What follows belongs to an exercise in optimizing a design on an open flow for small area; a production flow would make more cautious choices. Only simulation tests tie the RTL to the original design; equivalence was not proved. The series may have gaps, and a smaller design here may also do less where the tests do not look.

Run 1, CTS result over the die:
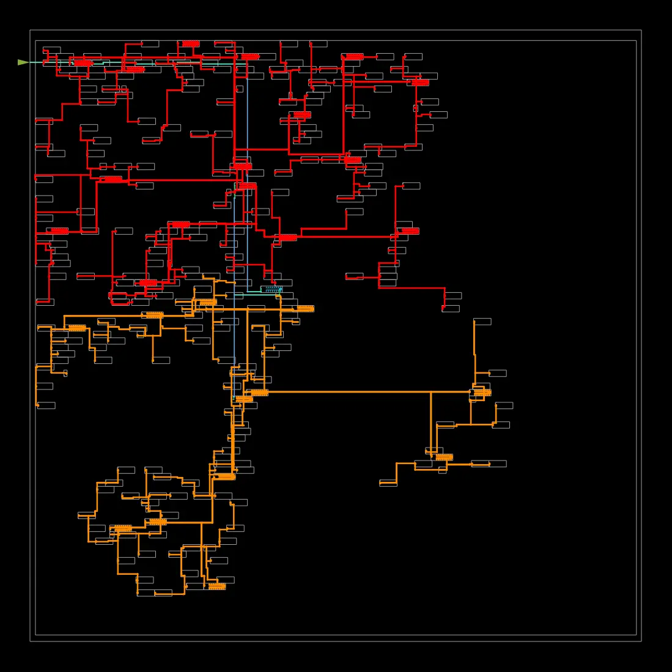
Run 1, sequential cells coloured by netlist name:
(3 px per µm) Other sequential cells in the stronger grey, the rest of the logic in the fainter grey.
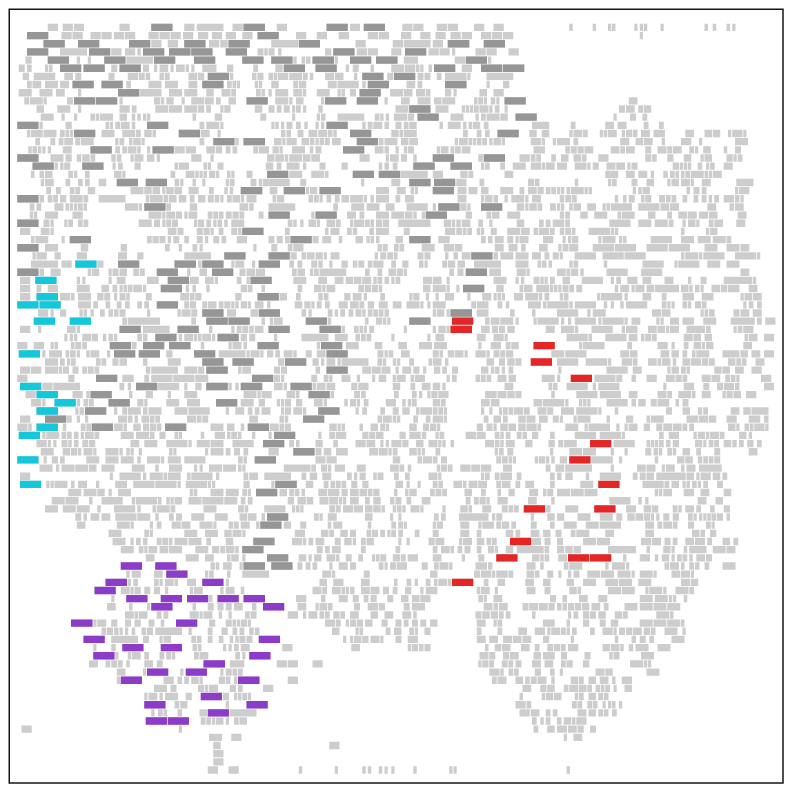
Run 1, metal 1:
(2 px per µm) Supply wires on this layer in grey.
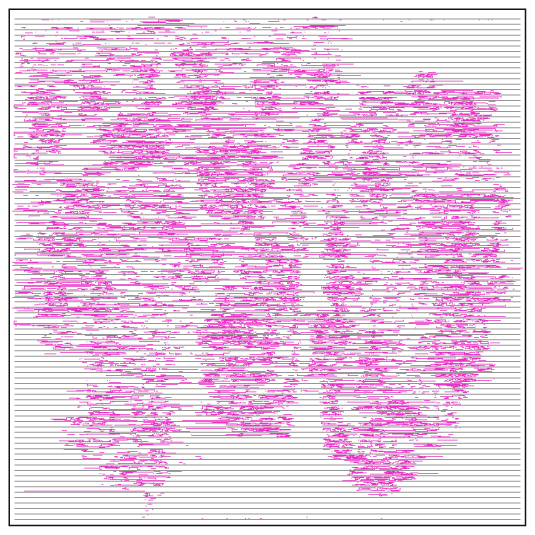
File: config.mk
export PLATFORM = sky130hd
export DESIGN_NAME = set_time
export DESIGN_NICKNAME = set_time
export VERILOG_FILES = /design/flow/design.v
export SDC_FILE = /design/flow/constraint.sdc
export NUM_CORES = 4
export LEC_CHECK = 0
export CAP_MARGIN = 20
export CORE_MARGIN = 2
export CORE_UTILIZATION = 40
export PLACE_DENSITY = 0.6
export SLEW_MARGIN = 20
File: constraint.sdc
create_clock -name core_clock -period 40.0 [get_ports {clk}]
set_input_delay 8.0000 -clock core_clock [delete_from_list [all_inputs] [get_ports {clk}]]
set_output_delay 8.0000 -clock core_clock [all_outputs]
set_load 0.01 [all_outputs]
File: design.v
`timescale 1ns/1ps
module set_time (clk, rst, button_mid, button_r, button_l, button_up, button_down,  mode, 
set_string, count, year_d, month_d, week, day_d, hour_d, min_d, sec_d);
input clk;
input rst;
input button_mid;
input button_l;
input button_r;
input button_down;
input button_up;
input [3:0]mode;
reg[15:0]year;
reg[7:0]month;
reg[7:0]day;
reg[7:0]hour;
reg[7:0]minute;
reg[7:0]sec;
output reg [3:0]week;
reg start_set;
localparam HOLD = 10;
output reg [83:0] set_string;
output reg[4:0] count;
reg[31:0] timer;
reg[31:0] timer2;
reg [3:0]year_th;
reg [3:0]year_h;
reg [3:0]year_t;
reg [3:0]year_u;
reg [3:0]month_t;
reg [3:0]month_u;
reg [3:0]day_t;
reg [3:0]day_u;
reg [3:0]hour_t;
reg [3:0]hour_u;
reg [3:0]min_t;
reg [3:0]min_u;
reg [3:0]sec_t;
reg [3:0]sec_u;
output reg [14:0]year_d;
output reg [3:0]month_d;
output reg [4:0]day_d;
output reg [5:0]hour_d;
output reg [5:0]min_d;
output reg [5:0]sec_d;
reg [14:0]year_f;
reg [3:0]month_f;
reg [8:0]week_f;
always @(*) begin
   set_string <= {year , 4'hb , month , 4'hb , day , 4'hb , week , 4'hb , hour , 4'hb , minute , 4'hb , sec};
end
always @(posedge clk) begin
if(rst)begin
    year <= 16'h2023;
    month <= 8'h01;
    day <= 8'h01;
    hour <= 8'h00;
    minute <= 8'h00;
    sec <= 8'h00;
    year_d <= 15'd2023;
    month_d <= 4'd1;
    day_d <= 5'd1;
    hour_d <= 6'd0;
    min_d <= 6'd0;
    sec_d <= 6'd0;
    year_f <= 15'd2022;
    month_f <= 4'd13;
    week = 4'd0;
    timer2 <= 32'd0;
    year_th <= 4'd2;
    year_h <= 4'd0;
    year_t <= 4'd2;
    year_u <= 4'd3;
    month_t <= 4'd0;
    month_u <= 4'd1;
    day_t <= 4'd0;
    day_u <= 4'd1;
    hour_t <= 4'd0;
    hour_u <= 4'd0;
    min_t <= 4'd0;
    min_u <= 4'd0;
    sec_t <= 4'd0;
    sec_u <= 4'd0;
end
else begin
    year <= {year_th , year_h , year_t , year_u};
    month <= {month_t , month_u};
    day <= {day_t , day_u};
    hour <= {hour_t , hour_u};
    minute <= {min_t , min_u};
    sec <= {sec_t , sec_u};
    year_d <= year_th*1000 + year_h*100 + year_t*10 + year_u;
    month_d <= month_t*10 + month_u;
    day_d <= day_t*10 + day_u;
    hour_d <= hour_t*10 + hour_u;
    min_d <= min_t*10 + min_u;
    sec_d <= sec_t*10 + sec_u;
    if(month_d == 1 || month_d == 2)begin
        month_f <= month_d + 12;
        year_f <= year_d - 1;
    end
    else begin
        month_f <= month_d ;
        year_f <= year_d ;
    end
    if(year_d > 1582)
        week = (day_d + 2*month_f + 3*(month_f + 1)/5 + year_f + year_f / 4 - year_f / 100 + year_f / 400 + 1) % 7;
    else begin
        if(year_d == 1582)begin
            if(month_d > 10)
                week = (day_d + 2*month_f + 3*(month_f + 1)/5 + year_f + year_f / 4 - year_f / 100 + year_f / 400 + 1) % 7;
            else if(month_d == 10)begin
                if(day_d >= 1 && day_d <= 4)begin  
                    week_f = year_f%100 + (year_f%100)/4 - year_f/100 + 2*month_f + (3*(month_f + 1)/5) + day_d - 1;
                    if(week_f[8] == 1)
                        week_f = ~ week_f + 1;
                    week = week_f % 7; 
                end
                else if(day_d >= 5 && day_d <= 14)begin 
                    day_t <= 1;
                    day_u <= 5;
                end 
                else begin  
                    week = (day_d + 2*month_f + 3*(month_f + 1)/5 + year_f + year_f / 4 - year_f / 100 + year_f / 400 + 1) % 7;
                end
            end
            else begin
                week_f = year_f%100 + (year_f%100)/4 - year_f/100 + 2*month_f + (3*(month_f + 1)/5) + day_d - 1;
                    if(week_f[8] == 1)
                        week_f = ~ week_f + 1;
                    week = week_f % 7; 
            end
        end
        else begin
            week_f = year_f%100 + (year_f%100)/4 - year_f/100 + 2*month_f + (3*(month_f + 1)/5) + day_d - 1;
            if(week_f[8] == 1)
                week_f = ~ week_f + 1;
            week = week_f % 7; 
        end
    end
    if(week == 0)
        week = 7;
    if(start_set == 1)begin
        if(button_up == 1 || button_down == 1)
        timer2 <= timer2 + 1;
        else
            timer2 <= 0;
    end
    else
        timer2 <= 0;
    if(timer2 == HOLD)begin  
        if(button_up == 1) begin  
            case (count)
            20: 
                begin
                    if(year_th >= 9)
                        year_th <= 0;
                    else
                        year_th <= year_th + 1; 
                end
            19:
                begin
                    if(year_h >= 9)
                        year_h <= 0;
                    else
                        year_h <= year_h + 1; 
                end
            18:
                begin
                    if(year_t >= 9)
                        year_t <= 0;
                    else
                        year_t <= year_t + 1; 
                end
            17:
                begin
                    if(year_th == 0 && year_h == 0 && year_t == 0 )begin
                        if(year_u >= 9)
                            year_u <= 1;
                        else
                            year_u <= year_u + 1; 
                    end
                    else begin
                        if(year_u >= 9)
                            year_u <= 0;
                        else
                            year_u <= year_u + 1; 
                    end
                end
            15:
                begin
                    if(month_t >= 1)
                        month_t <= 0;
                    else
                        month_t <= month_t + 1; 
                end
            14:
                begin
                    if(month_t != 1)begin
                        if(month_u >= 9)
                        month_u <= 1;
                    else
                        month_u <= month_u + 1; 
                    end
                    else begin
                        if(month_u >= 2)
                            month_u <= 0;
                        else
                            month_u <= month_u + 1; 
                    end
                end
            12:
                begin
                    if(month_d != 2)begin
                        if(day_t >= 3)
                        day_t <= 0;
                    else
                        day_t <=day_t + 1; 
                    end
                    else begin
                        if(day_t >= 2)
                            day_t <= 0;
                        else if(day_t == 3)
                            day_t <= 2;
                        else
                            day_t <=day_t + 1; 
                    end
                end
            11:
                begin
                    if(month_d == 2)begin  
                        if(day_t == 2)begin
                            if(year_d % 400 == 0 || (year_d % 4 == 0 && year_d%100!=0))begin  
                                if(day_u >= 9)
                                    day_u <= 0;  
                                else
                                    day_u <= day_u + 1;   
                            end
                            else begin
                                if(day_u >= 8)
                                    day_u <= 0;  
                                else
                                    day_u <= day_u + 1;
                            end
                        end
                        else begin
                            if(day_t == 0)begin
                                if(day_u >= 9)
                                    day_u <= 1;
                                else
                                    day_u <= day_u + 1; 
                            end
                            else begin
                                if(day_u >= 9)
                                    day_u <= 0;
                                else
                                    day_u <= day_u + 1;
                            end
                        end
                    end
                    else if(month_d == 1 || month_d == 3 || month_d == 5 || month_d == 7 || month_d == 8 || month_d == 10 || month_d == 12 )begin  
                        if(day_t == 3)begin
                            if(day_u >= 1)
                                day_u <= 0;
                            else
                                day_u <= day_u + 1;
                        end
                        else begin
                            if(day_t == 0)begin
                                if(day_u >= 9)
                                    day_u <= 1;
                                else
                                    day_u <=day_u + 1;
                            end
                            else begin
                                if(day_u >= 9)
                                    day_u <= 0;
                                else
                                    day_u <=day_u + 1;
                            end
                        end
                    end
                    else begin  
                        if(day_t == 3)begin
                            day_u <= 0;
                        end
                        else begin
                            if(day_t == 0)begin
                                if(day_u >= 9)
                                    day_u <= 1;
                                else
                                    day_u <=day_u + 1;
                            end
                            else begin
                                if(day_u >= 9)
                                    day_u <= 0;
                                else
                                    day_u <=day_u + 1; 
                            end
                        end
                    end
                end
            7:
                begin
                    if(hour_t >= 2)
                        hour_t <= 0;
                    else
                        hour_t <=hour_t + 1; 
                end
            6:
                begin
                    if(hour_t == 2)begin
                        if(hour_u >= 3)
                            hour_u <= 0;
                        else
                            hour_u <=hour_u + 1;
                    end
                    else begin
                        if(hour_u >= 9)
                            hour_u <= 0;
                        else
                            hour_u <=hour_u + 1; 
                end
                    end
            4:
                begin
                    if(min_t >= 5)
                        min_t <= 0;
                    else
                        min_t <=min_t + 1; 
                end
            3:
                begin
                    if(min_u >= 9)
                        min_u <= 0;
                    else
                        min_u <=min_u + 1; 
                end
            1:
                begin
                    if(sec_t >= 5)
                        sec_t <= 0;
                    else
                        sec_t <=sec_t + 1; 
                end
            0:
                begin
                    if(sec_u >= 9)
                        sec_u <= 0;
                    else
                        sec_u <= sec_u + 1; 
                end
            endcase
        end
        else if(button_down == 1)begin
            case (count)
            20: 
                begin
                    if(year_th <= 0)
                        year_th <= 9;
                    else
                        year_th <= year_th - 1; 
                end
            19:
                begin
                    if(year_h <= 0)
                        year_h <= 9;
                    else
                        year_h <= year_h - 1; 
                end
            18:
                begin
                    if(year_t <= 0)
                        year_t <= 9;
                    else
                        year_t <= year_t - 1; 
                end
            17:
                begin
                    if(year_th == 0 && year_h == 0 && year_t == 0)begin
                        if(year_u <= 1)
                            year_u <= 9;
                        else
                            year_u <= year_u - 1; 
                    end
                    else begin
                        if(year_u <= 0)
                            year_u <= 9;
                        else
                            year_u <= year_u - 1; 
                    end
                end
            15:
                begin
                    if(month_t <= 0)
                        month_t <= 1;
                    else
                        month_t <= month_t - 1; 
                end
            14:
                begin
                    if(month_t != 1)begin
                        if(month_u <= 1)
                        month_u <= 9;
                    else
                        month_u <= month_u - 1; 
                    end
                    else begin
                        if(month_u <= 0)
                            month_u <= 2;
                        else
                            month_u <= month_u - 1; 
                    end 
                end
            12:
                begin
                     if(month_d != 2)begin
                        if(day_t <= 0)
                        day_t <= 3;
                    else
                        day_t <=day_t - 1; 
                    end
                    else begin
                        if(day_t <= 0)
                            day_t <= 2;
                        else if(day_t == 3)
                            day_t <= 2;
                        else
                            day_t <=day_t - 1; 
                    end 
                end
            11:
                begin
                    if(month_d == 2)begin  
                        if(day_t == 2)begin
                            if(year_d % 400 == 0 || (year_d % 4 == 0 && year_d%100!=0))begin  
                                if(day_u <= 0)
                                    day_u <= 9;  
                                else
                                    day_u <= day_u - 1;   
                            end
                            else begin
                                if(day_u <= 0)
                                    day_u <= 8;  
                                else
                                    day_u <= day_u - 1;
                            end
                        end
                        else begin
                            if(day_t == 0)begin
                                if(day_u <= 1)
                                    day_u <= 9;
                                else
                                    day_u <= day_u - 1; 
                            end
                            else begin
                                if(day_u <= 0)
                                    day_u <= 9;
                                else
                                    day_u <= day_u - 1;
                            end
                        end
                    end
                    else if(month_d == 1 || month_d == 3 || month_d == 5 || month_d == 7 || month_d == 8 || month_d == 10 || month_d == 12 )begin  
                        if(day_t == 3)begin
                            if(day_u <= 0)
                                day_u <= 1;
                            else
                                day_u <= day_u - 1;
                        end
                        else begin
                            if(day_t == 0)begin
                                if(day_u <= 1)
                                    day_u <= 9;
                                else
                                    day_u <=day_u - 1;
                            end
                            else begin
                                if(day_u <= 0)
                                    day_u <= 9;
                                else
                                    day_u <=day_u - 1;
                            end
                        end
                    end
                    else begin  
                        if(day_t >= 3)begin
                            day_u <= 0;
                        end
                        else begin
                            if(day_t == 0)begin
                                if(day_u <= 1)
                                    day_u <= 9;
                                else
                                    day_u <=day_u - 1;
                            end
                            else begin
                                if(day_u <= 0)
                                    day_u <= 9;
                                else
                                    day_u <=day_u - 1;
                            end
                        end
                    end
                end
            7:
                begin
                    if(hour_t <= 0)
                        hour_t <= 2;
                    else
                        hour_t <=hour_t - 1; 
                end
            6:
                begin
                    if(hour_t == 2)begin
                        if(hour_u <= 0)
                            hour_u <= 3;
                        else
                            hour_u <=hour_u - 1;
                    end
                    else begin
                        if(hour_u <= 0)
                            hour_u <= 9;
                        else
                            hour_u <=hour_u - 1;
                    end
                end
            4:
                begin
                    if(min_t <= 0)
                        min_t <= 5;
                    else
                        min_t <=min_t - 1; 
                end
            3:
                begin
                    if(min_u <= 0)
                        min_u <= 9;
                    else
                        min_u <=min_u - 1; 
                end
            1:
                begin
                    if(sec_t <= 0)
                        sec_t <= 5;
                    else
                        sec_t <=sec_t - 1; 
                end
            0:
                begin
                    if(sec_u <= 0)
                        sec_u <= 9;
                    else
                        sec_u <= sec_u - 1; 
                end
            endcase
        end
    end
if(month_t == 1 && month_u > 2)begin
    month_t <=1;
    month_u <= 2;
end
if(month_t == 0 && month_u == 0)begin
    month_t <=0;
    month_u <= 1;
end
if(month_d == 2)begin
    if(year_d % 400 == 0 || (year_d % 4 == 0 && year_d%100!=0))begin
        if((day_t == 2 && day_u > 9) || day_t == 3)begin
            day_t <= 2;
            day_u <= 9;
        end
    end
    else begin
        if((day_t == 2 && day_u > 8) || day_t == 3)begin
            day_t <= 2;
            day_u <= 8;
        end
    end
end
else if(month_d == 1 || month_d == 3 || month_d == 5 || month_d == 7 || month_d == 8 || month_d == 10 || month_d == 12)begin
    if(day_t == 3 && day_u > 1)begin
        day_t <= 3;
        day_u <= 1; 
    end
end
else begin
    if(day_t == 3 && day_u > 0)begin
        day_t <= 3;
        day_u <= 0;
    end
end
if(day_t == 0 && day_u == 0)begin
    day_t <= 0;
    day_u <= 1;
end
if(hour_t == 2 && hour_u > 3)begin
    hour_t <= 2;
    hour_u <= 3;
end
if(year_th == 0 && year_h == 0 && year_t == 0 && year_u == 0)begin
    year_th <= 0;
    year_h <= 0;
    year_t <= 0;
    year_u <= 1;
end
if(year_d == 1582 && month_d == 10)begin
    if(day_d >4 && day_d < 15)begin
        day_t <= 1;
        day_u <= 5;
    end
end
end
end
always @(*) begin
    if(mode == 0)
        start_set <= 1;
    else
        start_set <= 0;
end
always @(posedge clk) begin
    if(rst)begin
        timer <= 32'd0;
        count <= 5'd20;
    end
    else if(start_set == 1)begin
    if(button_l == 1 || button_r == 1)
        timer <= timer + 1;
        else
            timer <= 0;
    if(timer == HOLD)begin     
        if(button_l == 1) begin
            if(count >= 20)
                count <= 0;
            else if(count == 1)
                count <= 3;
            else if(count == 4 )
                count <= 6;
            else if(count == 7)
                count <= 9;
            else if(count == 9)
                count <= 11;
            else if(count == 12)
                count <= 14;
            else if(count == 15)
                count <= 17;
            else
                count <= count + 1;
        end
        else if(button_r == 1)begin
            if(count <= 0)
                count <= 20;
            else if(count == 3)
                count <= 1;
            else if(count == 6 )
                count <= 4;
            else if(count == 9)
                count <= 7;
            else if(count == 11)
                count <= 9;
            else if(count == 14)
                count <= 12;
            else if(count == 17)
                count <= 15;
            else
                count <= count - 1;
        end
    end
    end
end
endmodule  
File: run.sh
#!/bin/bash
# synth_recipe.tcl (not shown) runs the flow's synth.tcl, then flattens the netlist and writes it again
# the make line also repeats each setting of config.mk as NAME=value (left out here)
make -C /OpenROAD-flow-scripts/flow DESIGN_CONFIG=/design/flow/config.mk WORK_HOME=/design/flow/orfs CLKGATE_MAP_FILE= SYNTH_SCRIPT=/design/flow/synth_recipe.tcl finish
==> summary.txt, run 1 <==
* Hold Crit Class: reg2reg
* Final Critical Period at 20.61 ns
* DRT iter0 DRCs at 1290
* Number of inserted diodes at 0
* Worst r2r path cells at 72
* Finished Layout Cells at 4280
* Yosys top cell area share at 0.1870
* Post-synth top flop: dfxtp_1
* Hold Slack at 0.4971 ns
* Pins Over Slew Limit at 0
* Unrepaired setup endpoints after global routing: false
* Die ar. at 0.06626 mm²
* Synthesized area per cell at 7.564 µm²
* GRT overflow at 0
* Setup TNS at 0 ns
* CTS tree: yes
* DR DRC count at 0
* Post-CTS setup buffers at 0
* Finished Cell Area at 0.02830 mm²
* Hold buffers post-CTS at 0
* CP startpoint: year_f[13]$_SDFF_PP0_
* Smallest setup slack after layout at 19.39 ns
* Max Cap Viol at 0
* YS warnings at 1
* First-pass GRT wire length at 112200 µm
* Worst hold start: timer2[0]$_SDFF_PP0_
* Clock Skew at 0.03713 ns
* FP Rows at 92
* H-tree depth at 1
* Outcome: timing/DRC/antenna clean
* Area growth syn-to-layout at 10.18%
* Critical path peak fanout at 13
* Sequential element share of the synthesized area at 0.1870
* Worst slew pin tran at 0.9963 ns
* Post-synth top area cell: dfxtp_1
* Placed Cells at 4225
* IO Count at 146
* Vias per Instance at 5.584
* Worst Path Class, Setup: reg2reg
* Layout cell share with drive strength beyond 1 at 0.04747
* Post-Syn Area at 0.02569 mm²
* Detailed placement HPWL at 50910 µm
* Nets@finish at 3723
* Worst Hold End: timer2[0]$_SDFF_PP0_
* Pre-antenna DRT Iters at 6
* Layout fillers at 6542
* Core area at 0.06331 mm²
* Reg2reg start: year_f[13]$_SDFF_PP0_
* DIE WIDTH at 257.4 µm
Notes on 'CTS result over the die' above:
Root Driver: clkbuf_16
CTS sink cnt: 240

Notes on 'sequential cells coloured by netlist name' above:
Key: purple = timer [sequential cells 32, where bottom left]; cyan = year [sequential cells 16, where left middle]; red = year_f [sequential cells 15]
Another 177 sequential cells are not coloured.
Util after Layout: 0.4470
Seq. cell area: 0.004805 mm²
Seq/total area: 0.1698

Notes on 'metal 1' above:
The layer carries 31.6 mm of wire. The longest straight run is 60.3 µm. The layer holds 47% of the routed length.
met1 Use GR: 0.2680
Routed WL: 67050 µm
total number of vias: 23900

[run 1: state kept, by name, summed over array words and instances (netlist names), 5 cells and up]
signal  flops
month       8
year_d     14
year       16
count       5
year_f     15
timer2     32
timer      32
day         8
hour        7
min_d       6
minute      7
sec_d       6
hour_d      6
sec         7
[run 1: kinds of logic (layout without fill, tap and decap cells)]
group / count (synthesis) / count (layout) / synth area share
fa+ha+maj: 313 / 313 / 0.1727
flops: 240 / 240 / 0.1870
xor+xnor: 209 / 209 / 0.07155
buf+inv: 408 / 424 / 0.06644
simple gates: 1284 / 1284 / 0.2444
mux: 43 / 43 / 0.01836
other cells: 2 / 24 / 0.0002924
compound gates: 897 / 897 / 0.2392
[run 1: cell type report]
class | instances | area, µm² | area share
multi-input combinational | 2770 | 19280 | 0.6813
sequential | 240 | 4805 | 0.1698
timing repair buffer | 137 | 1319 | 0.04660
tap | 846 | 1059 | 0.03740
inverter | 233 | 877.1 | 0.03099
clock buffer | 35 | 778.2 | 0.02750
clock inverter | 19 | 181.4 | 0.006410
[run 1: worst max path at each step]
stage	to	slack (ns)
finish	week[1]$_SDFF_PP0_	19.39
floorplan	week[1]$_SDFF_PP0_	22.67
global placement	week[1]$_SDFF_PP0_	19.40
CTS	week[1]$_SDFF_PP0_	19.21
global route	week[1]$_SDFF_PP0_	17.66
detailed placement	week[1]$_SDFF_PP0_	19.22
[run 1: critical path, delay by kind of cell, from the launching register on]
| family | cells | cell delay [ns] |
|---|---|---|
| adders and majority gates | 9 | 3.11 |
| and+or+nand+nor | 19 | 4.86 |
| buffers and inverters | 8 | 0.84 |
| xor gates and xnor gates | 4 | 0.66 |
| muxes | 2 | 0.53 |
| DFF | 1 | 0.69 |
| AOI/OAI and AO/OA | 30 | 9.84 |
[run 1: cell usage in the layout, fill, tap and decap left out, drive strengths merged, types with 41 or more instances in the layout]
master,n
nand4,41
a21oi,209
a211oi,62
xnor2,126
nor2b,62
dfxtp,240
nand2,262
xor2,83
and3,54
nand3,122
inv,232
or3,41
o211ai,41
fa,73
a31oi,43
o21ai,192
ha,228
nor3,124
clkdlybuf4s50,118
nor2,388
[run 1: layer usage]
metal  part of all wire  routed length [µm]  global-route usage
met1               0.47               31610              0.2680
met2               0.46               31130              0.3345
met3              0.046                3088             0.02325
met4              0.018                1229             0.04319
met5                  0                   0                   0
## Run 2: files that changed since run 1, shown whole
==> design.v <==
`timescale 1ns/1ps
module set_time (clk, rst, button_mid, button_r, button_l, button_up, button_down,  mode,
set_string, count, year_d, month_d, week, day_d, hour_d, min_d, sec_d);
input clk;
input rst;
input button_mid;
input button_l;
input button_r;
input button_down;
input button_up;
input [3:0]mode;
output [83:0] set_string;
output reg [4:0] count;
output [14:0] year_d;
output [3:0] month_d;
output reg [3:0] week;
output [4:0] day_d;
output [5:0] hour_d;
output [5:0] min_d;
output [5:0] sec_d;
localparam HOLD = 10;
reg [3:0] y3, y2, y1, y0;      
reg       mt;                  
reg [3:0] mu;
reg [1:0] dt;                  
reg [3:0] du;
reg [1:0] ht;                  
reg [3:0] hu;
reg [2:0] nt;                  
reg [3:0] nu;
reg [2:0] st;                  
reg [3:0] su;
reg [3:0] oy3, oy2, oy1, oy0;
reg       omt;
reg [3:0] omu;
reg [1:0] odt;
reg [3:0] odu;
reg [1:0] oht;
reg [3:0] ohu;
reg [2:0] ont;
reg [3:0] onu;
reg [2:0] ost;
reg [3:0] osu;
reg [2:0] gq;     
reg [2:0] kq;     
reg [5:0] kn;     
reg [3:0] timer;    
reg [3:0] timer2;   
assign set_string = {oy3, oy2, oy1, oy0, 4'hb, 3'b000, omt, omu, 4'hb, 2'b00, odt, odu, 4'hb,
                     week, 4'hb, 2'b00, oht, ohu, 4'hb, 1'b0, ont, onu, 4'hb, 1'b0, ost, osu};
wire [13:0] ybin = oy3 * 10'd1000 + oy2 * 7'd100 + oy1 * 4'd10 + oy0;
assign year_d  = {1'b0, ybin};
wire [4:0] mbin = omt * 4'd10 + omu;
assign month_d = mbin[3:0];
wire [5:0] dbin = odt * 4'd10 + odu;
assign day_d   = dbin[4:0];
assign hour_d  = oht * 4'd10 + ohu;
assign min_d   = ont * 4'd10 + onu;
assign sec_d   = ost * 4'd10 + osu;
wire [3:0] md = month_d;
wire [4:0] dd = day_d;
wire y_mod100 = (oy1 == 4'd0) && (oy0 == 4'd0);
wire y_mod4   = !oy0[0] && (oy0[1] == oy1[0]);
wire c_mod4   = !oy2[0] && (oy2[1] == oy3[0]);
wire leap     = (y_mod100 && c_mod4) || (y_mod4 && !y_mod100);
wire y_eq1582 = (oy3 == 4'd1) && (oy2 == 4'd5) && (oy1 == 4'd8) && (oy0 == 4'd2);
wire y_gt1582 = (oy3 > 4'd1) ||
                ((oy3 == 4'd1) && ((oy2 > 4'd5) ||
                 ((oy2 == 4'd5) && ((oy1 > 4'd8) || ((oy1 == 4'd8) && (oy0 > 4'd2))))));
wire m_feb = (md == 4'd2);
wire m_31  = (md == 4'd1) || (md == 4'd3) || (md == 4'd5) || (md == 4'd7) ||
             (md == 4'd8) || (md == 4'd10) || (md == 4'd12);
wire m_oct = (md == 4'd10);
wire d_gap = (dd > 5'd4) && (dd < 5'd15);
wire       jm = (md == 4'd1) || (md == 4'd2);
wire       fsp = jm && (oy3 == 4'd0) && (oy2 == 4'd0) && (oy1 == 4'd0) && (oy0 == 4'd0);
wire       c0 = (oy1 == 4'd0) && (oy0 == 4'd0);
wire       c4 = y_mod4;
reg [5:0] m2;
always @(*) begin
    case (md)
    4'd0: m2 = 6'd0;   4'd1: m2 = 6'd34;  4'd2: m2 = 6'd37;  4'd3: m2 = 6'd8;
    4'd4: m2 = 6'd11;  4'd5: m2 = 6'd13;  4'd6: m2 = 6'd16;  4'd7: m2 = 6'd18;
    4'd8: m2 = 6'd21;  4'd9: m2 = 6'd24;  4'd10: m2 = 6'd26; 4'd11: m2 = 6'd29;
    4'd12: m2 = 6'd31; 4'd13: m2 = 6'd34; 4'd14: m2 = 6'd37; default: m2 = 6'd39;
    endcase
end
function [2:0] mod7add;
    input [2:0] x, y;
    reg [3:0] s;
    begin
        s = x + y;
        mod7add = (s >= 4'd7) ? s - 4'd7 : s[2:0];
    end
endfunction
function [2:0] mod7;
    input [6:0] x;
    reg [3:0] s;
    begin
        s = x[6] + x[5:3] + x[2:0];
        case (s)
        4'd7, 4'd14: mod7 = 3'd0;
        4'd8, 4'd15: mod7 = 3'd1;
        4'd9:        mod7 = 3'd2;
        4'd10:       mod7 = 3'd3;
        4'd11:       mod7 = 3'd4;
        4'd12:       mod7 = 3'd5;
        4'd13:       mod7 = 3'd6;
        default:     mod7 = s[2:0];
        endcase
    end
endfunction
wire [4:0] qtu = ({oy1, 1'b0} + oy0);     
wire [4:0] qab = ({oy3, 1'b0} + oy2);     
wire [2:0] p_r  = mod7(oy1 * 7'd5 + oy0 + qtu[4:2]);
wire [2:0] m2_r = mod7({1'b0, m2});
wire [2:0] pm_r = mod7add(p_r, m2_r);
wire [2:0] g_r  = mod7(oy3 * 7'd3 + oy2 * 7'd5 + qab[4:2]);
wire [2:0] k_r  = mod7(oy3 * 7'd4 + oy2 * 7'd6);
wire [2:0] g_c = fsp ? 3'd1 : !jm ? 3'd1 : leap ? 3'd6 : 3'd0;
wire [2:0] k_c = fsp ? 3'd0 : !jm ? 3'd6 : c4 ? 3'd4 : 3'd5;
wire [2:0] gq_n = mod7add(mod7add(pm_r, g_r), g_c);
wire [2:0] kq_n = mod7add(mod7add(pm_r, k_r), k_c);
wire [6:0] cC = oy3 * 4'd10 + oy2;
wire [6:0] tT = oy1 * 4'd12 + oy0 + qtu[4:2];
wire [8:0] sS = cC + 1 + jm + (jm & c4) - tT - m2;
wire [5:0] kn_n = fsp ? 6'd32 : (jm && c0) ? 6'd0 : sS[8] ? 6'd0 : (sS[7:5] != 3'd0) ? 6'd32 : {1'b0, sS[4:0]};
wire [2:0] dd7 = mod7({2'b0, dd});
wire [2:0] greg = mod7add(dd7, gq);
wire [2:0] jr = mod7add(dd7, kq);
wire       jneg = dd < kn;
wire [2:0] jul = (jneg && jr != 3'd0) ? 3'd7 - jr : jr;
reg [3:0] wsel;
always @(*) begin
    if (y_gt1582)
        wsel = {1'b0, greg};
    else if (y_eq1582) begin
        if (md > 4'd10)
            wsel = {1'b0, greg};
        else if (m_oct) begin
            if (dd >= 5'd1 && dd <= 5'd4)
                wsel = {1'b0, jul};
            else if (d_gap)
                wsel = week;
            else
                wsel = {1'b0, greg};
        end
        else
            wsel = {1'b0, jul};
    end
    else
        wsel = {1'b0, jul};
end
wire start_set = (mode == 4'd0);
wire act_ud = (timer2 == HOLD);
wire act_lr = (timer == HOLD);
wire [3:0] timer2_inc = (timer2 == 4'd11) ? timer2 : timer2 + 4'd1;
wire [3:0] timer_inc  = (timer == 4'd11) ? timer : timer + 4'd1;
reg [3:0] sx, slo, shi;
always @(*) begin
    sx = 4'd0; slo = 4'd0; shi = 4'd9;
    case (count)
    5'd20: sx = y3;
    5'd19: sx = y2;
    5'd18: sx = y1;
    5'd17: begin sx = y0; slo = (y3 == 0 && y2 == 0 && y1 == 0) ? 4'd1 : 4'd0; end
    5'd15: begin sx = {3'd0, mt}; shi = 4'd1; end
    5'd14: begin sx = mu; slo = mt ? 4'd0 : 4'd1; shi = mt ? 4'd2 : 4'd9; end
    5'd12: begin sx = {2'd0, dt}; shi = m_feb ? 4'd2 : 4'd3; end
    5'd11: begin
        sx = du;
        slo = (dt == 2'd0) ? 4'd1 : 4'd0;
        shi = (dt == 2'd3) ? (m_feb ? 4'd9 : m_31 ? 4'd1 : 4'd0) :
              (dt == 2'd2 && m_feb) ? (leap ? 4'd9 : 4'd8) : 4'd9;
    end
    5'd7:  begin sx = {2'd0, ht}; shi = 4'd2; end
    5'd6:  begin sx = hu; shi = (ht == 2'd2) ? 4'd3 : 4'd9; end
    5'd4:  begin sx = {1'b0, nt}; shi = 4'd5; end
    5'd3:  sx = nu;
    5'd1:  begin sx = {1'b0, st}; shi = 4'd5; end
    5'd0:  sx = su;
    default: ;
    endcase
end
wire [3:0] nx = button_up ? ((sx >= shi) ? slo : sx + 4'd1)
                          : ((sx <= slo) ? shi : sx - 4'd1);
reg [3:0] n_y3, n_y2, n_y1, n_y0, n_mu, n_du, n_hu, n_nu, n_su;
reg       n_mt;
reg [1:0] n_dt, n_ht;
reg [2:0] n_nt, n_st;
always @(*) begin
    n_y3 = y3; n_y2 = y2; n_y1 = y1; n_y0 = y0;
    n_mt = mt; n_mu = mu; n_dt = dt; n_du = du;
    n_ht = ht; n_hu = hu; n_nt = nt; n_nu = nu; n_st = st; n_su = su;
    if (act_ud && (button_up || button_down)) begin
        case (count)
        5'd20: n_y3 = nx;
        5'd19: n_y2 = nx;
        5'd18: n_y1 = nx;
        5'd17: n_y0 = nx;
        5'd15: n_mt = nx[0];
        5'd14: n_mu = nx;
        5'd12: n_dt = nx[1:0];
        5'd11: n_du = nx;
        5'd7:  n_ht = nx[1:0];
        5'd6:  n_hu = nx;
        5'd4:  n_nt = nx[2:0];
        5'd3:  n_nu = nx;
        5'd1:  n_st = nx[2:0];
        5'd0:  n_su = nx;
        default: ;
        endcase
    end
    if (mt && mu > 2) begin
        n_mt = 1'b1; n_mu = 4'd2;
    end
    if (!mt && mu == 0) begin
        n_mt = 1'b0; n_mu = 4'd1;
    end
    if (m_feb) begin
        if (leap) begin
            if (dt == 3) begin
                n_dt = 2'd2; n_du = 4'd9;
            end
        end
        else begin
            if ((dt == 2 && du > 8) || dt == 3) begin
                n_dt = 2'd2; n_du = 4'd8;
            end
        end
    end
    else if (m_31) begin
        if (dt == 3 && du > 1) begin
            n_dt = 2'd3; n_du = 4'd1;
        end
    end
    else begin
        if (dt == 3 && du > 0) begin
            n_dt = 2'd3; n_du = 4'd0;
        end
    end
    if (dt == 0 && du == 0) begin
        n_dt = 2'd0; n_du = 4'd1;
    end
    if (ht == 2 && hu > 3) begin
        n_ht = 2'd2; n_hu = 4'd3;
    end
    if (y3 == 0 && y2 == 0 && y1 == 0 && y0 == 0)
        n_y0 = 4'd1;
    if (y_eq1582 && m_oct && d_gap) begin
        n_dt = 2'd1; n_du = 4'd5;
    end
end
reg [4:0] n_count;
always @(*) begin
    n_count = count;
    if (button_l) begin
        if (count >= 20)      n_count = 5'd0;
        else if (count == 1)  n_count = 5'd3;
        else if (count == 4)  n_count = 5'd6;
        else if (count == 7)  n_count = 5'd9;
        else if (count == 9)  n_count = 5'd11;
        else if (count == 12) n_count = 5'd14;
        else if (count == 15) n_count = 5'd17;
        else                  n_count = count + 5'd1;
    end
    else if (button_r) begin
        if (count == 0)       n_count = 5'd20;
        else if (count == 3)  n_count = 5'd1;
        else if (count == 6)  n_count = 5'd4;
        else if (count == 9)  n_count = 5'd7;
        else if (count == 11) n_count = 5'd9;
        else if (count == 14) n_count = 5'd12;
        else if (count == 17) n_count = 5'd15;
        else                  n_count = count - 5'd1;
    end
end
always @(posedge clk) begin
    if (rst) begin
        y3 <= 4'd2; y2 <= 4'd0; y1 <= 4'd2; y0 <= 4'd3;
        mt <= 1'b0; mu <= 4'd1; dt <= 2'd0; du <= 4'd1;
        ht <= 2'd0; hu <= 4'd0; nt <= 3'd0; nu <= 4'd0; st <= 3'd0; su <= 4'd0;
        oy3 <= 4'd2; oy2 <= 4'd0; oy1 <= 4'd2; oy0 <= 4'd3;
        omt <= 1'b0; omu <= 4'd1; odt <= 2'd0; odu <= 4'd1;
        oht <= 2'd0; ohu <= 4'd0; ont <= 3'd0; onu <= 4'd0; ost <= 3'd0; osu <= 4'd0;
        gq <= 3'd6; kq <= 3'd5; kn <= 6'd0;
        week <= 4'd0;
        timer2 <= 4'd0;
    end
    else begin
        y3 <= n_y3; y2 <= n_y2; y1 <= n_y1; y0 <= n_y0;
        mt <= n_mt; mu <= n_mu; dt <= n_dt; du <= n_du;
        ht <= n_ht; hu <= n_hu; nt <= n_nt; nu <= n_nu; st <= n_st; su <= n_su;
        oy3 <= y3; oy2 <= y2; oy1 <= y1; oy0 <= y0;
        omt <= mt; omu <= mu; odt <= dt; odu <= du;
        oht <= ht; ohu <= hu; ont <= nt; onu <= nu; ost <= st; osu <= su;
        gq <= gq_n; kq <= kq_n; kn <= kn_n;
        week <= (wsel == 4'd0) ? 4'd7 : wsel;
        timer2 <= (start_set && (button_up || button_down)) ? timer2_inc : 4'd0;
    end
end
always @(posedge clk) begin
    if (rst) begin
        timer <= 4'd0;
        count <= 5'd20;
    end
    else if (start_set) begin
        timer <= (button_l || button_r) ? timer_inc : 4'd0;
        if (act_lr)
            count <= n_count;
    end
end
endmodule
==> run 2 against run 1 <==
Die area is 48% lower. Highest routed layer unchanged. Register-to-register slack better by 11 ns. Still clean on timing, DRC and antenna. Non-clock buffer count is 19 lower. Via count is 55% lower.
==> summary.txt, run 2 <==
* Clock Skew at 0.01602 ns
* Area occupied by multi-input gates at 0.009544 mm²
* # setup viols final at 0
* Reg2reg start: oy1[1]$_SDFF_PP1_
* Commonest cells after routing, fill and taps aside: ha_1 (206), inv_1 (174), dfxtp_1 (123), nor2_1 (118), clkdlybuf4s50_1 (109)
* FP Rows at 66
* GRT overflow at 0
* Antenna violations before repair at 0
* Slew headroom at 0.3191
* Worst Path Class, Setup: reg2out
* #FFs+latches synth at 123
* Yosys top cell area share at 0.1967
* Hold buffers post-CTS at 0
* Vias per Instance at 5.217
* DR DRC count at 0
* Worst-skew pair later-pin latency at 0.42 ns
* CP startpoint: oy3[2]$_SDFF_PP0_
* Number of inserted diodes at 0
* Finished Cell Area at 0.01503 mm²
* Synth cell count leaders: ha_1 (206), inv_1 (174), dfxtp_1 (123)
* Largest stage delay, worst path at 0.77 ns
* Total track usage at 0.1873
* Initial core utilization at 0.4049
* Yosys cell types at 101
* Hold Crit Class: reg2reg
* Final Critical Period at 13.47 ns
* First-pass GRT wire length at 51820 µm
* Critical path peak fanout at 11
* Worst Setup EP: year_d[13]
* Setup TNS at 0 ns
* H-tree depth at 4
* Cells after synthesis at 1519
* Top-count cell post-synth: ha_1
* Max reg flops at 6
* Layout cell share with drive strength beyond 1 at 0.06122
* Top cells by area, synth: ha_1 (20%), dfxtp_1 (19%), fa_1 (9.5%)
* Nets@finish at 1883
* Post-synth top flop: dfxtp_1
* Area growth syn-to-layout at 14.65%
* Most used cell, CP: ha_1
* Post-route ant nets at 0
* Top Registers: kn (6), count (5)
* Final Hold Vio Count at 0
* Max Freq at 74.25 MHz
* Pin count of the biggest net entering global routing at 59
* Arrival time at the worst endpoint at 5.47 ns
* Placement Cell Area at 0.01438 mm²
* Flop2flop setup slack at 30.67 ns
* YS warnings at 1
* IO Count at 146
* Crit Reg-Reg Endpoint: gq[1]$_SDFF_PP1_
* Pins Over Slew Limit at 0
* Tcrit/Tclk final at 0.3367
* CP max stage cell: dfxtp_1
* Clock tree buffer depth at 2
* Die ar. at 0.03423 mm²
* Worst r2r path cells at 35
* Synthesized area per cell at 8.628 µm²
* Critical Path Start Type: register
* Post-synth EDFFs at 0
* Post-synth top area cell: ha_1
* Wirelength per Cell at 15.07 µm
* Layout fillers at 3150
* CTS sink cnt at 123
* CP required at 32.00 ns
* Detailed placement HPWL at 24770 µm
* Pre-antenna DRT Iters at 6
* CP endpoint kind: output port
* Total CTS buffers at 17
* CTS tree: yes
* Post-Syn Area at 0.01311 mm²
* DRT iter0 DRCs at 591
* Most common cell after layout, fill and taps aside: ha_1
* Largest Register: kn
* Core area at 0.03237 mm²
* Post-CTS sizing at 0
* Routability cong. at 0.9125
* Max Cap Viol at 0
* Unrepaired setup endpoints after global routing: false
* Worst slew pin tran at 1.020 ns
* Clock-pin slew on the worst setup and hold paths at 0.06 ns
* Share of flip-flops with an asynchronous set or reset at 0
* Root Driver: clkbuf_16
* Outcome: timing/DRC/antenna clean
* Min-Delay Path Depth at 1
* Post-CTS setup buffers at 0
* Sequential element share of the synthesized area at 0.1879
* Vias in the first global route at 10470
* Seq. cell area at 0.002462 mm²
* Critical Path, Cell by Cell: fa_1, inv_1, fa_1, inv_1, ha_1, nor2b_1, o21ai_0, and3_1, nor2_1, ha_1, ha_1, ha_1, a21o_1, a31oi_1, o21ai_0, xnor2_1, clkdlybuf4s50_1
## run 2: changes by cell type after synthesis, sizes merged, moves of 70 or more
cell    previous run  this run
o21ai            192        64
dfxtp            240       123
xnor2            126        56
nand3            122        26
a21oi            209        83
nor3             124        26
nor2             388       120
nand2            262        81
clkbuf           109        19
## run 2: final cells by class
cell class                 instances  share of cell area
timing repair buffer             118             0.07710
clock buffer                      20             0.03039
multi-input combinational       1167              0.6351
sequential                       123              0.1639
tap                              442             0.03680
inverter                         177             0.04421
clock inverter                    12             0.01249
## run 2: cells by family (layout without fill, tap and decap cells)
kind of cell	after synthesis	in the layout	share of synthesized area
DFF	123	123	0.1879
buffers and inverters	261	327	0.09308
xor gates and xnor gates	92	92	0.06253
and+or+nand+nor	421	421	0.1699
AOI/OAI and AO/OA	324	324	0.1721
muxes	24	24	0.01948
adders and majority gates	272	272	0.2944
other	2	34	0.0005730
## run 2: per-layer routing
layer  GRT usage  vias to the layer above  wire [µm]  share of wire
li1            -                     5338          -              -
met1      0.2415                     5112      14180           0.46
met2      0.3206                      241      14860           0.48
met3     0.02871                       50       1192          0.038
met4     0.05968                        0        796          0.026
met5           0                        -          0              0
## run 2: how the worst min path moves through the flow
stage,from,to
after global routing,su[2]$_SDFFE_PP0P_,osu[2]$_SDFF_PP0_
after floorplan,su[3]$_SDFFE_PP0P_,osu[3]$_SDFF_PP0_
final,su[2]$_SDFFE_PP0P_,osu[2]$_SDFF_PP0_
after global placement,hu[1]$_SDFFE_PP0P_,ohu[1]$_SDFF_PP0_
after CTS,su[2]$_SDFFE_PP0P_,osu[2]$_SDFF_PP0_
after detailed placement,hu[1]$_SDFFE_PP0P_,ohu[1]$_SDFF_PP0_
## run 2: stage by stage
stage	instances	util	hold WS, ns	setup WS [ns]
floorplan	1551	-	0.4528	27.83
global placement	2027	0.4443	0.4767	26.96
detailed placement	2027	0.4443	0.4766	26.93
CTS	2059	0.4642	0.4877	26.45
global route	2059	0.4642	0.5060	26.19
finish	2059	0.4642	0.4852	26.53
## run 2: critical path, delay by kind of cell, from the launching register on
| kind | cells | cell delay (ns) |
|---|---|---|
| compound gates | 4 | 0.84 |
| simple gates | 3 | 0.36 |
| flops | 1 | 0.77 |
| buf+inv | 3 | 0.73 |
| fa+ha+maj | 6 | 2.19 |
| xor+xnor | 1 | 0.15 |
Run 2, metal 1:
(2 px per µm) Supply wires on this layer in grey.
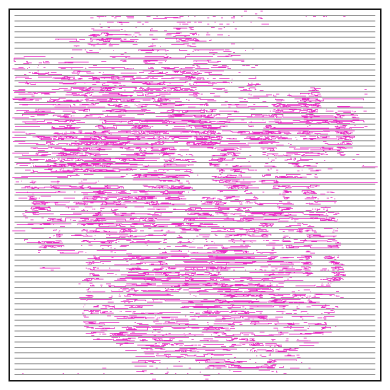
Routed WL: 31030 µm
met1 Use GR: 0.2415
total number of vias: 10740

Run 2, pin map:
(2 px per µm) Pins as bars across the die edge, other pins in grey.
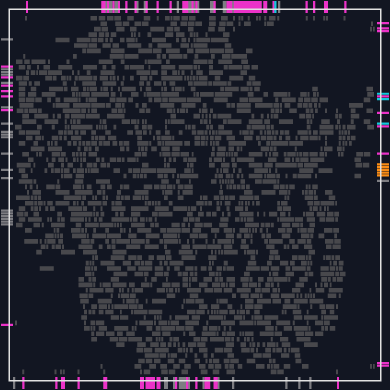
Key: cyan = week [pins 4, direction output, edge 3 right, 1 top]; magenta = set_string [pins 84, direction output, edge 43 top, 25 bottom, 9 right, 7 left]; orange = day_d [pins 5, direction output, edge right]
All pins by edge: 62 top, 40 bottom, 26 left, 18 right.
DIE WIDTH: 185.0 µm
Die Ht: 185.0 µm
number of I/O port buffers: 110

--- run 3 (changed files replaced; the others as in run 2) ---
==> design.v <==
`timescale 1ns/1ps
module set_time (clk, rst, button_mid, button_r, button_l, button_up, button_down,  mode,
set_string, count, year_d, month_d, week, day_d, hour_d, min_d, sec_d);
input clk;
input rst;
input button_mid;
input button_l;
input button_r;
input button_down;
input button_up;
input [3:0]mode;
output [83:0] set_string;
output reg [4:0] count;
output [14:0] year_d;
output [3:0] month_d;
output reg [3:0] week;
output [4:0] day_d;
output [5:0] hour_d;
output [5:0] min_d;
output [5:0] sec_d;
localparam HOLD = 10;
function [8:0] add8;    
    input [7:0] x, y;
    input ci;
    integer i;
    reg c;
    begin
        c = ci;
        for (i = 0; i < 8; i = i + 1) begin
            add8[i] = x[i] ^ y[i] ^ c;
            c = (x[i] & y[i]) | (x[i] & c) | (y[i] & c);
        end
        add8[8] = c;
    end
endfunction
function [15:0] add15;   
    input [14:0] x, y;
    integer i;
    reg c;
    begin
        c = 1'b0;
        for (i = 0; i < 15; i = i + 1) begin
            add15[i] = x[i] ^ y[i] ^ c;
            c = (x[i] & y[i]) | (x[i] & c) | (y[i] & c);
        end
        add15[15] = c;
    end
endfunction
function [3:0] inc4;
    input [3:0] x;
    inc4 = {x[3] ^ (x[2] & x[1] & x[0]), x[2] ^ (x[1] & x[0]), x[1] ^ x[0], ~x[0]};
endfunction
function [3:0] dec4;
    input [3:0] x;
    dec4 = {x[3] ^ ~(x[2] | x[1] | x[0]), x[2] ^ ~(x[1] | x[0]), x[1] ^ ~x[0], ~x[0]};
endfunction
function ge4;           
    input [3:0] x, y;
    reg [8:0] s;
    begin
        s = add8({4'd0, x}, {4'h0, ~y}, 1'b1);
        ge4 = s[4];
    end
endfunction
function [5:0] csa7;
    input [2:0] x, y, z;
    reg [2:0] s, c;
    begin
        s = x ^ y ^ z;
        c = (x & y) | (x & z) | (y & z);
        csa7 = {c[1:0], c[2], s};
    end
endfunction
function [2:0] fin7;
    input [5:0] v;
    reg [8:0] s;
    reg [8:0] r;
    begin
        s = add8({5'd0, v[2:0]}, {5'd0, v[5:3]}, 1'b0);
        r = add8({5'd0, s[2:0]}, 8'd0, s[3]);
        fin7 = (r[2:0] == 3'd7) ? 3'd0 : r[2:0];
    end
endfunction
function [15:0] tenx;
    input [14:0] x;
    input [3:0] y;
    reg [15:0] s;
    begin
        s = add15(x, {12'd0, y[3:1]});                        
        tenx = add15({x[11:0], 3'd0}, {s[13:0], y[0]});       
    end
endfunction
reg [3:0] y3, y2, y1, y0;      
reg       mt;                  
reg [3:0] mu;
reg [1:0] dt;                  
reg [3:0] du;
reg [1:0] ht;                  
reg [3:0] hu;
reg [2:0] nt;                  
reg [3:0] nu;
reg [2:0] st;                  
reg [3:0] su;
reg [3:0] oy3, oy2, oy1, oy0;
reg       omt;
reg [3:0] omu;
reg [1:0] odt;
reg [3:0] odu;
reg [1:0] oht;
reg [3:0] ohu;
reg [2:0] ont;
reg [3:0] onu;
reg [2:0] ost;
reg [3:0] osu;
reg [2:0] gq;     
reg [2:0] kq;     
reg [5:0] kn;     
reg [3:0] timer;    
reg [3:0] timer2;   
assign set_string = {oy3, oy2, oy1, oy0, 4'hb, 3'b000, omt, omu, 4'hb, 2'b00, odt, odu, 4'hb,
                     week, 4'hb, 2'b00, oht, ohu, 4'hb, 1'b0, ont, onu, 4'hb, 1'b0, ost, osu};
wire [15:0] yb1 = tenx({11'd0, oy3}, oy2);
wire [15:0] yb2 = tenx({8'd0, yb1[6:0]}, oy1);
wire [15:0] yb3 = tenx({5'd0, yb2[9:0]}, oy0);
assign year_d  = {1'b0, yb3[13:0]};
wire [15:0] mb = tenx({14'd0, omt}, omu);
assign month_d = mb[3:0];
wire [15:0] db = tenx({13'd0, odt}, odu);
assign day_d   = db[4:0];
wire [15:0] hb = tenx({13'd0, oht}, ohu);
assign hour_d  = hb[5:0];
wire [15:0] nb = tenx({12'd0, ont}, onu);
assign min_d   = nb[5:0];
wire [15:0] sb = tenx({12'd0, ost}, osu);
assign sec_d   = sb[5:0];
wire [3:0] md = month_d;
wire [4:0] dd = day_d;
wire c0   = (oy1 == 4'd0) && (oy0 == 4'd0);           
wire c4   = !oy0[0] && (oy0[1] == oy1[0]);            
wire C4   = !oy2[0] && (oy2[1] == oy3[0]);            
wire leap = (c0 && C4) || (c4 && !c0);
wire y_eq1582 = (oy3 == 4'd1) && (oy2 == 4'd5) && (oy1 == 4'd8) && (oy0 == 4'd2);
wire y_gt1582 = (|oy3[3:1]) ||
                ((oy3 == 4'd1) && ((oy2[3] | (oy2[2] & oy2[1])) ||
                 ((oy2 == 4'd5) && ((oy1[3] & (|oy1[2:0])) ||
                  ((oy1 == 4'd8) && (oy0[3] | oy0[2] | (oy0[1] & oy0[0])))))));
wire m_feb = (md == 4'd2);
wire m_31  = (md == 4'd1) || (md == 4'd3) || (md == 4'd5) || (md == 4'd7) ||
             (md == 4'd8) || (md == 4'd10) || (md == 4'd12);
wire m_oct = (md == 4'd10);
wire m_gt10 = md[3] & (md[2] | (md[1] & md[0]));
wire d_le4  = !dd[4] && !dd[3] && (!dd[2] || (!dd[1] && !dd[0]));
wire d_lt15 = !dd[4] && !(dd[3] & dd[2] & dd[1] & dd[0]);
wire d_gap  = !d_le4 && d_lt15;                       
wire d_1to4 = d_le4 && (|dd);
wire jm  = (md == 4'd1) || (md == 4'd2);
wire fsp = jm && c0 && (oy3 == 4'd0) && (oy2 == 4'd0);
wire [1:0] cm4 = {oy0[1] ^ oy1[0], oy0[0]};
wire [1:0] Cm4 = {oy2[1] ^ oy3[0], oy2[0]};
wire [3:0] nu_ = ~oy0;
wire [3:0] nb_ = ~oy2;
wire [3:0] vb_a = {cm4, Cm4};
wire [2:0] vb = {
    (vb_a == 4'd1) | (vb_a == 4'd4) | (vb_a == 4'd7) | (vb_a == 4'd10) | (vb_a == 4'd11) | (vb_a == 4'd13) | (vb_a == 4'd14),
    (vb_a == 4'd2) | (vb_a == 4'd5) | (vb_a == 4'd7) | (vb_a == 4'd8) | (vb_a == 4'd10) | (vb_a == 4'd13) | (vb_a == 4'd15),
    (vb_a == 4'd1) | (vb_a == 4'd2) | (vb_a == 4'd3) | (vb_a == 4'd4) | (vb_a == 4'd5) | (vb_a == 4'd6) | (vb_a == 4'd8) | (vb_a == 4'd9) | (vb_a == 4'd12)};
wire [1:0] vbk_a = cm4;
wire [2:0] vbk = {
    (vbk_a == 2'd1),
    (vbk_a == 2'd2),
    (vbk_a == 2'd1) | (vbk_a == 2'd2) | (vbk_a == 2'd3)};
wire [5:0] vdg_a = {md, leap, fsp};
wire [2:0] vdg = {
    (vdg_a == 6'd0) | (vdg_a == 6'd1) | (vdg_a == 6'd2) | (vdg_a == 6'd3) | (vdg_a == 6'd8) | (vdg_a == 6'd9) | (vdg_a == 6'd10) | (vdg_a == 6'd11) | (vdg_a == 6'd12) | (vdg_a == 6'd13) | (vdg_a == 6'd14) | (vdg_a == 6'd15) | (vdg_a == 6'd21) | (vdg_a == 6'd23) | (vdg_a == 6'd24) | (vdg_a == 6'd26) | (vdg_a == 6'd32) | (vdg_a == 6'd33) | (vdg_a == 6'd34) | (vdg_a == 6'd35) | (vdg_a == 6'd44) | (vdg_a == 6'd45) | (vdg_a == 6'd46) | (vdg_a == 6'd47) | (vdg_a == 6'd53) | (vdg_a == 6'd55) | (vdg_a == 6'd56) | (vdg_a == 6'd58),
    (vdg_a == 6'd4) | (vdg_a == 6'd5) | (vdg_a == 6'd7) | (vdg_a == 6'd9) | (vdg_a == 6'd11) | (vdg_a == 6'd13) | (vdg_a == 6'd15) | (vdg_a == 6'd17) | (vdg_a == 6'd19) | (vdg_a == 6'd20) | (vdg_a == 6'd22) | (vdg_a == 6'd24) | (vdg_a == 6'd26) | (vdg_a == 6'd29) | (vdg_a == 6'd31) | (vdg_a == 6'd40) | (vdg_a == 6'd41) | (vdg_a == 6'd42) | (vdg_a == 6'd43) | (vdg_a == 6'd45) | (vdg_a == 6'd47) | (vdg_a == 6'd52) | (vdg_a == 6'd54) | (vdg_a == 6'd56) | (vdg_a == 6'd58) | (vdg_a == 6'd61) | (vdg_a == 6'd63),
    (vdg_a == 6'd1) | (vdg_a == 6'd3) | (vdg_a == 6'd5) | (vdg_a == 6'd6) | (vdg_a == 6'd7) | (vdg_a == 6'd8) | (vdg_a == 6'd12) | (vdg_a == 6'd14) | (vdg_a == 6'd16) | (vdg_a == 6'd18) | (vdg_a == 6'd20) | (vdg_a == 6'd22) | (vdg_a == 6'd28) | (vdg_a == 6'd30) | (vdg_a == 6'd33) | (vdg_a == 6'd35) | (vdg_a == 6'd37) | (vdg_a == 6'd39) | (vdg_a == 6'd41) | (vdg_a == 6'd43) | (vdg_a == 6'd44) | (vdg_a == 6'd46) | (vdg_a == 6'd49) | (vdg_a == 6'd51) | (vdg_a == 6'd52) | (vdg_a == 6'd54) | (vdg_a == 6'd60) | (vdg_a == 6'd62)};
wire [5:0] vdk_a = {md, c4, fsp};
wire [2:0] vdk = {
    (vdk_a == 6'd4) | (vdk_a == 6'd6) | (vdk_a == 6'd9) | (vdk_a == 6'd11) | (vdk_a == 6'd13) | (vdk_a == 6'd15) | (vdk_a == 6'd16) | (vdk_a == 6'd18) | (vdk_a == 6'd25) | (vdk_a == 6'd27) | (vdk_a == 6'd28) | (vdk_a == 6'd30) | (vdk_a == 6'd36) | (vdk_a == 6'd37) | (vdk_a == 6'd38) | (vdk_a == 6'd39) | (vdk_a == 6'd40) | (vdk_a == 6'd42) | (vdk_a == 6'd45) | (vdk_a == 6'd47) | (vdk_a == 6'd48) | (vdk_a == 6'd49) | (vdk_a == 6'd50) | (vdk_a == 6'd51) | (vdk_a == 6'd57) | (vdk_a == 6'd59) | (vdk_a == 6'd60) | (vdk_a == 6'd62),
    (vdk_a == 6'd1) | (vdk_a == 6'd3) | (vdk_a == 6'd4) | (vdk_a == 6'd8) | (vdk_a == 6'd12) | (vdk_a == 6'd14) | (vdk_a == 6'd21) | (vdk_a == 6'd23) | (vdk_a == 6'd24) | (vdk_a == 6'd26) | (vdk_a == 6'd33) | (vdk_a == 6'd35) | (vdk_a == 6'd37) | (vdk_a == 6'd39) | (vdk_a == 6'd40) | (vdk_a == 6'd42) | (vdk_a == 6'd44) | (vdk_a == 6'd46) | (vdk_a == 6'd49) | (vdk_a == 6'd51) | (vdk_a == 6'd53) | (vdk_a == 6'd55) | (vdk_a == 6'd56) | (vdk_a == 6'd58),
    (vdk_a == 6'd0) | (vdk_a == 6'd1) | (vdk_a == 6'd2) | (vdk_a == 6'd3) | (vdk_a == 6'd5) | (vdk_a == 6'd6) | (vdk_a == 6'd7) | (vdk_a == 6'd10) | (vdk_a == 6'd16) | (vdk_a == 6'd18) | (vdk_a == 6'd24) | (vdk_a == 6'd25) | (vdk_a == 6'd26) | (vdk_a == 6'd27) | (vdk_a == 6'd28) | (vdk_a == 6'd30) | (vdk_a == 6'd32) | (vdk_a == 6'd33) | (vdk_a == 6'd34) | (vdk_a == 6'd35) | (vdk_a == 6'd41) | (vdk_a == 6'd43) | (vdk_a == 6'd56) | (vdk_a == 6'd57) | (vdk_a == 6'd58) | (vdk_a == 6'd59) | (vdk_a == 6'd60) | (vdk_a == 6'd62)};
wire [3:0] m2v_a = md;
wire [5:0] m2v = {
    (m2v_a == 4'd1) | (m2v_a == 4'd2) | (m2v_a == 4'd13) | (m2v_a == 4'd14) | (m2v_a == 4'd15),
    (m2v_a == 4'd6) | (m2v_a == 4'd7) | (m2v_a == 4'd8) | (m2v_a == 4'd9) | (m2v_a == 4'd10) | (m2v_a == 4'd11) | (m2v_a == 4'd12),
    (m2v_a == 4'd3) | (m2v_a == 4'd4) | (m2v_a == 4'd5) | (m2v_a == 4'd9) | (m2v_a == 4'd10) | (m2v_a == 4'd11) | (m2v_a == 4'd12),
    (m2v_a == 4'd2) | (m2v_a == 4'd5) | (m2v_a == 4'd8) | (m2v_a == 4'd11) | (m2v_a == 4'd12) | (m2v_a == 4'd14) | (m2v_a == 4'd15),
    (m2v_a == 4'd1) | (m2v_a == 4'd4) | (m2v_a == 4'd7) | (m2v_a == 4'd10) | (m2v_a == 4'd12) | (m2v_a == 4'd13) | (m2v_a == 4'd15),
    (m2v_a == 4'd2) | (m2v_a == 4'd4) | (m2v_a == 4'd5) | (m2v_a == 4'd8) | (m2v_a == 4'd11) | (m2v_a == 4'd12) | (m2v_a == 4'd14) | (m2v_a == 4'd15)};
wire [5:0] p1 = csa7({oy1[1], oy1[0], oy1[2]}, {nu_[3], oy1[3], 1'b0}, {nu_[0], nu_[2], nu_[1]});
wire [5:0] g1 = csa7(p1[2:0], p1[5:3], vb);
wire [5:0] g2 = csa7(g1[2:0], g1[5:3], vdg);
wire [2:0] gq_n = fin7(g2);
wire [5:0] k1 = csa7(p1[2:0], p1[5:3], vbk);
wire [5:0] k2 = csa7(k1[2:0], k1[5:3], vdk);
wire [5:0] k3 = csa7(k2[2:0], k2[5:3], {oy3[0], oy3[2], oy3[1]});
wire [5:0] k4 = csa7(k3[2:0], k3[5:3], {oy3[3], 1'b0, nb_[3]});
wire [5:0] k5 = csa7(k4[2:0], k4[5:3], {nb_[2], nb_[1], nb_[0]});
wire [2:0] kq_n = fin7(k5);
wire [15:0] cB = tenx({11'd0, oy1}, oy0);
wire [8:0] tS = add8({1'b0, cB[6:0]}, {3'd0, cB[6:2]}, 1'b0);
wire [15:0] CB = yb1;
wire [8:0] nS = add8(tS[7:0], {2'd0, m2v}, 1'b0);
wire [1:0] e = {jm, ~jm | c4};
wire [8:0] pS = add8({1'b0, CB[6:0]}, {6'd0, e}, 1'b0);
wire [8:0] sS = add8(pS[7:0], ~nS[7:0], 1'b1);         
wire spos = sS[8] && (|sS[7:0]);
wire [5:0] kn_n = fsp ? 6'd32 : (jm && c0) ? 6'd0 : !spos ? 6'd0 :
                  (|sS[7:5]) ? 6'd32 : {1'b0, sS[4:0]};
wire [5:0] gw = csa7({dd[2], dd[1], dd[0]}, {1'b0, dd[4], dd[3]}, gq);
wire [2:0] greg = fin7(gw);
wire [5:0] jw = csa7({dd[2], dd[1], dd[0]}, {1'b0, dd[4], dd[3]}, kq);
wire [2:0] jr = fin7(jw);
wire [8:0] kc = add8({3'd0, dd}, {2'b00, ~kn}, 1'b1);   
wire       jneg = !kc[6];
wire [2:0] jul = (jneg && (|jr)) ? ~jr : jr;
reg [3:0] wsel;
always @(*) begin
    if (y_gt1582)
        wsel = {1'b0, greg};
    else if (y_eq1582) begin
        if (m_gt10)
            wsel = {1'b0, greg};
        else if (m_oct) begin
            if (d_1to4)
                wsel = {1'b0, jul};
            else if (d_gap)
                wsel = week;
            else
                wsel = {1'b0, greg};
        end
        else
            wsel = {1'b0, jul};
    end
    else
        wsel = {1'b0, jul};
end
wire start_set = (mode == 4'd0);
wire act_ud = (timer2 == HOLD);
wire act_lr = (timer == HOLD);
wire [3:0] timer2_inc = (timer2 == 4'd11) ? timer2 : inc4(timer2);
wire [3:0] timer_inc  = (timer == 4'd11) ? timer : inc4(timer);
reg [3:0] sx, shi;
reg       slo;
always @(*) begin
    sx = 4'd0; slo = 1'b0; shi = 4'd9;
    case (count)
    5'd20: sx = y3;
    5'd19: sx = y2;
    5'd18: sx = y1;
    5'd17: begin sx = y0; slo = (y3 == 0 && y2 == 0 && y1 == 0); end
    5'd15: begin sx = {3'd0, mt}; shi = 4'd1; end
    5'd14: begin sx = mu; slo = !mt; shi = mt ? 4'd2 : 4'd9; end
    5'd12: begin sx = {2'd0, dt}; shi = m_feb ? 4'd2 : 4'd3; end
    5'd11: begin
        sx = du;
        slo = (dt == 2'd0);
        shi = (dt == 2'd3) ? (m_feb ? 4'd9 : m_31 ? 4'd1 : 4'd0) :
              (dt == 2'd2 && m_feb) ? (leap ? 4'd9 : 4'd8) : 4'd9;
    end
    5'd7:  begin sx = {2'd0, ht}; shi = 4'd2; end
    5'd6:  begin sx = hu; shi = (ht == 2'd2) ? 4'd3 : 4'd9; end
    5'd4:  begin sx = {1'b0, nt}; shi = 4'd5; end
    5'd3:  sx = nu;
    5'd1:  begin sx = {1'b0, st}; shi = 4'd5; end
    5'd0:  sx = su;
    default: ;
    endcase
end
wire sx_le_lo = (sx[3:1] == 3'd0) && (!sx[0] || slo);
wire [3:0] nx = button_up ? (ge4(sx, shi) ? {3'd0, slo} : inc4(sx))
                          : (sx_le_lo ? shi : dec4(sx));
wire step = act_ud && (button_up || button_down);
reg [3:0] n_y3, n_y2, n_y1, n_y0, n_mu, n_du, n_hu, n_nu, n_su;
reg       n_mt;
reg [1:0] n_dt, n_ht;
reg [2:0] n_nt, n_st;
always @(*) begin
    n_y3 = y3; n_y2 = y2; n_y1 = y1; n_y0 = y0;
    n_mt = mt; n_mu = mu; n_dt = dt; n_du = du;
    n_ht = ht; n_hu = hu; n_nt = nt; n_nu = nu; n_st = st; n_su = su;
    if (step) begin
        case (count)
        5'd20: n_y3 = nx;
        5'd19: n_y2 = nx;
        5'd18: n_y1 = nx;
        5'd17: n_y0 = nx;
        5'd15: n_mt = nx[0];
        5'd14: n_mu = nx;
        5'd12: n_dt = nx[1:0];
        5'd11: n_du = nx;
        5'd7:  n_ht = nx[1:0];
        5'd6:  n_hu = nx;
        5'd4:  n_nt = nx[2:0];
        5'd3:  n_nu = nx;
        5'd1:  n_st = nx[2:0];
        5'd0:  n_su = nx;
        default: ;
        endcase
    end
    if (mt && (mu[3] | mu[2] | (mu[1] & mu[0]))) begin    
        n_mt = 1'b1; n_mu = 4'd2;
    end
    if (!mt && mu == 4'd0) begin
        n_mt = 1'b0; n_mu = 4'd1;
    end
    if (m_feb) begin
        if (leap) begin
            if (dt == 2'd3) begin
                n_dt = 2'd2; n_du = 4'd9;
            end
        end
        else begin
            if ((dt == 2'd2 && (du[3] & (|du[2:0]))) || dt == 2'd3) begin
                n_dt = 2'd2; n_du = 4'd8;
            end
        end
    end
    else if (m_31) begin
        if (dt == 2'd3 && (|du[3:1])) begin
            n_dt = 2'd3; n_du = 4'd1;
        end
    end
    else begin
        if (dt == 2'd3 && (|du)) begin
            n_dt = 2'd3; n_du = 4'd0;
        end
    end
    if (dt == 2'd0 && du == 4'd0) begin
        n_dt = 2'd0; n_du = 4'd1;
    end
    if (ht == 2'd2 && (|hu[3:2])) begin
        n_ht = 2'd2; n_hu = 4'd3;
    end
    if (y3 == 4'd0 && y2 == 4'd0 && y1 == 4'd0 && y0 == 4'd0)
        n_y0 = 4'd1;
    if (y_eq1582 && m_oct && d_gap) begin
        n_dt = 2'd1; n_du = 4'd5;
    end
end
wire [4:0] cl_a = count;
wire [4:0] cl = {
    (cl_a == 5'd15) | (cl_a == 5'd17) | (cl_a == 5'd18) | (cl_a == 5'd19),
    (cl_a == 5'd7) | (cl_a == 5'd9) | (cl_a == 5'd11) | (cl_a == 5'd12) | (cl_a == 5'd14),
    (cl_a == 5'd3) | (cl_a == 5'd4) | (cl_a == 5'd6) | (cl_a == 5'd11) | (cl_a == 5'd12) | (cl_a == 5'd14) | (cl_a == 5'd19),
    (cl_a == 5'd1) | (cl_a == 5'd4) | (cl_a == 5'd6) | (cl_a == 5'd9) | (cl_a == 5'd12) | (cl_a == 5'd14) | (cl_a == 5'd17) | (cl_a == 5'd18),
    (cl_a == 5'd0) | (cl_a == 5'd1) | (cl_a == 5'd6) | (cl_a == 5'd7) | (cl_a == 5'd9) | (cl_a == 5'd14) | (cl_a == 5'd15) | (cl_a == 5'd18)};
wire [4:0] cr_a = count;
wire [4:0] cr = {
    (cr_a == 5'd0) | (cr_a == 5'd2) | (cr_a == 5'd5) | (cr_a == 5'd8) | (cr_a == 5'd10) | (cr_a == 5'd13) | (cr_a == 5'd16) | (cr_a == 5'd18) | (cr_a == 5'd19) | (cr_a == 5'd20) | (cr_a == 5'd21) | (cr_a == 5'd22) | (cr_a == 5'd23) | (cr_a == 5'd24) | (cr_a == 5'd25) | (cr_a == 5'd26) | (cr_a == 5'd27) | (cr_a == 5'd28) | (cr_a == 5'd29) | (cr_a == 5'd30) | (cr_a == 5'd31),
    (cr_a == 5'd11) | (cr_a == 5'd12) | (cr_a == 5'd14) | (cr_a == 5'd15) | (cr_a == 5'd17),
    (cr_a == 5'd0) | (cr_a == 5'd6) | (cr_a == 5'd7) | (cr_a == 5'd9) | (cr_a == 5'd14) | (cr_a == 5'd15) | (cr_a == 5'd17),
    (cr_a == 5'd2) | (cr_a == 5'd4) | (cr_a == 5'd5) | (cr_a == 5'd7) | (cr_a == 5'd8) | (cr_a == 5'd9) | (cr_a == 5'd10) | (cr_a == 5'd12) | (cr_a == 5'd13) | (cr_a == 5'd15) | (cr_a == 5'd16) | (cr_a == 5'd17) | (cr_a == 5'd19) | (cr_a == 5'd20) | (cr_a == 5'd21) | (cr_a == 5'd22) | (cr_a == 5'd23) | (cr_a == 5'd24) | (cr_a == 5'd25) | (cr_a == 5'd26) | (cr_a == 5'd27) | (cr_a == 5'd28) | (cr_a == 5'd29) | (cr_a == 5'd30) | (cr_a == 5'd31),
    (cr_a == 5'd2) | (cr_a == 5'd3) | (cr_a == 5'd4) | (cr_a == 5'd5) | (cr_a == 5'd8) | (cr_a == 5'd9) | (cr_a == 5'd10) | (cr_a == 5'd11) | (cr_a == 5'd12) | (cr_a == 5'd13) | (cr_a == 5'd16) | (cr_a == 5'd17) | (cr_a == 5'd18) | (cr_a == 5'd20) | (cr_a == 5'd21) | (cr_a == 5'd22) | (cr_a == 5'd23) | (cr_a == 5'd24) | (cr_a == 5'd25) | (cr_a == 5'd26) | (cr_a == 5'd27) | (cr_a == 5'd28) | (cr_a == 5'd29) | (cr_a == 5'd30) | (cr_a == 5'd31)};
wire [4:0] n_count = button_l ? cl : button_r ? cr : count;
always @(posedge clk) begin
    if (rst) begin
        y3 <= 4'd2; y2 <= 4'd0; y1 <= 4'd2; y0 <= 4'd3;
        mt <= 1'b0; mu <= 4'd1; dt <= 2'd0; du <= 4'd1;
        ht <= 2'd0; hu <= 4'd0; nt <= 3'd0; nu <= 4'd0; st <= 3'd0; su <= 4'd0;
        oy3 <= 4'd2; oy2 <= 4'd0; oy1 <= 4'd2; oy0 <= 4'd3;
        omt <= 1'b0; omu <= 4'd1; odt <= 2'd0; odu <= 4'd1;
        oht <= 2'd0; ohu <= 4'd0; ont <= 3'd0; onu <= 4'd0; ost <= 3'd0; osu <= 4'd0;
        gq <= 3'd6; kq <= 3'd5; kn <= 6'd0;
        week <= 4'd0;
        timer2 <= 4'd0;
    end
    else begin
        y3 <= n_y3; y2 <= n_y2; y1 <= n_y1; y0 <= n_y0;
        mt <= n_mt; mu <= n_mu; dt <= n_dt; du <= n_du;
        ht <= n_ht; hu <= n_hu; nt <= n_nt; nu <= n_nu; st <= n_st; su <= n_su;
        oy3 <= y3; oy2 <= y2; oy1 <= y1; oy0 <= y0;
        omt <= mt; omu <= mu; odt <= dt; odu <= du;
        oht <= ht; ohu <= hu; ont <= nt; onu <= nu; ost <= st; osu <= su;
        gq <= gq_n; kq <= kq_n; kn <= kn_n;
        week <= (wsel == 4'd0) ? 4'd7 : wsel;
        timer2 <= (start_set && (button_up || button_down)) ? timer2_inc : 4'd0;
    end
end
always @(posedge clk) begin
    if (rst) begin
        timer <= 4'd0;
        count <= 5'd20;
    end
    else if (start_set) begin
        timer <= (button_l || button_r) ? timer_inc : 4'd0;
        if (act_lr)
            count <= n_count;
    end
end
endmodule
==> config.mk <==
export PLATFORM = sky130hd
export DESIGN_NAME = set_time
export DESIGN_NICKNAME = set_time
export VERILOG_FILES = /design/flow/design.v
export SDC_FILE = /design/flow/constraint.sdc
export NUM_CORES = 4
export LEC_CHECK = 0
export CAP_MARGIN = 20
export CORE_MARGIN = 2
export CORE_UTILIZATION = 40
export CTS_BUF_LIST = sky130_fd_sc_hd__clkbuf_4
export PLACE_DENSITY = 0.6
export SLEW_MARGIN = 20
==> run 3 against run 2 <==
Maximum frequency decreased by 11%. Critical endpoint is now year_d[11]. Core utilization decreased by 0.61 points. First-iteration DRC count decreased by 2.2%. Still clean. Critical path type unchanged. Critical path depth increased by 6. Count of clock-buffer cells in the layout decreased by 3.
==> summary.txt, run 3 <==
* First-pass GRT wire length at 41210 µm
* Synthesized area per cell at 8.630 µm²
* Largest stage delay, worst path at 0.54 ns
* Most used cell, CP: fa_1
* Smallest setup slack after layout at 24.80 ns
* IO Count at 146
* Sequential element share of the synthesized area at 0.2443
* Synth Area in XOR/XNOR at 0.02048
* Total track usage at 0.1966
* Largest family of logic cells by synthesized area: adder cells
* Post-synthesis mux area share at 0.01812
* Most common cell after layout, fill and taps aside: inv_1
* Max Freq at 65.79 MHz
* Layout cell share with drive strength beyond 1 at 0.06051
* #FFs+latches synth at 123
* Largest Register: kn
* Top-count cell post-synth: inv_1
* Routed WL at 25550 µm
* Core area at 0.02496 mm²
* Initial core utilization at 0.4038
* Max reg flops at 6
* Tcrit/Tclk final at 0.3800
* Final Critical Period at 15.20 ns
* H-tree depth at 4
* Routability cong. at 0.8980
* Share of flip-flops with an asynchronous set or reset at 0
* Placement Cell Area at 0.01120 mm²
* Finished Cell Area at 0.01144 mm²
* Total number of vias at 8237
* Fraction of the mapped netlist area in compound gates at 0.1500
* Clock-pin slew on the worst setup and hold paths at 0.12 ns
* CP top delay family: adder cells
* Pin count of the biggest net entering global routing at 73
* Max Cap Viol at 0
* Antenna violations before repair at 1
* Clock tree buffer depth at 2
* Hold Crit Class: reg2reg
* Yosys top cell area share at 0.2443
* DRT iter0 DRCs at 578
* Worst Path Class, Setup: reg2out
* Detailed placement HPWL at 19950 µm
* GRT overflow at 0
* Post-Syn Area at 0.01008 mm²
* Critical Path, Cell by Cell: ha_1, fa_1, inv_1, fa_1, inv_1, ha_1, inv_1, fa_1, inv_1, ha_1, inv_1, fa_1, inv_1, ha_1, fa_1, fa_1, fa_1, fa_1, fa_1, inv_1, fa_1, inv_1, clkdlybuf4s50_1
* FP Rows at 58
* CTS tree: yes
* Util after Layout at 0.4581
* Post-synth top area cell: dfxtp_1
* Unrepaired setup endpoints after global routing: false
* Nets@finish at 1405
* Hold Slack at 0.4869 ns
* Post-Synth Simple-Gate Area at 0.1971
* Slew headroom at 0.4406
* YS warnings at 1
* Outcome: timing/DRC/antenna clean
* Yosys cell types at 82
* CP max stage cell: fa_1
==> run 3: cell types whose count changed after synthesis, moves of 9 or more <==
cell | previous run | this run
a21o_1 | 40 | 7
a21oi_1 | 82 | 58
clkbuf_1 | 19 | 35
fa_1 | 62 | 86
ha_1 | 206 | 65
inv_1 | 174 | 148
nor2_1 | 118 | 100
o21ai_0 | 55 | 39
o21ai_1 | 9 | 0
xnor2_1 | 56 | 16
xor2_1 | 35 | 5
==> run 3: worst paths after layout <==
kind / startpoint / end / slack [ns]
min reg2reg: nt[2]$_SDFFE_PP0P_ / ont[2]$_SDFF_PP0_ / 0.49
min: nt[2]$_SDFFE_PP0P_ / ont[2]$_SDFF_PP0_ / 0.49
max: oy3[0]$_SDFF_PP0_ / year_d[11] / 24.80
max reg2reg: omu[1]$_SDFF_PP0_ / kq[0]$_SDFF_PP1_ / 32.62
==> run 3: area by class of cell <==
cell class	instances	area (µm²)
tap	330	412.9
timing repair buffer	120	1174
antenna	1	2.502
inverter	149	559.3
fill	2482	13530
clock buffer	17	127.6
sequential	123	2462
clock inverter	15	102.6
multi-input combinational	832	6595
==> run 3: per-layer routing <==
layer | vias to the layer above | part of all wire | global-route usage
met5 | - | 0 | 0
met4 | 0 | 0.015 | 0.04827
met3 | 28 | 0.051 | 0.03158
met2 | 212 | 0.46 | 0.3112
met1 | 3966 | 0.47 | 0.2811
li1 | 4031 | - | -
==> run 3: cell families after synthesis <==
| family | Yosys count |
|---|---|
| buffers and inverters | 245 |
| muxes | 17 |
| DFF | 123 |
| adders and majority gates | 155 |
| other | 2 |
| AOI/OAI and AO/OA | 218 |
| xor gates and xnor gates | 22 |
| and+or+nand+nor | 386 |
==> run 3: metrics by stage <==
| step | std cells |
|---|---|
| after floorplan | 1200 |
| after global placement | 1554 |
| after detailed placement | 1554 |
| after CTS | 1586 |
| after global routing | 1587 |
| final | 1587 |
Run 3, clock wires, drivers and flops:
(4 px per µm)
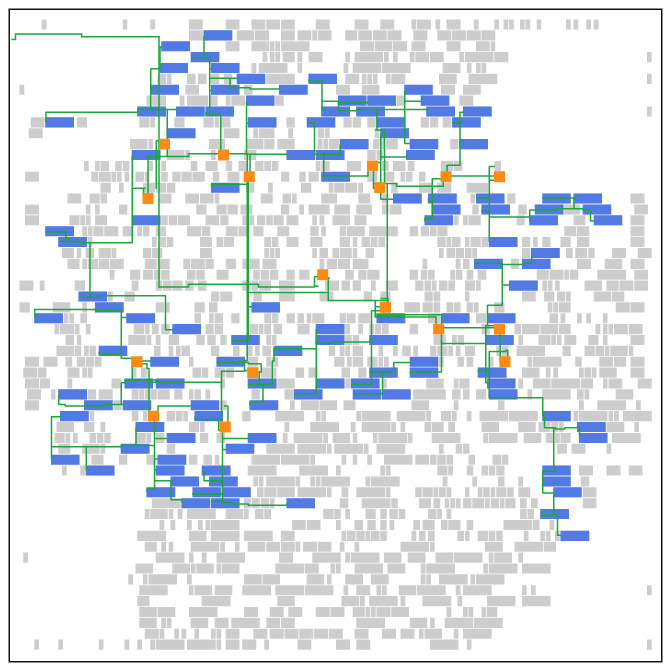
Key: blue = flip-flops [count 123]; green = clock wires [length 1670 µm]; orange = clock-net drivers [count 17]
There are 18 routed clock nets.
worst-skew pair later-pin latency: 0.55 ns
Clock Skew: 0.01970 ns

Run 3, pin map:
(2 px per µm) Pins as bars across the die edge, other pins in grey.
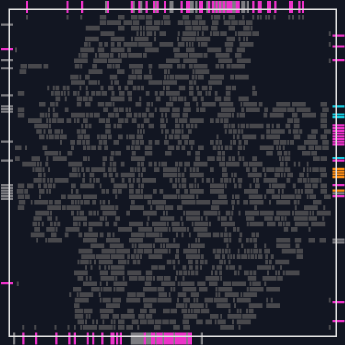
Key: magenta = set_string [pins 84, direction output, edge 35 top, 31 bottom, 16 right, 2 left]; orange = day_d [pins 5, direction output, edge right]; cyan = week [pins 4, direction output, edge right]
Die Ht: 162.7 µm
DIE WIDTH: 162.7 µm

==> run 4: changes to the inputs <==
--- a/config.mk
+++ b/config.mk
@@ -9,5 +9,4 @@
 export CORE_MARGIN = 2
 export CORE_UTILIZATION = 40
-export CTS_BUF_LIST = sky130_fd_sc_hd__clkbuf_4
 export PLACE_DENSITY = 0.6
 export SLEW_MARGIN = 20
==> run 4 against run 3 <==
Still clean on timing, DRC and antenna. Maximum frequency increased by 1.0%. Synthesized cell count did not move. Worst setup slack improved by 0.15 ns. Core utilization rose by 1.3 points. Cell count is essentially flat. Critical endpoint unchanged. Largest cell class unchanged.
==> summary.txt, run 4 <==
* Max Cap Viol at 0
* Setup TNS at 0 ns
* Pin count of the biggest net entering global routing at 73
* Met3 Track Usage GR at 0.03412
* Root Driver: clkbuf_16
* Nets@finish at 1405
* Clock-pin slew on the worst setup and hold paths at 0.06 ns
* Initial core utilization at 0.4038
* Hold buffers post-CTS at 0
* #FFs+latches synth at 123
* First-pass GRT wire length at 41540 µm
* Post-route ant nets at 0
* YS warnings at 1
* Critical Path Start Type: register
* Max Freq at 66.46 MHz
* DIE WIDTH at 162.7 µm
* Outcome: timing/DRC/antenna clean
* DRT iter0 DRCs at 593
* FP Rows at 58
* # setup viols final at 0
* Total number of vias at 8278
* Core area at 0.02496 mm²
* Final Hold Vio Count at 0
* Final Critical Period at 15.05 ns
* Cells after synthesis at 1168
* Arrival time at the worst endpoint at 7.05 ns
* Top-count cell post-synth: inv_1
* Post-synth top area cell: dfxtp_1
* Clock tree buffer depth at 2
* Hold Slack at 0.4802 ns
* Number of I/O port buffers at 110
* CP endpoint kind: output port
* CTS sink cnt at 123
* Clock Skew at 0.01322 ns
* Top cells by area, synth: dfxtp_1 (24%), fa_1 (17%), ha_1 (8.1%)
* Commonest cells after routing, fill and taps aside: inv_1 (148), dfxtp_1 (123), clkdlybuf4s50_1 (109), nor2_1 (100), fa_1 (86)
* Die ar. at 0.02648 mm²
* Unrepaired setup endpoints after global routing: false
* Vias per Instance at 5.219
* Largest Register: kn
* Worst Path Class, Setup: reg2out
* Yosys top cell area share at 0.2443
* Top Registers: kn (6), count (5)
* Share of flip-flops with an asynchronous set or reset at 0
* Smallest setup slack after layout at 24.95 ns
* Tcrit/Tclk final at 0.3762
* Synth cell count leaders: inv_1 (148), dfxtp_1 (123), nor2_1 (100)
* Critical path peak fanout at 7
* Antenna violations before repair at 0
* Slew headroom at 0.4536
* Area occupied by multi-input gates at 0.006595 mm²
* Yosys cell types at 82
* Pre-antenna DRT Iters at 5
* Detailed placement HPWL at 19950 µm
* Post-Syn Area at 0.01008 mm²
* Layout cell share with drive strength beyond 1 at 0.06210
* Pins Over Slew Limit at 0
* Post-synth top flop: dfxtp_1
* Grt met2 use at 0.3168
* Synthesized area per cell at 8.630 µm²
* Vias in the first global route at 7857
* Die Ht at 162.7 µm
* Placed Cells at 1554
* Layout fillers at 2446
* Post-synth EDFFs at 0
* CP required at 32.00 ns
* CTS tree: yes
* Worst slack, placed at 25.35 ns
* GRT Max-Usage Layer: met2
* Seq. cell area at 0.002462 mm²
* IO Count at 146
* Routability cong. at 0.8980
* GRT overflow at 0
* Post-CTS sizing at 0
* Routed WL at 25730 µm
* Area growth syn-to-layout at 16.58%
* Wirelength per Cell at 16.22 µm
* Total track usage at 0.1987
* Met1 Use GR at 0.2810
* Hold Crit Class: reg2reg
* Worst-skew pair later-pin latency at 0.42 ns
* Worst slew pin tran at 0.8121 ns
* DR DRC count at 0
* Sequential element share of the synthesized area at 0.2443
* Post-CTS setup buffers at 0
* Max reg flops at 6
* Number of inserted diodes at 0
[run 4: changes by cell type in the layout (fill, tap and decap cells not counted)]
cell	change
clkinv_1	-2
clkbuf_16	+17
clkbuf_4	-17
diode_2	-1
clkbuf_8	+2
[run 4: logic make-up after synthesis]
kind of cell / after synthesis / share of synthesized area
and+or+nand+nor: 386 / 0.1971
muxes: 17 / 0.01812
other: 2 / 0.0007451
DFF: 123 / 0.2443
buffers and inverters: 245 / 0.1138
AOI/OAI and AO/OA: 218 / 0.1500
xor gates and xnor gates: 22 / 0.02048
adders and majority gates: 155 / 0.2555
[run 4: worst paths after layout]
path / cells after the start / start / to / slack, ns
hold reg to reg: 1 / nt[2]$_SDFFE_PP0P_ / ont[2]$_SDFF_PP0_ / 0.48
setup / recovery: 23 / oy3[0]$_SDFF_PP0_ / year_d[11] / 24.95
setup reg to reg: 24 / omu[1]$_SDFF_PP0_ / kq[0]$_SDFF_PP1_ / 32.64
hold / removal: 1 / nt[2]$_SDFFE_PP0P_ / ont[2]$_SDFF_PP0_ / 0.48
[run 4: per-layer routing]
layer / part of all wire / wire length (µm)
met4: 0.013 / 329
met3: 0.053 / 1353
met1: 0.47 / 12130
met2: 0.46 / 11910
met5: 0 / 0
[run 4: final cells by class]
type | count | share of cell area
Multi-Input combinational cell | 832 | 0.5612
Clock buffer | 19 | 0.03854
Sequential cell | 123 | 0.2095
Tap cell | 330 | 0.03514
Inverter | 149 | 0.04759
Timing Repair Buffer | 120 | 0.09987
Clock inverter | 13 | 0.008092
[run 4: through the flow]
stage | cell area [µm²] | util
after CTS | 11750 | 0.4707
after global routing | 11750 | 0.4707
after detailed placement | 11200 | 0.4488
after global placement | 11200 | 0.4488
after floorplan | 10200 | -
final | 11750 | 0.4707
[run 4: critical path, stage by stage (launching register included)]
cell             delay (ns)
dfxtp_1                0.39
ha_1                   0.23
fa_1                   0.35
inv_1                  0.07
fa_1                   0.41
inv_1                  0.06
ha_1                   0.14
inv_1                  0.05
fa_1                   0.54
inv_1                  0.11
ha_1                   0.29
inv_1                  0.05
fa_1                   0.49
inv_1                  0.07
ha_1                   0.32
fa_1                   0.42
fa_1                   0.40
fa_1                   0.39
fa_1                   0.39
fa_1                   0.37
inv_1                  0.07
fa_1                   0.42
inv_1                  0.07
clkdlybuf4s50_1        0.52
Run 4, logic cells by family:
(4 px per µm)
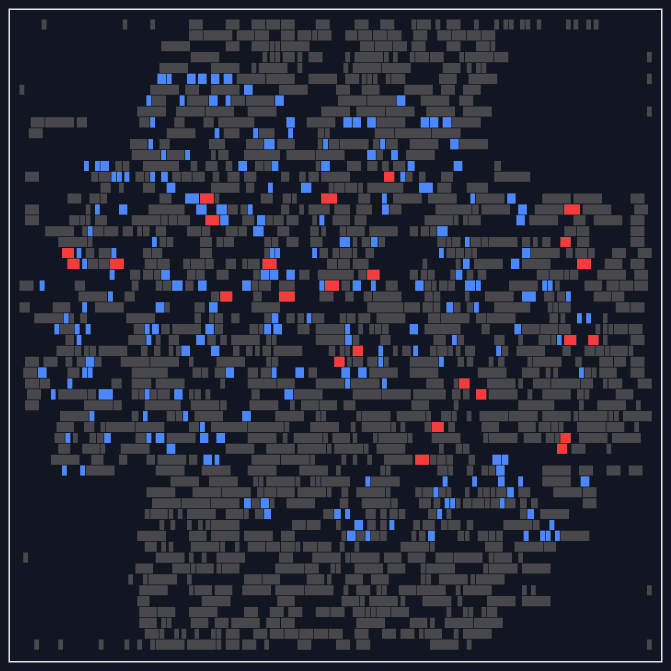
Key: blue = nor cells [cells 203]; red = non-inverting ao/oa cells [cells 25]
most common cell after layout, fill and taps aside: inv_1
Finished Layout Cells: 1586
multi-input combinational area share: 0.5612

Run 4, CTS result over the die:
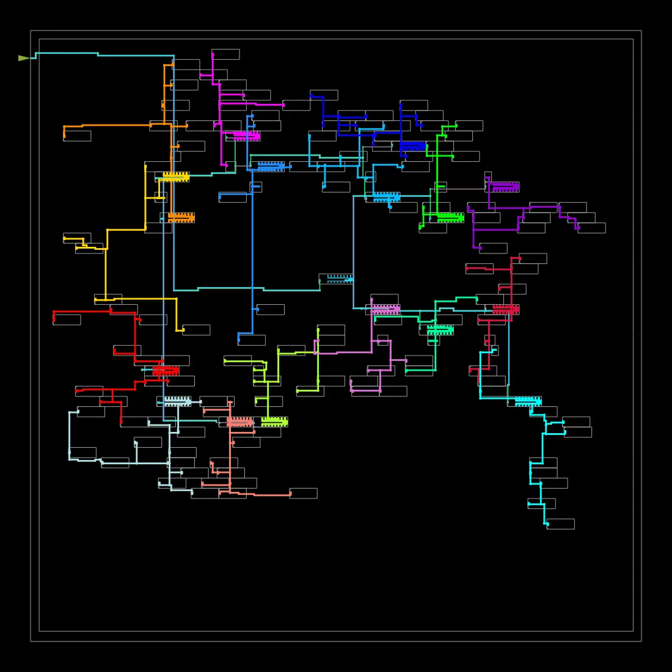
H-tree depth: 4
total CTS buffers: 17

==> run 5: changes to the inputs <==
==> flow/run.sh (new file) <==
#!/bin/bash
# Own layout flow: the standard synthesis, then the combinational logic of
# its netlist re-mapped for area (registers untouched, see resynth.tcl), then
# the standard layout from floorplan to finish, with buf_1 port buffers.
# Each tool's output goes to a log file of its own in the work folder.
set -euo pipefail
R=orfs/results/${FLOW_PLATFORM}/set_time/base
YOSYS=${FLOW_HOME}/../tools/install/yosys/bin/yosys
bash standard.sh synth > log_1_standard_synth.txt 2>&1
cp "$R/1_2_yosys.v" std_1_2_yosys.v
RS_LIB=${FLOW_HOME}/platforms/${FLOW_PLATFORM}/lib/sky130_fd_sc_hd__tt_025C_1v80.lib \
RS_TOP=${FLOW_TOP} RS_IN=std_1_2_yosys.v RS_OUT=resynth_1_2_yosys.v RS_ABC=flow/abc_area.script \
  "$YOSYS" -c flow/resynth.tcl > log_2_resynth.txt 2>&1
cp resynth_1_2_yosys.v "$R/1_2_yosys.v"
rm -f "$R/1_synth.odb" "$R/1_synth.sdc"
bash standard.sh BUFFER_PORTS_ARGS="-buffer_cell sky130_fd_sc_hd__buf_1" finish > log_3_standard_layout.txt 2>&1
==> flow/abc_area.script (new file) <==
strash
&get -n; &deepsyn -T 60; &put
dch -f
map -a
topo
==> flow/resynth.tcl (new file) <==
# Re-map the combinational logic of the standard synthesis netlist with a
# stronger ABC script. Flip-flops, tie cells and full/half adder cells are kept
# as they are (black boxes), so every register keeps its name and cell type.
yosys -import
set lib $::env(RS_LIB)
read_liberty -ignore_miss_func $lib
read_verilog $::env(RS_IN)
hierarchy -top $::env(RS_TOP)
blackbox sky130_fd_sc_hd__df* sky130_fd_sc_hd__edf* sky130_fd_sc_hd__sdf* sky130_fd_sc_hd__dl* sky130_fd_sc_hd__conb_1 sky130_fd_sc_hd__fa_* sky130_fd_sc_hd__ha_*
flatten
select $::env(RS_TOP)
opt -purge
abc -script $::env(RS_ABC) -liberty $lib -dont_use *probe* -dont_use *lpflow*
read_liberty -lib -overwrite $lib
setundef -zero
splitnets
opt_clean -purge
hilomap -singleton -hicell sky130_fd_sc_hd__conb_1 HI -locell sky130_fd_sc_hd__conb_1 LO
insbuf -buf sky130_fd_sc_hd__buf_4 A X
check -assert -mapped
tee -o resynth_stat.txt stat -liberty $lib
write_verilog -selected -noattr -nohex -nodec $::env(RS_OUT)
==> standard.sh (new file) <==
#!/bin/bash
# synth_recipe.tcl (not shown) runs the flow's synth.tcl, then flattens the netlist and writes it again
# the make line also repeats each setting of config.mk as NAME=value (left out here)
make -C /OpenROAD-flow-scripts/flow DESIGN_CONFIG=/design/flow/config.mk WORK_HOME=/design/flow/orfs CLKGATE_MAP_FILE= SYNTH_SCRIPT=/design/flow/synth_recipe.tcl "${@:-finish}"
--- a/config.mk
+++ b/config.mk
@@ -9,4 +9,7 @@
 export CORE_MARGIN = 2
 export CORE_UTILIZATION = 40
+export CTS_BUF_LIST = sky130_fd_sc_hd__clkbuf_8
+export CTS_CLUSTER_DIAMETER = 100
+export CTS_CLUSTER_SIZE = 30
 export PLACE_DENSITY = 0.6
 export SLEW_MARGIN = 20
removed: run.sh
==> run 5 against run 4 <==
Still clean. Area after synthesis decreased by 6.5%. Synthesized cell count increased by 1.8%. Count of clock-buffer cells in the layout unchanged. Critical path type unchanged.
==> summary.txt, run 5 <==
* Outcome: timing/DRC/antenna clean
* GRT overflow at 0
* Hold Crit Class: reg2reg
* YS warnings at 1
* Initial core utilization at 0.4040
* Max reg flops at 6
* Total track usage at 0.1942
* Uppermost layer routed: met4
* Unrepaired setup endpoints after global routing: false
* Min-Delay Path Depth at 2
* Most common cell after layout, fill and taps aside: clkinv_1
* Synthesized area per cell at 7.928 µm²
* Crit Reg-Reg Endpoint: kq[0]$_SDFF_PP1_
* Met2 WL at 10530 µm
* Vias per Instance at 4.784
* DR DRC count at 0
* Met1 wire length at 10850 µm
* Die ar. at 0.02481 mm²
* Detailed placement HPWL at 19010 µm
* DRT iter0 DRCs at 487
* Routability cong. at 0.9472
* Reg2reg start: omu[1]$_SDFF_PP0_
* Total CTS buffers at 17
* Worst r2r path cells at 31
* Arrival time at the worst endpoint at 6.95 ns
* Pre-antenna DRT Iters at 5
* First-pass GRT wire length at 37160 µm
* Worst Path Class, Setup: reg2out
* CP startpoint: oy3[0]$_SDFF_PP0_
* Placement Cell Area at 0.009594 mm²
* Area growth syn-to-layout at 6.199%
* Most used cell, CP: fa_1
* Post-CTS setup buffers at 0
* Post-Syn Area at 0.009427 mm²
* Wirelength per Cell at 14.69 µm
* Antenna violations before repair at 0
* Layout cell share with drive strength beyond 1 at 0.03093
* Setup TNS at 0 ns
* CTS tree: yes
* Clock tree buffer depth at 2
* Critical Path Start Type: register
* Flop2flop setup slack at 32.55 ns
run 5: area by class of cell:
| class | instances | area (µm²) | share of cell area |
|---|---|---|---|
| clock buffers | 19 | 261.5 | 0.02612 |
| clock inverters | 13 | 155.1 | 0.01550 |
| inverters | 266 | 998.5 | 0.09974 |
| multi-input cells | 729 | 5313 | 0.5307 |
| flip-flops and latches | 123 | 2462 | 0.2460 |
| well taps | 319 | 399.1 | 0.03987 |
| repair buffers | 111 | 421.7 | 0.04212 |
run 5: how the worst min path moves through the flow:
stage	endpoint	slack, ns
2_1_floorplan	osu[1]$_SDFF_PP0_	0.40
6_report	ost[1]$_SDFF_PP0_	0.44
3_5_place_dp	osu[1]$_SDFF_PP0_	0.42
3_3_place_gp	osu[1]$_SDFF_PP0_	0.42
5_1_grt	osu[1]$_SDFF_PP0_	0.46
4_1_cts	osu[1]$_SDFF_PP0_	0.44
run 5: per-stage QoR:
stage          cells  utilization  setup slack, ns
5_1_grt         1580       0.4291            24.78
3_5_place_dp    1548       0.4112            25.57
3_3_place_gp    1548       0.4112            25.60
6_report        1580       0.4291            25.05
2_1_floorplan   1221            -            25.99
4_1_cts         1580       0.4291            25.02
run 5: metal layers:
metal  global-route usage  vias up
met3              0.03084       37
met1               0.2654     3502
met2               0.3136      246
met4              0.06450        0
met5                    0        -
li1                     -     3774
run 5: critical path, delay by kind of cell, from the launching register on:
| family | cells | cell delay (ns) |
|---|---|---|
| flip-flops | 1 | 0.42 |
| adder cells (fa/ha/maj) | 15 | 5.30 |
| buffers and inverters | 9 | 0.79 |
Run 5, metal 1:
(3 px per µm) Supply wires on this layer in grey.
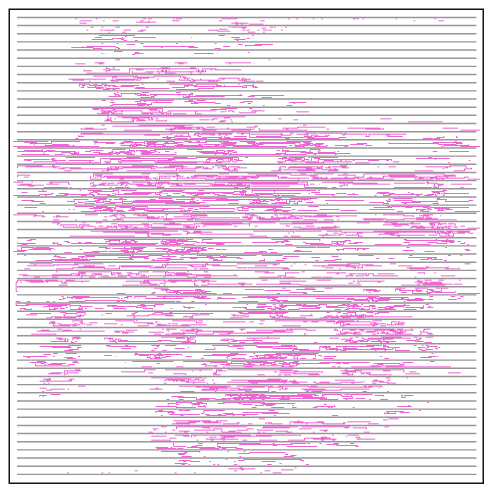
The layer carries 10800 µm of wire. The longest straight run is 43.7 µm. The layer holds 47% of the routed length. The wires run mostly horizontal.
Routed WL: 23210 µm
total number of vias: 7559

Run 5, CTS result over the die:
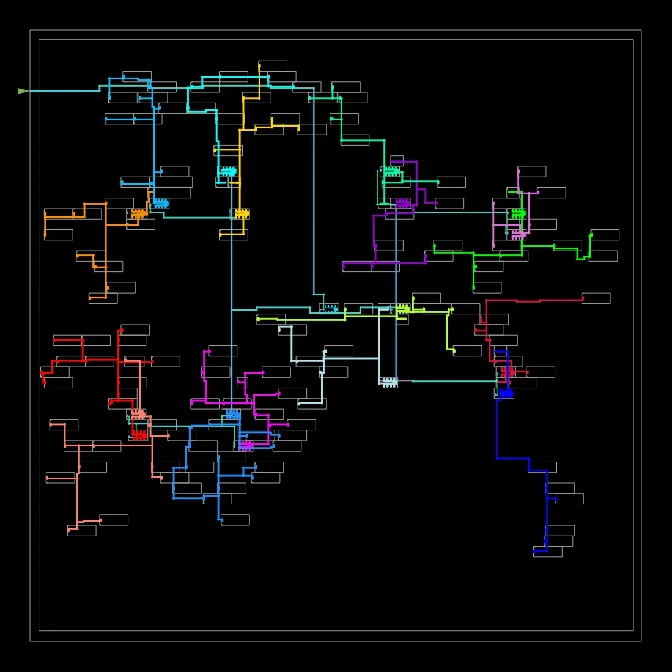
Root Driver: clkbuf_8
seq_cells: 123
CTS sink cnt: 123

==> run 6: changes to the inputs <==
--- a/config.mk
+++ b/config.mk
@@ -10,6 +10,4 @@
 export CORE_UTILIZATION = 40
 export CTS_BUF_LIST = sky130_fd_sc_hd__clkbuf_8
-export CTS_CLUSTER_DIAMETER = 100
-export CTS_CLUSTER_SIZE = 30
 export PLACE_DENSITY = 0.6
 export SLEW_MARGIN = 20
==> run 6 against run 5 <==
Via count did not move. Critical endpoint unchanged. Cell count did not move. Highest routed layer unchanged. Synthesized cell count is the same. Count of clock-buffer cells in the layout unchanged. Global-route usage unchanged. Area after synthesis stayed put. Routed wire length did not move.
==> summary.txt, run 6 <==
* Largest Register: kn
* First-pass GRT wire length at 37160 µm
* Core area at 0.02333 mm²
* CTS sink cnt at 123
* Critical Path, Cell by Cell: ha_1, fa_1, clkinv_1, fa_1, clkinv_1, ha_1, clkinv_1, fa_1, clkinv_1, ha_1, clkinv_1, fa_1, fa_1, fa_1, clkinv_1, ha_1, fa_1, fa_1, fa_1, clkinv_1, fa_1, clkinv_1, ha_1, buf_1
* CTS tree: yes
* Number of inserted diodes at 0
* Commonest cells after routing, fill and taps aside: clkinv_1 (266), nor2_1 (166), dfxtp_1 (123), nand2_1 (119), buf_1 (109)
* Routability cong. at 0.9472
* Total track usage at 0.1942
* Critical path peak fanout at 6
* FP Rows at 56
* Pin count of the biggest net entering global routing at 67
* Max Freq at 66.89 MHz
* Most used cell, CP: fa_1
* Unrepaired setup endpoints after global routing: false
* Total number of vias at 7559
* Worst slack, placed at 25.57 ns
* Reg2reg start: omu[1]$_SDFF_PP0_
* WP buf/inv at 9
* Die ar. at 0.02481 mm²
* Hold Crit Class: reg2reg
* Seq. cell area at 0.002462 mm²
* Detailed placement HPWL at 19010 µm
* Pre-antenna DRT Iters at 5
* GRT overflow at 0
* Clock-pin slew on the worst setup and hold paths at 0.08 ns
* Outcome: timing/DRC/antenna clean
* Hold Slack at 0.4398 ns
* Number of I/O port buffers at 110
* Root Driver: clkbuf_8
* Layout cell share with drive strength beyond 1 at 0.03093
* Worst slew pin tran at 0.7653 ns
* Area occupied by multi-input gates at 0.005313 mm²
* Hold buffers post-CTS at 0
* Worst Path Class, Setup: reg2out
* Largest stage delay, worst path at 0.54 ns
* CP endpoint kind: output port
* Critical Path Start Type: register
* Crit Reg-Reg Endpoint: kq[0]$_SDFF_PP1_
* Pins Over Slew Limit at 0
* Vias in the first global route at 7252
* Routed WL at 23210 µm
* CP required at 32.00 ns
run 6: per-layer routing:
metal  up-vias  wire length [µm]  track usage
met5         -                 0            0
met4         0               556      0.06450
met3        37              1278      0.03084
met2       246             10530       0.3136
met1      3502             10850       0.2654
li1       3774                 -            -
run 6: tightest hold or removal path, cell delays in order (launching register included):
cell      delay, ns
dfxtp_1        0.31
clkinv_1       0.05
nor2_1         0.04
run 6: worst max-delay path by stage:
stage	from	to	slack (ns)	cells after the start
2_1_floorplan	oy3[0]$_SDFF_PP0_	year_d[11]	25.99	23
3_3_place_gp	oy3[0]$_SDFF_PP0_	year_d[12]	25.60	24
3_5_place_dp	oy3[0]$_SDFF_PP0_	year_d[12]	25.57	24
4_1_cts	oy3[0]$_SDFF_PP0_	year_d[12]	25.02	24
5_1_grt	oy3[0]$_SDFF_PP0_	year_d[12]	24.78	24
6_report	oy3[0]$_SDFF_PP0_	year_d[12]	25.05	24
run 6: final cells by class:
cell class / count / share of cell area
clock buffer: 19 / 0.02612
sequential: 123 / 0.2460
timing repair buffer: 111 / 0.04212
inverter: 266 / 0.09974
tap: 319 / 0.03987
multi-input combinational: 729 / 0.5307
clock inverter: 13 / 0.01550
run 6: through the flow:
stage | utilization | area [µm²]
6_report | 0.4291 | 10010
2_1_floorplan | - | 9547
5_1_grt | 0.4291 | 10010
3_3_place_gp | 0.4112 | 9594
4_1_cts | 0.4291 | 10010
3_5_place_dp | 0.4112 | 9594
Run 6, logic cells by family:
(4 px per µm)
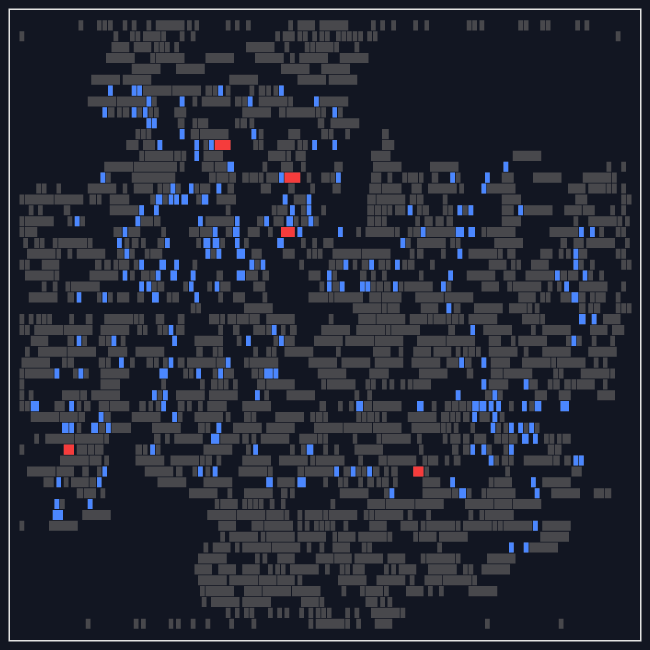
Key: blue = nor cells [cells 202]; red = non-inverting ao/oa cells [cells 5]
multi-input combinational area share: 0.5307
Finished Layout Cells: 1580

Run 6, pin map:
(2 px per µm) Pins as bars across the die edge, other pins in grey.
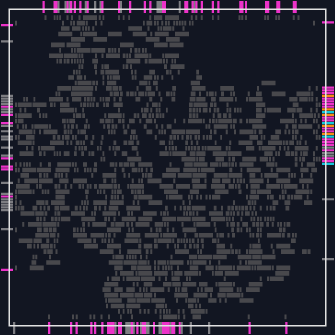
Key: orange = day_d [pins 5, direction output, edge right]; magenta = set_string [pins 84, direction output, edge 31 top, 26 bottom, 18 right, 9 left]; cyan = week [pins 4, direction output, edge right]
All pins by edge: 43 top, 41 bottom, 32 right, 30 left.
DIE WIDTH: 157.5 µm
Die Ht: 157.5 µm

==> run 7: changes to the inputs <==
--- a/design.v
+++ b/design.v
@@ -79,5 +79,5 @@
         s = add8({5'd0, v[2:0]}, {5'd0, v[5:3]}, 1'b0);
         r = add8({5'd0, s[2:0]}, 8'd0, s[3]);
-        fin7 = (r[2:0] == 3'd7) ? 3'd0 : r[2:0];
+        fin7 = r[2:0];
     end
 endfunction
@@ -165,9 +165,4 @@
     (vb_a == 4'd2) | (vb_a == 4'd5) | (vb_a == 4'd7) | (vb_a == 4'd8) | (vb_a == 4'd10) | (vb_a == 4'd13) | (vb_a == 4'd15),
     (vb_a == 4'd1) | (vb_a == 4'd2) | (vb_a == 4'd3) | (vb_a == 4'd4) | (vb_a == 4'd5) | (vb_a == 4'd6) | (vb_a == 4'd8) | (vb_a == 4'd9) | (vb_a == 4'd12)};
-wire [1:0] vbk_a = cm4;
-wire [2:0] vbk = {
-    (vbk_a == 2'd1),
-    (vbk_a == 2'd2),
-    (vbk_a == 2'd1) | (vbk_a == 2'd2) | (vbk_a == 2'd3)};
 wire [5:0] vdg_a = {md, leap, fsp};
 wire [2:0] vdg = {
@@ -175,9 +170,4 @@
     (vdg_a == 6'd4) | (vdg_a == 6'd5) | (vdg_a == 6'd7) | (vdg_a == 6'd9) | (vdg_a == 6'd11) | (vdg_a == 6'd13) | (vdg_a == 6'd15) | (vdg_a == 6'd17) | (vdg_a == 6'd19) | (vdg_a == 6'd20) | (vdg_a == 6'd22) | (vdg_a == 6'd24) | (vdg_a == 6'd26) | (vdg_a == 6'd29) | (vdg_a == 6'd31) | (vdg_a == 6'd40) | (vdg_a == 6'd41) | (vdg_a == 6'd42) | (vdg_a == 6'd43) | (vdg_a == 6'd45) | (vdg_a == 6'd47) | (vdg_a == 6'd52) | (vdg_a == 6'd54) | (vdg_a == 6'd56) | (vdg_a == 6'd58) | (vdg_a == 6'd61) | (vdg_a == 6'd63),
     (vdg_a == 6'd1) | (vdg_a == 6'd3) | (vdg_a == 6'd5) | (vdg_a == 6'd6) | (vdg_a == 6'd7) | (vdg_a == 6'd8) | (vdg_a == 6'd12) | (vdg_a == 6'd14) | (vdg_a == 6'd16) | (vdg_a == 6'd18) | (vdg_a == 6'd20) | (vdg_a == 6'd22) | (vdg_a == 6'd28) | (vdg_a == 6'd30) | (vdg_a == 6'd33) | (vdg_a == 6'd35) | (vdg_a == 6'd37) | (vdg_a == 6'd39) | (vdg_a == 6'd41) | (vdg_a == 6'd43) | (vdg_a == 6'd44) | (vdg_a == 6'd46) | (vdg_a == 6'd49) | (vdg_a == 6'd51) | (vdg_a == 6'd52) | (vdg_a == 6'd54) | (vdg_a == 6'd60) | (vdg_a == 6'd62)};
-wire [5:0] vdk_a = {md, c4, fsp};
-wire [2:0] vdk = {
-    (vdk_a == 6'd4) | (vdk_a == 6'd6) | (vdk_a == 6'd9) | (vdk_a == 6'd11) | (vdk_a == 6'd13) | (vdk_a == 6'd15) | (vdk_a == 6'd16) | (vdk_a == 6'd18) | (vdk_a == 6'd25) | (vdk_a == 6'd27) | (vdk_a == 6'd28) | (vdk_a == 6'd30) | (vdk_a == 6'd36) | (vdk_a == 6'd37) | (vdk_a == 6'd38) | (vdk_a == 6'd39) | (vdk_a == 6'd40) | (vdk_a == 6'd42) | (vdk_a == 6'd45) | (vdk_a == 6'd47) | (vdk_a == 6'd48) | (vdk_a == 6'd49) | (vdk_a == 6'd50) | (vdk_a == 6'd51) | (vdk_a == 6'd57) | (vdk_a == 6'd59) | (vdk_a == 6'd60) | (vdk_a == 6'd62),
-    (vdk_a == 6'd1) | (vdk_a == 6'd3) | (vdk_a == 6'd4) | (vdk_a == 6'd8) | (vdk_a == 6'd12) | (vdk_a == 6'd14) | (vdk_a == 6'd21) | (vdk_a == 6'd23) | (vdk_a == 6'd24) | (vdk_a == 6'd26) | (vdk_a == 6'd33) | (vdk_a == 6'd35) | (vdk_a == 6'd37) | (vdk_a == 6'd39) | (vdk_a == 6'd40) | (vdk_a == 6'd42) | (vdk_a == 6'd44) | (vdk_a == 6'd46) | (vdk_a == 6'd49) | (vdk_a == 6'd51) | (vdk_a == 6'd53) | (vdk_a == 6'd55) | (vdk_a == 6'd56) | (vdk_a == 6'd58),
-    (vdk_a == 6'd0) | (vdk_a == 6'd1) | (vdk_a == 6'd2) | (vdk_a == 6'd3) | (vdk_a == 6'd5) | (vdk_a == 6'd6) | (vdk_a == 6'd7) | (vdk_a == 6'd10) | (vdk_a == 6'd16) | (vdk_a == 6'd18) | (vdk_a == 6'd24) | (vdk_a == 6'd25) | (vdk_a == 6'd26) | (vdk_a == 6'd27) | (vdk_a == 6'd28) | (vdk_a == 6'd30) | (vdk_a == 6'd32) | (vdk_a == 6'd33) | (vdk_a == 6'd34) | (vdk_a == 6'd35) | (vdk_a == 6'd41) | (vdk_a == 6'd43) | (vdk_a == 6'd56) | (vdk_a == 6'd57) | (vdk_a == 6'd58) | (vdk_a == 6'd59) | (vdk_a == 6'd60) | (vdk_a == 6'd62)};
 wire [3:0] m2v_a = md;
 wire [5:0] m2v = {
@@ -192,10 +182,4 @@
 wire [5:0] g2 = csa7(g1[2:0], g1[5:3], vdg);
 wire [2:0] gq_n = fin7(g2);
-wire [5:0] k1 = csa7(p1[2:0], p1[5:3], vbk);
-wire [5:0] k2 = csa7(k1[2:0], k1[5:3], vdk);
-wire [5:0] k3 = csa7(k2[2:0], k2[5:3], {oy3[0], oy3[2], oy3[1]});
-wire [5:0] k4 = csa7(k3[2:0], k3[5:3], {oy3[3], 1'b0, nb_[3]});
-wire [5:0] k5 = csa7(k4[2:0], k4[5:3], {nb_[2], nb_[1], nb_[0]});
-wire [2:0] kq_n = fin7(k5);
 wire [15:0] cB = tenx({11'd0, oy1}, oy0);
 wire [8:0] tS = add8({1'b0, cB[6:0]}, {3'd0, cB[6:2]}, 1'b0);
@@ -206,4 +190,7 @@
 wire [8:0] sS = add8(pS[7:0], ~nS[7:0], 1'b1);         
 wire spos = sS[8] && (|sS[7:0]);
+wire [5:0] q1 = csa7({sS[2], sS[1], sS[0]}, {sS[5], sS[4], sS[3]}, {fsp, sS[7], sS[6]});
+wire [5:0] q2 = csa7(q1[2:0], q1[5:3], {1'b0, ~sS[8], ~sS[8]});
+wire [2:0] kq_n = ~fin7(q2);
 wire [5:0] kn_n = fsp ? 6'd32 : (jm && c0) ? 6'd0 : !spos ? 6'd0 :
                   (|sS[7:5]) ? 6'd32 : {1'b0, sS[4:0]};
@@ -214,5 +201,5 @@
 wire [8:0] kc = add8({3'd0, dd}, {2'b00, ~kn}, 1'b1);   
 wire       jneg = !kc[6];
-wire [2:0] jul = (jneg && (|jr)) ? ~jr : jr;
+wire [2:0] jul = jneg ? ~jr : jr;            
 reg [3:0] wsel;
 always @(*) begin
--- a/config.mk
+++ b/config.mk
@@ -8,6 +8,6 @@
 export CAP_MARGIN = 20
 export CORE_MARGIN = 2
-export CORE_UTILIZATION = 40
+export CORE_UTILIZATION = 65
 export CTS_BUF_LIST = sky130_fd_sc_hd__clkbuf_8
-export PLACE_DENSITY = 0.6
+export PLACE_DENSITY = 0.75
 export SLEW_MARGIN = 20
==> run 7 against run 6 <==
Hold slack lost 0.0039 ns. Register-to-register slack lost 1.4 ns. Non-clock buffer count grew 1. Routed wire length shrank 13%. Core utilization grew 27 points. Flip-flop and latch count is the same. Critical path depth is the same. Count of clock-buffer cells in the layout shrank 1. First-iteration DRC count grew 5.1%. Cell count shrank 12%. Critical path type unchanged. Highest routed layer unchanged.
==> summary.txt, run 7 <==
* YS warnings at 1
* Unrepaired setup endpoints after global routing: false
* Worst-skew pair later-pin latency at 0.46 ns
* Arrival time at the worst endpoint at 6.86 ns
* Nets@finish at 1343
* FP Rows at 43
* Initial core utilization at 0.6601
* Pre-antenna DRT Iters at 5
* Vias in the first global route at 6901
* CP max stage cell: fa_1
* Grt met2 use at 0.4679
* Layout cell share with drive strength beyond 1 at 0.03408
* Largest Register: kn
* Crit Reg-Reg Endpoint: kq[2]$_SDFF_PP1_
* Detailed placement HPWL at 16100 µm
* CP required at 32.00 ns
* Top Registers: kn (6), count (5)
* Routed WL at 20190 µm
* Tcrit/Tclk final at 0.3714
* CP top delay family: adder cells
* Clock-pin slew on the worst setup and hold paths at 0.08 ns
* Setup TNS at 0 ns
* Total number of vias at 7331
* Hold Slack at 0.4359 ns
* Worst hold start: nu[3]$_SDFFE_PP0P_
* Final Hold Vio Count at 0
* Met1 Use GR at 0.3571
* CP endpoint kind: output port
* Met3 Track Usage GR at 0.05712
* Vias per Instance at 5.301
* Clock Skew at 0.01686 ns
* Most common cell after layout, fill and taps aside: clkinv_1
* Pins Over Slew Limit at 0
* Commonest cells after routing, fill and taps aside: clkinv_1 (253), nor2_1 (139), dfxtp_1 (123), nand2_1 (114), buf_1 (109)
* Synthesized area per cell at 8.014 µm²
* Flop2flop setup slack at 31.18 ns
* IO Count at 146
* Smallest setup slack after layout at 25.14 ns
* Min-Delay Path Depth at 2
* Post-route ant nets at 0
* Reg2reg start: omt$_SDFF_PP0_
* DRT iter0 DRCs at 512
* Post-Syn Area at 0.009056 mm²
* DR DRC count at 0
* # setup viols final at 0
* Final Critical Period at 14.86 ns
* Worst slew pin tran at 1.033 ns
* Largest stage delay, worst path at 0.57 ns
* Cells after synthesis at 1130
* Post-CTS setup buffers at 0
* H-tree depth at 4
* Max Freq at 67.31 MHz
* Worst Path Class, Setup: reg2out
* GRT Max-Usage Layer: met2
* Critical Path, Cell by Cell: ha_1, fa_1, clkinv_1, fa_1, clkinv_1, ha_1, clkinv_1, fa_1, clkinv_1, ha_1, clkinv_1, fa_1, fa_1, clkinv_1, ha_1, fa_1, fa_1, fa_1, fa_1, clkinv_1, fa_1, clkinv_1, ha_1, buf_1
* Worst r2r path cells at 32
* Post-CTS sizing at 0
* Routability cong. at 1.014
* Worst Hold End: onu[3]$_SDFF_PP0_
* CTS sink cnt at 123
* Worst slack, placed at 25.59 ns
* Antenna violations before repair at 0
* Number of I/O port buffers at 110
* Number of inserted diodes at 0
* CTS tree: yes
* Critical path peak fanout at 6
* Pin count of the biggest net entering global routing at 35
* Wirelength per Cell at 14.60 µm
* Clock tree buffer depth at 2
* Most used cell, CP: fa_1
* Max reg flops at 6
* Area growth syn-to-layout at 5.402%
* Root Driver: clkbuf_8
* Outcome: timing/DRC/antenna clean
* Hold buffers post-CTS at 0
* Hold Crit Class: reg2reg
* Critical Path Start Type: register
* Total track usage at 0.2856
* Max Cap Viol at 0
* First-pass GRT wire length at 32890 µm
* GRT overflow at 0
* CP startpoint: oy3[0]$_SDFF_PP0_
-- run 7: changes by cell type in the layout (fill, tap and decap cells not counted), sizes merged, moves of 8 or more --
| cell | delta |
|---|---|
| fa | -9 |
| nor2 | -27 |
| nand4 | +8 |
| nor3 | -10 |
| o21ai | -8 |
| clkinv | -15 |
-- run 7: area by class of cell --
cell class                      count  area [µm²]
Multi-Input combinational cell    683        4991
Fill cell                        1199        4174
Sequential cell                   123        2462
Inverter                          253       949.7
Timing Repair Buffer              112       429.2
Clock buffer                       18       247.7
Clock inverter                     14       240.2
Tap cell                          180       225.2
-- run 7: worst min-delay path, cell delays in order (launching register included) --
cell and delay [ns]:
dfxtp_1 0.31, clkinv_1 0.04, nor2_1 0.04
-- run 7: per-stage QoR --
| stage | area (µm²) | cells | utilization |
|---|---|---|---|
| after floorplan | 9176 | 1162 | - |
| after global placement | 9057 | 1351 | 0.6602 |
| after detailed placement | 9057 | 1351 | 0.6602 |
| after CTS | 9545 | 1383 | 0.6958 |
| after global routing | 9545 | 1383 | 0.6958 |
| final | 9545 | 1383 | 0.6958 |
-- run 7: worst max-delay path by stage --
stage | end | slack [ns] | cells after the start
after floorplan | year_d[11] | 26.02 | 23
after global placement | year_d[12] | 25.68 | 24
after detailed placement | year_d[12] | 25.59 | 24
after CTS | year_d[12] | 25.09 | 24
after global routing | year_d[12] | 24.78 | 24
final | year_d[12] | 25.14 | 24
-- run 7: layer usage --
metal,part of all wire,wire [µm]
met1,0.41,8312
met2,0.48,9747
met3,0.062,1245
met4,0.044,884
met5,0,0
Run 7, pin map:
(3 px per µm) Pins as bars across the die edge, other pins in grey.
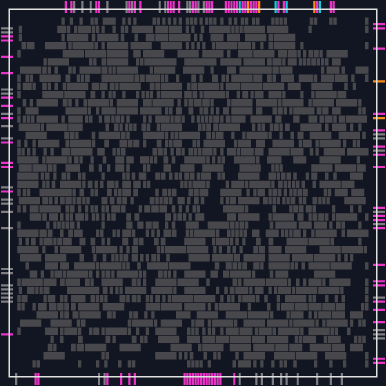
Key: magenta = set_string [pins 84, direction output, edge 31 top, 21 bottom, 20 right, 12 left]; cyan = week [pins 4, direction output, edge top]; orange = day_d [pins 5, direction output, edge 3 top, 2 right]
DIE WIDTH: 122.0 µm
Die Ht: 122.0 µm

Run 7, CTS result over the die:
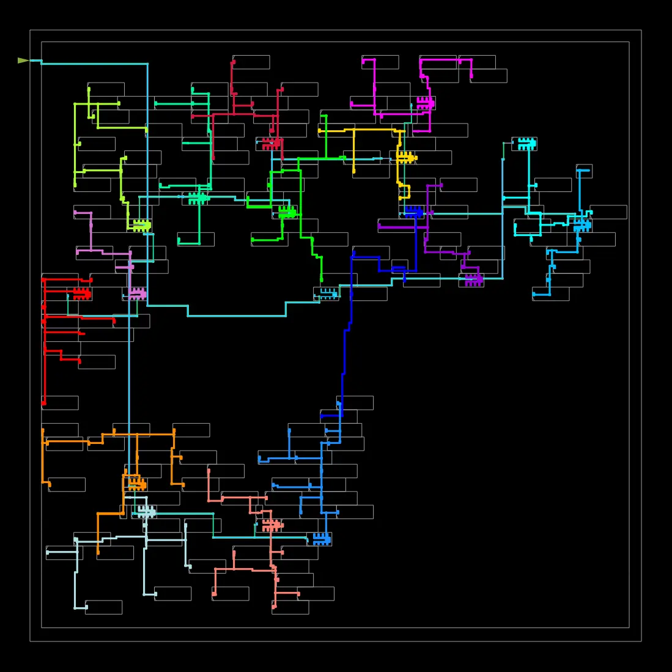

==> run 8: changes to the inputs <==
--- a/config.mk
+++ b/config.mk
@@ -8,6 +8,6 @@
 export CAP_MARGIN = 20
 export CORE_MARGIN = 2
-export CORE_UTILIZATION = 65
+export CORE_UTILIZATION = 40
 export CTS_BUF_LIST = sky130_fd_sc_hd__clkbuf_8
-export PLACE_DENSITY = 0.75
+export PLACE_DENSITY = 0.6
 export SLEW_MARGIN = 20
==> run 8 against run 7 <==
Cell area grew 0.45%. Core utilization shrank 27 points. Clock skew grew 0.0025 ns.
==> summary.txt, run 8 <==
* DIE WIDTH at 154.5 µm
* Root Driver: clkbuf_8
* Worst Path Class, Setup: reg2out
* Post-CTS sizing at 0
* Commonest cells after routing, fill and taps aside: clkinv_1 (253), nor2_1 (139), dfxtp_1 (123), nand2_1 (114), buf_1 (109)
* Pin count of the biggest net entering global routing at 65
* Most common cell after layout, fill and taps aside: clkinv_1
* IO Count at 146
* Outcome: timing/DRC/antenna clean
* Wirelength per Cell at 14.50 µm
* # setup viols final at 0
* Core area at 0.02243 mm²
* Vias in the first global route at 6953
* Die Ht at 154.5 µm
* Tcrit/Tclk final at 0.3711
* Clock tree buffer depth at 2
* Finished Layout Cells at 1488
* Synthesized area per cell at 8.014 µm²
* Area occupied by multi-input gates at 0.004997 mm²
* Routability cong. at 0.9450
* Area growth syn-to-layout at 5.872%
* Final Hold Vio Count at 0
* Die ar. at 0.02386 mm²
* DRT iter0 DRCs at 475
* Util after Layout at 0.4274
* Max Cap Viol at 0
* Largest Register: kn
* Max reg flops at 6
* Layout fillers at 2341
* GRT overflow at 0
* Pins Over Slew Limit at 0
* Total CTS buffers at 17
* Post-CTS setup buffers at 0
* CTS tree: yes
* Post-route ant nets at 0
* Most used cell, CP: fa_1
* Final Critical Period at 14.84 ns
* CP required at 32.00 ns
* Hold buffers post-CTS at 0
* Number of I/O port buffers at 110
* Critical Path Start Type: register
* Critical Path, Cell by Cell: ha_1, fa_1, clkinv_1, fa_1, clkinv_1, ha_1, clkinv_1, fa_1, clkinv_1, ha_1, clkinv_1, fa_1, fa_1, clkinv_1, ha_1, fa_1, fa_1, fa_1, fa_1, clkinv_1, fa_1, clkinv_1, ha_1, buf_1
* Post-Syn Area at 0.009056 mm²
* Setup TNS at 0 ns
* DR DRC count at 0
* Total track usage at 0.1872
* Nets@finish at 1343
* Hold Crit Class: reg2reg
* CTS sink cnt at 123
* First-pass GRT wire length at 35160 µm
* Antenna violations before repair at 0
* CP max stage cell: fa_1
* Max Freq at 67.38 MHz
* Largest stage delay, worst path at 0.55 ns
* CP endpoint kind: output port
* Hold Slack at 0.4361 ns
* YS warnings at 1
* Seq. cell area at 0.002462 mm²
* Finished Cell Area at 0.009588 mm²
* Worst slew pin tran at 0.9820 ns
* Initial core utilization at 0.4037
* Smallest setup slack after layout at 25.16 ns
* Slew headroom at 0.3453
* Placed Cells at 1456
run 8: critical path, delay by kind of cell (launching register included):
| kind | cells | cell delay [ns] |
|---|---|---|
| DFF | 1 | 0.37 |
| adders and majority gates | 15 | 5.25 |
| buffers and inverters | 9 | 0.78 |
run 8: layer usage:
layer	global-route usage	vias to the layer above	share of wire
li1	-	3583	-
met1	0.2562	3383	0.48
met2	0.2995	226	0.45
met3	0.04147	21	0.062
met4	0.05115	0	0.013
met5	0	-	0
run 8: area by class of cell:
| type | instances | share of cell area |
|---|---|---|
| sequential | 123 | 0.2568 |
| multi-input combinational | 683 | 0.5212 |
| clock buffer | 18 | 0.02584 |
| timing repair buffer | 112 | 0.04476 |
| tap | 285 | 0.03719 |
| clock inverter | 14 | 0.01514 |
| inverter | 253 | 0.09905 |
run 8: path summary, 6_finish.rpt:
check	from	end	slack, ns	depth (start not counted)
max	oy3[0]$_SDFF_PP0_	year_d[12]	25.16	24
min reg2reg	st[0]$_SDFFE_PP0P_	ost[0]$_SDFF_PP0_	0.44	2
min	st[0]$_SDFFE_PP0P_	ost[0]$_SDFF_PP0_	0.44	2
max reg2reg	omt$_SDFF_PP0_	kq[2]$_SDFF_PP1_	31.22	32
Run 8, metal 1:
(3 px per µm) Supply wires on this layer in grey.
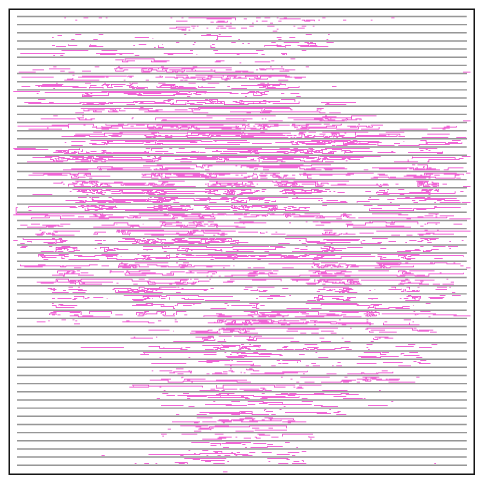
met1 Use GR: 0.2562
total number of vias: 7213
Routed WL: 21580 µm

Run 8, clock wires, drivers and flops:
(4 px per µm)
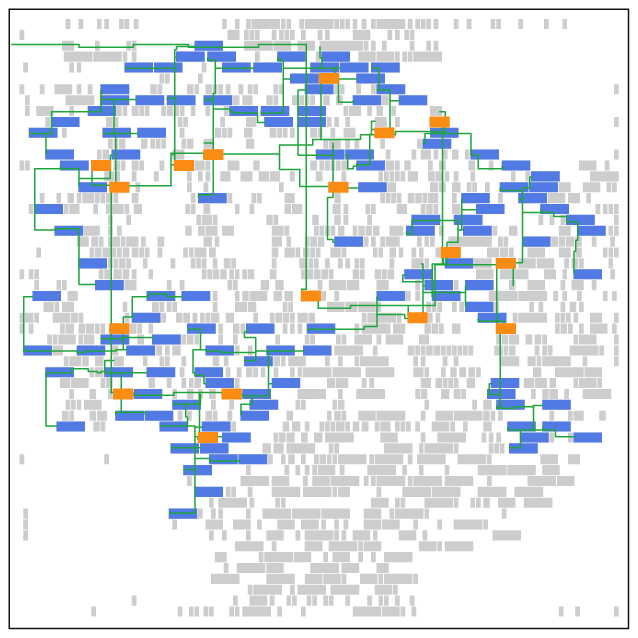
Key: orange = clock-net drivers [count 17]; green = clock wires [length 1610 µm]; blue = flip-flops [count 123]
There are 18 routed clock nets.
worst-skew pair later-pin latency: 0.45 ns
Clock Skew: 0.01939 ns

==> run 9: changes to the inputs <==
--- a/design.v
+++ b/design.v
@@ -195,32 +195,12 @@
 wire [5:0] kn_n = fsp ? 6'd32 : (jm && c0) ? 6'd0 : !spos ? 6'd0 :
                   (|sS[7:5]) ? 6'd32 : {1'b0, sS[4:0]};
-wire [5:0] gw = csa7({dd[2], dd[1], dd[0]}, {1'b0, dd[4], dd[3]}, gq);
-wire [2:0] greg = fin7(gw);
-wire [5:0] jw = csa7({dd[2], dd[1], dd[0]}, {1'b0, dd[4], dd[3]}, kq);
-wire [2:0] jr = fin7(jw);
+wire w_hold = y_eq1582 && m_oct && d_gap;
+wire w_greg = y_gt1582 || (y_eq1582 && (m_gt10 || (m_oct && !d_1to4 && !d_gap)));
+wire [5:0] ww = csa7({dd[2], dd[1], dd[0]}, {1'b0, dd[4], dd[3]}, w_greg ? gq : kq);
+wire [2:0] wr = fin7(ww);                     
 wire [8:0] kc = add8({3'd0, dd}, {2'b00, ~kn}, 1'b1);   
-wire       jneg = !kc[6];
-wire [2:0] jul = jneg ? ~jr : jr;            
-reg [3:0] wsel;
-always @(*) begin
-    if (y_gt1582)
-        wsel = {1'b0, greg};
-    else if (y_eq1582) begin
-        if (m_gt10)
-            wsel = {1'b0, greg};
-        else if (m_oct) begin
-            if (d_1to4)
-                wsel = {1'b0, jul};
-            else if (d_gap)
-                wsel = week;
-            else
-                wsel = {1'b0, greg};
-        end
-        else
-            wsel = {1'b0, jul};
-    end
-    else
-        wsel = {1'b0, jul};
-end
+wire       jneg = !w_greg && !kc[6];          
+wire [2:0] wv = jneg ? ~wr : wr;              
+wire [3:0] wsel = w_hold ? week : {1'b0, wv};
 wire start_set = (mode == 4'd0);
 wire act_ud = (timer2 == HOLD);
==> flow/abc_area.script (replaced) <==
strash
&get -n; &deepsyn -T 60; &put
&get -n; &dch -f; &nf -p -R 1000 -F 8 -A 8 -C 32; &put
==> run 9 against run 8 <==
Flip-flop and latch count did not move. Register-to-register slack gained 0.03 ns. Cell count is 8.7% lower. Critical endpoint unchanged.
==> summary.txt, run 9 <==
* Outcome: timing/DRC/antenna clean
* H-tree depth at 4
* Pins Over Slew Limit at 0
* Worst Path Class, Setup: reg2out
* Total track usage at 0.1770
* Layout fillers at 2192
* CP required at 32.00 ns
* Slew headroom at 0.2004
* Die Ht at 152.5 µm
* Pin count of the biggest net entering global routing at 62
* Finished Cell Area at 0.009298 mm²
* DRT iter0 DRCs at 544
* Hold Slack at 0.4671 ns
* Most common cell after layout, fill and taps aside: clkinv_1
* Max reg flops at 6
* Top Registers: kn (6), count (5)
* Number of I/O port buffers at 110
* Post-Syn Area at 0.008818 mm²
* Max Freq at 67.18 MHz
* First-pass GRT wire length at 32960 µm
* Setup TNS at 0 ns
* Routed WL at 20540 µm
* Largest Register: kn
* Placement Cell Area at 0.008960 mm²
* IO Count at 146
* Detailed placement HPWL at 16090 µm
* Unrepaired setup endpoints after global routing: false
* Clock-pin slew on the worst setup and hold paths at 0.07 ns
* Vias per Instance at 4.976
* Worst-skew pair later-pin latency at 0.45 ns
* Post-route ant nets at 0
* Antenna violations before repair at 0
* Final Hold Vio Count at 0
* DIE WIDTH at 152.5 µm
* Cells after synthesis at 1005
* Clock tree buffer depth at 2
* Nets@finish at 1212
## run 9: final timing paths
| check | to | slack, ns | cells past startpoint |
|---|---|---|---|
| worst max-delay path | year_d[12] | 25.11 | 24 |
| worst min-delay path | oy0[3]$_SDFF_PP0_ | 0.47 | 2 |
| worst max register to register | kq[2]$_SDFF_PP1_ | 31.25 | 28 |
| worst min register to register | oy0[3]$_SDFF_PP0_ | 0.47 | 2 |
## run 9: area by class of cell
class | instances | area (µm²) | area share
clock inverters | 12 | 76.32 | 0.008209
inverters | 141 | 529.3 | 0.05692
multi-input cells | 670 | 5174 | 0.5565
flip-flops and latches | 123 | 2462 | 0.2648
repair buffers | 114 | 444.2 | 0.04777
well taps | 280 | 350.3 | 0.03768
clock buffers | 19 | 261.5 | 0.02813
## run 9: per-layer routing
metal / vias up / part of all wire / track usage
li1: 3328 / - / -
met1: 3165 / 0.46 / 0.2420
met2: 243 / 0.46 / 0.2834
met3: 27 / 0.069 / 0.03953
met4: 0 / 0.014 / 0.04982
met5: - / 0 / 0
## run 9: through the flow
| stage | util | setup slack, ns |
|---|---|---|
| 2_1_floorplan | - | 26.03 |
| 3_3_place_gp | 0.4118 | 25.62 |
| 3_5_place_dp | 0.4118 | 25.53 |
| 4_1_cts | 0.4274 | 25.01 |
| 5_1_grt | 0.4274 | 24.74 |
| 6_report | 0.4274 | 25.11 |
## run 9: tightest hold or removal path: stages, from the launching register on
cell	delay, ns
dfxtp_1	0.31
clkinv_1	0.06
nor2_1	0.05
Run 9, clock wires, drivers and flops:
(4 px per µm)
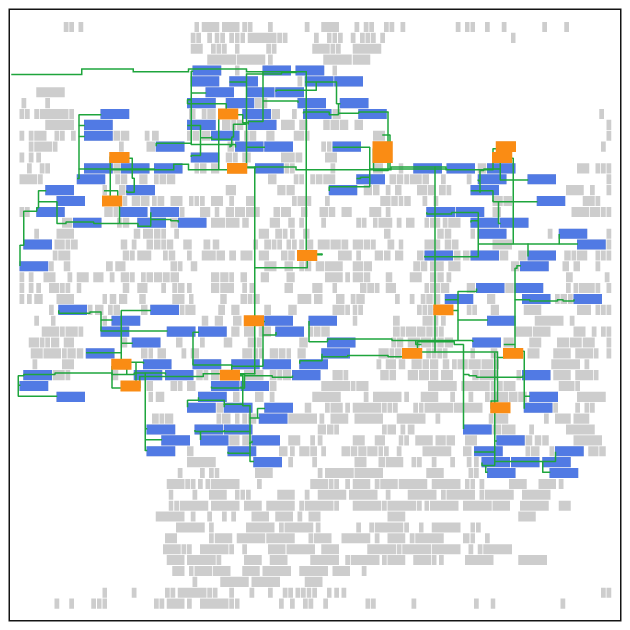
Key: green = clock wires [length 1670 µm]; orange = clock-net drivers [count 17]; blue = flip-flops [count 123]
There are 18 routed clock nets.
Clock Skew: 0.009525 ns

Run 9, metal 1:
(3 px per µm) Supply wires on this layer in grey.
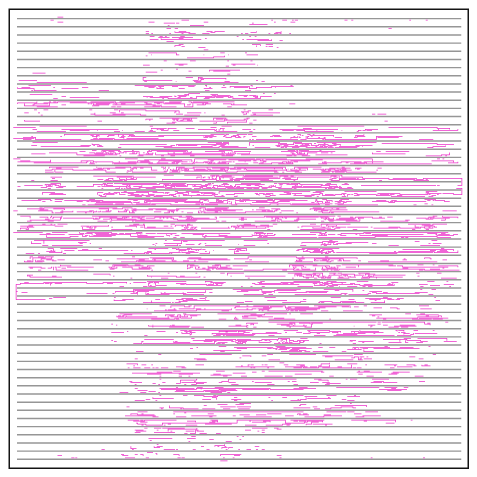
The longest straight run is 43.2 µm. 1066 nets have wire on it. The wires run mostly horizontal. The layer carries 9390 µm of wire. The layer holds 46% of the routed length.
total number of vias: 6763
met1 Use GR: 0.2420

==> afterwards: timing with drivers on the ports <==
The results above use ideal ports. As a check the final layouts listed here were re-extracted and re-timed, cells and wires unchanged.
Step 1 assumes that a clkbuf_16 drives the clock port and a buf_2 every other input.
Step 2 times the ports against the registers' clock, not the clock port: input delays grow and output delays shrink by t, the midpoint of the rising clock arrivals with the driver on.
a / b / c = no drivers / after step 1 / after step 2; a / b = the first two.
| run | t (ns) | setup slack, ns | worst setup path after step 2 | latest minus earliest clock arrival (ns) |
|---|---|---|---|---|
| run 1 | 0.635 | 19.388 / 19.388 / 19.388 | register to register | 0.037 / 0.037 |
| run 2 | 0.462 | 26.532 / 26.487 / 26.949 | register to output | 0.016 / 0.017 |
| run 3 | 0.579 | 24.800 / 24.757 / 25.336 | register to output | 0.019 / 0.019 |
| run 4 | 0.464 | 24.952 / 24.906 / 25.370 | register to output | 0.013 / 0.014 |
| run 5 | 0.479 | 25.050 / 25.010 / 25.490 | register to output | 0.016 / 0.015 |
| run 6 | 0.479 | 25.050 / 25.010 / 25.490 | register to output | 0.016 / 0.015 |
| run 7 | 0.484 | 25.143 / 25.105 / 25.589 | register to output | 0.017 / 0.017 |
| run 8 | 0.479 | 25.158 / 25.118 / 25.597 | register to output | 0.020 / 0.020 |
| run 9 | 0.484 | 25.114 / 25.074 / 25.558 | register to output | 0.010 / 0.010 |
After both steps every run listed still meets setup and hold.
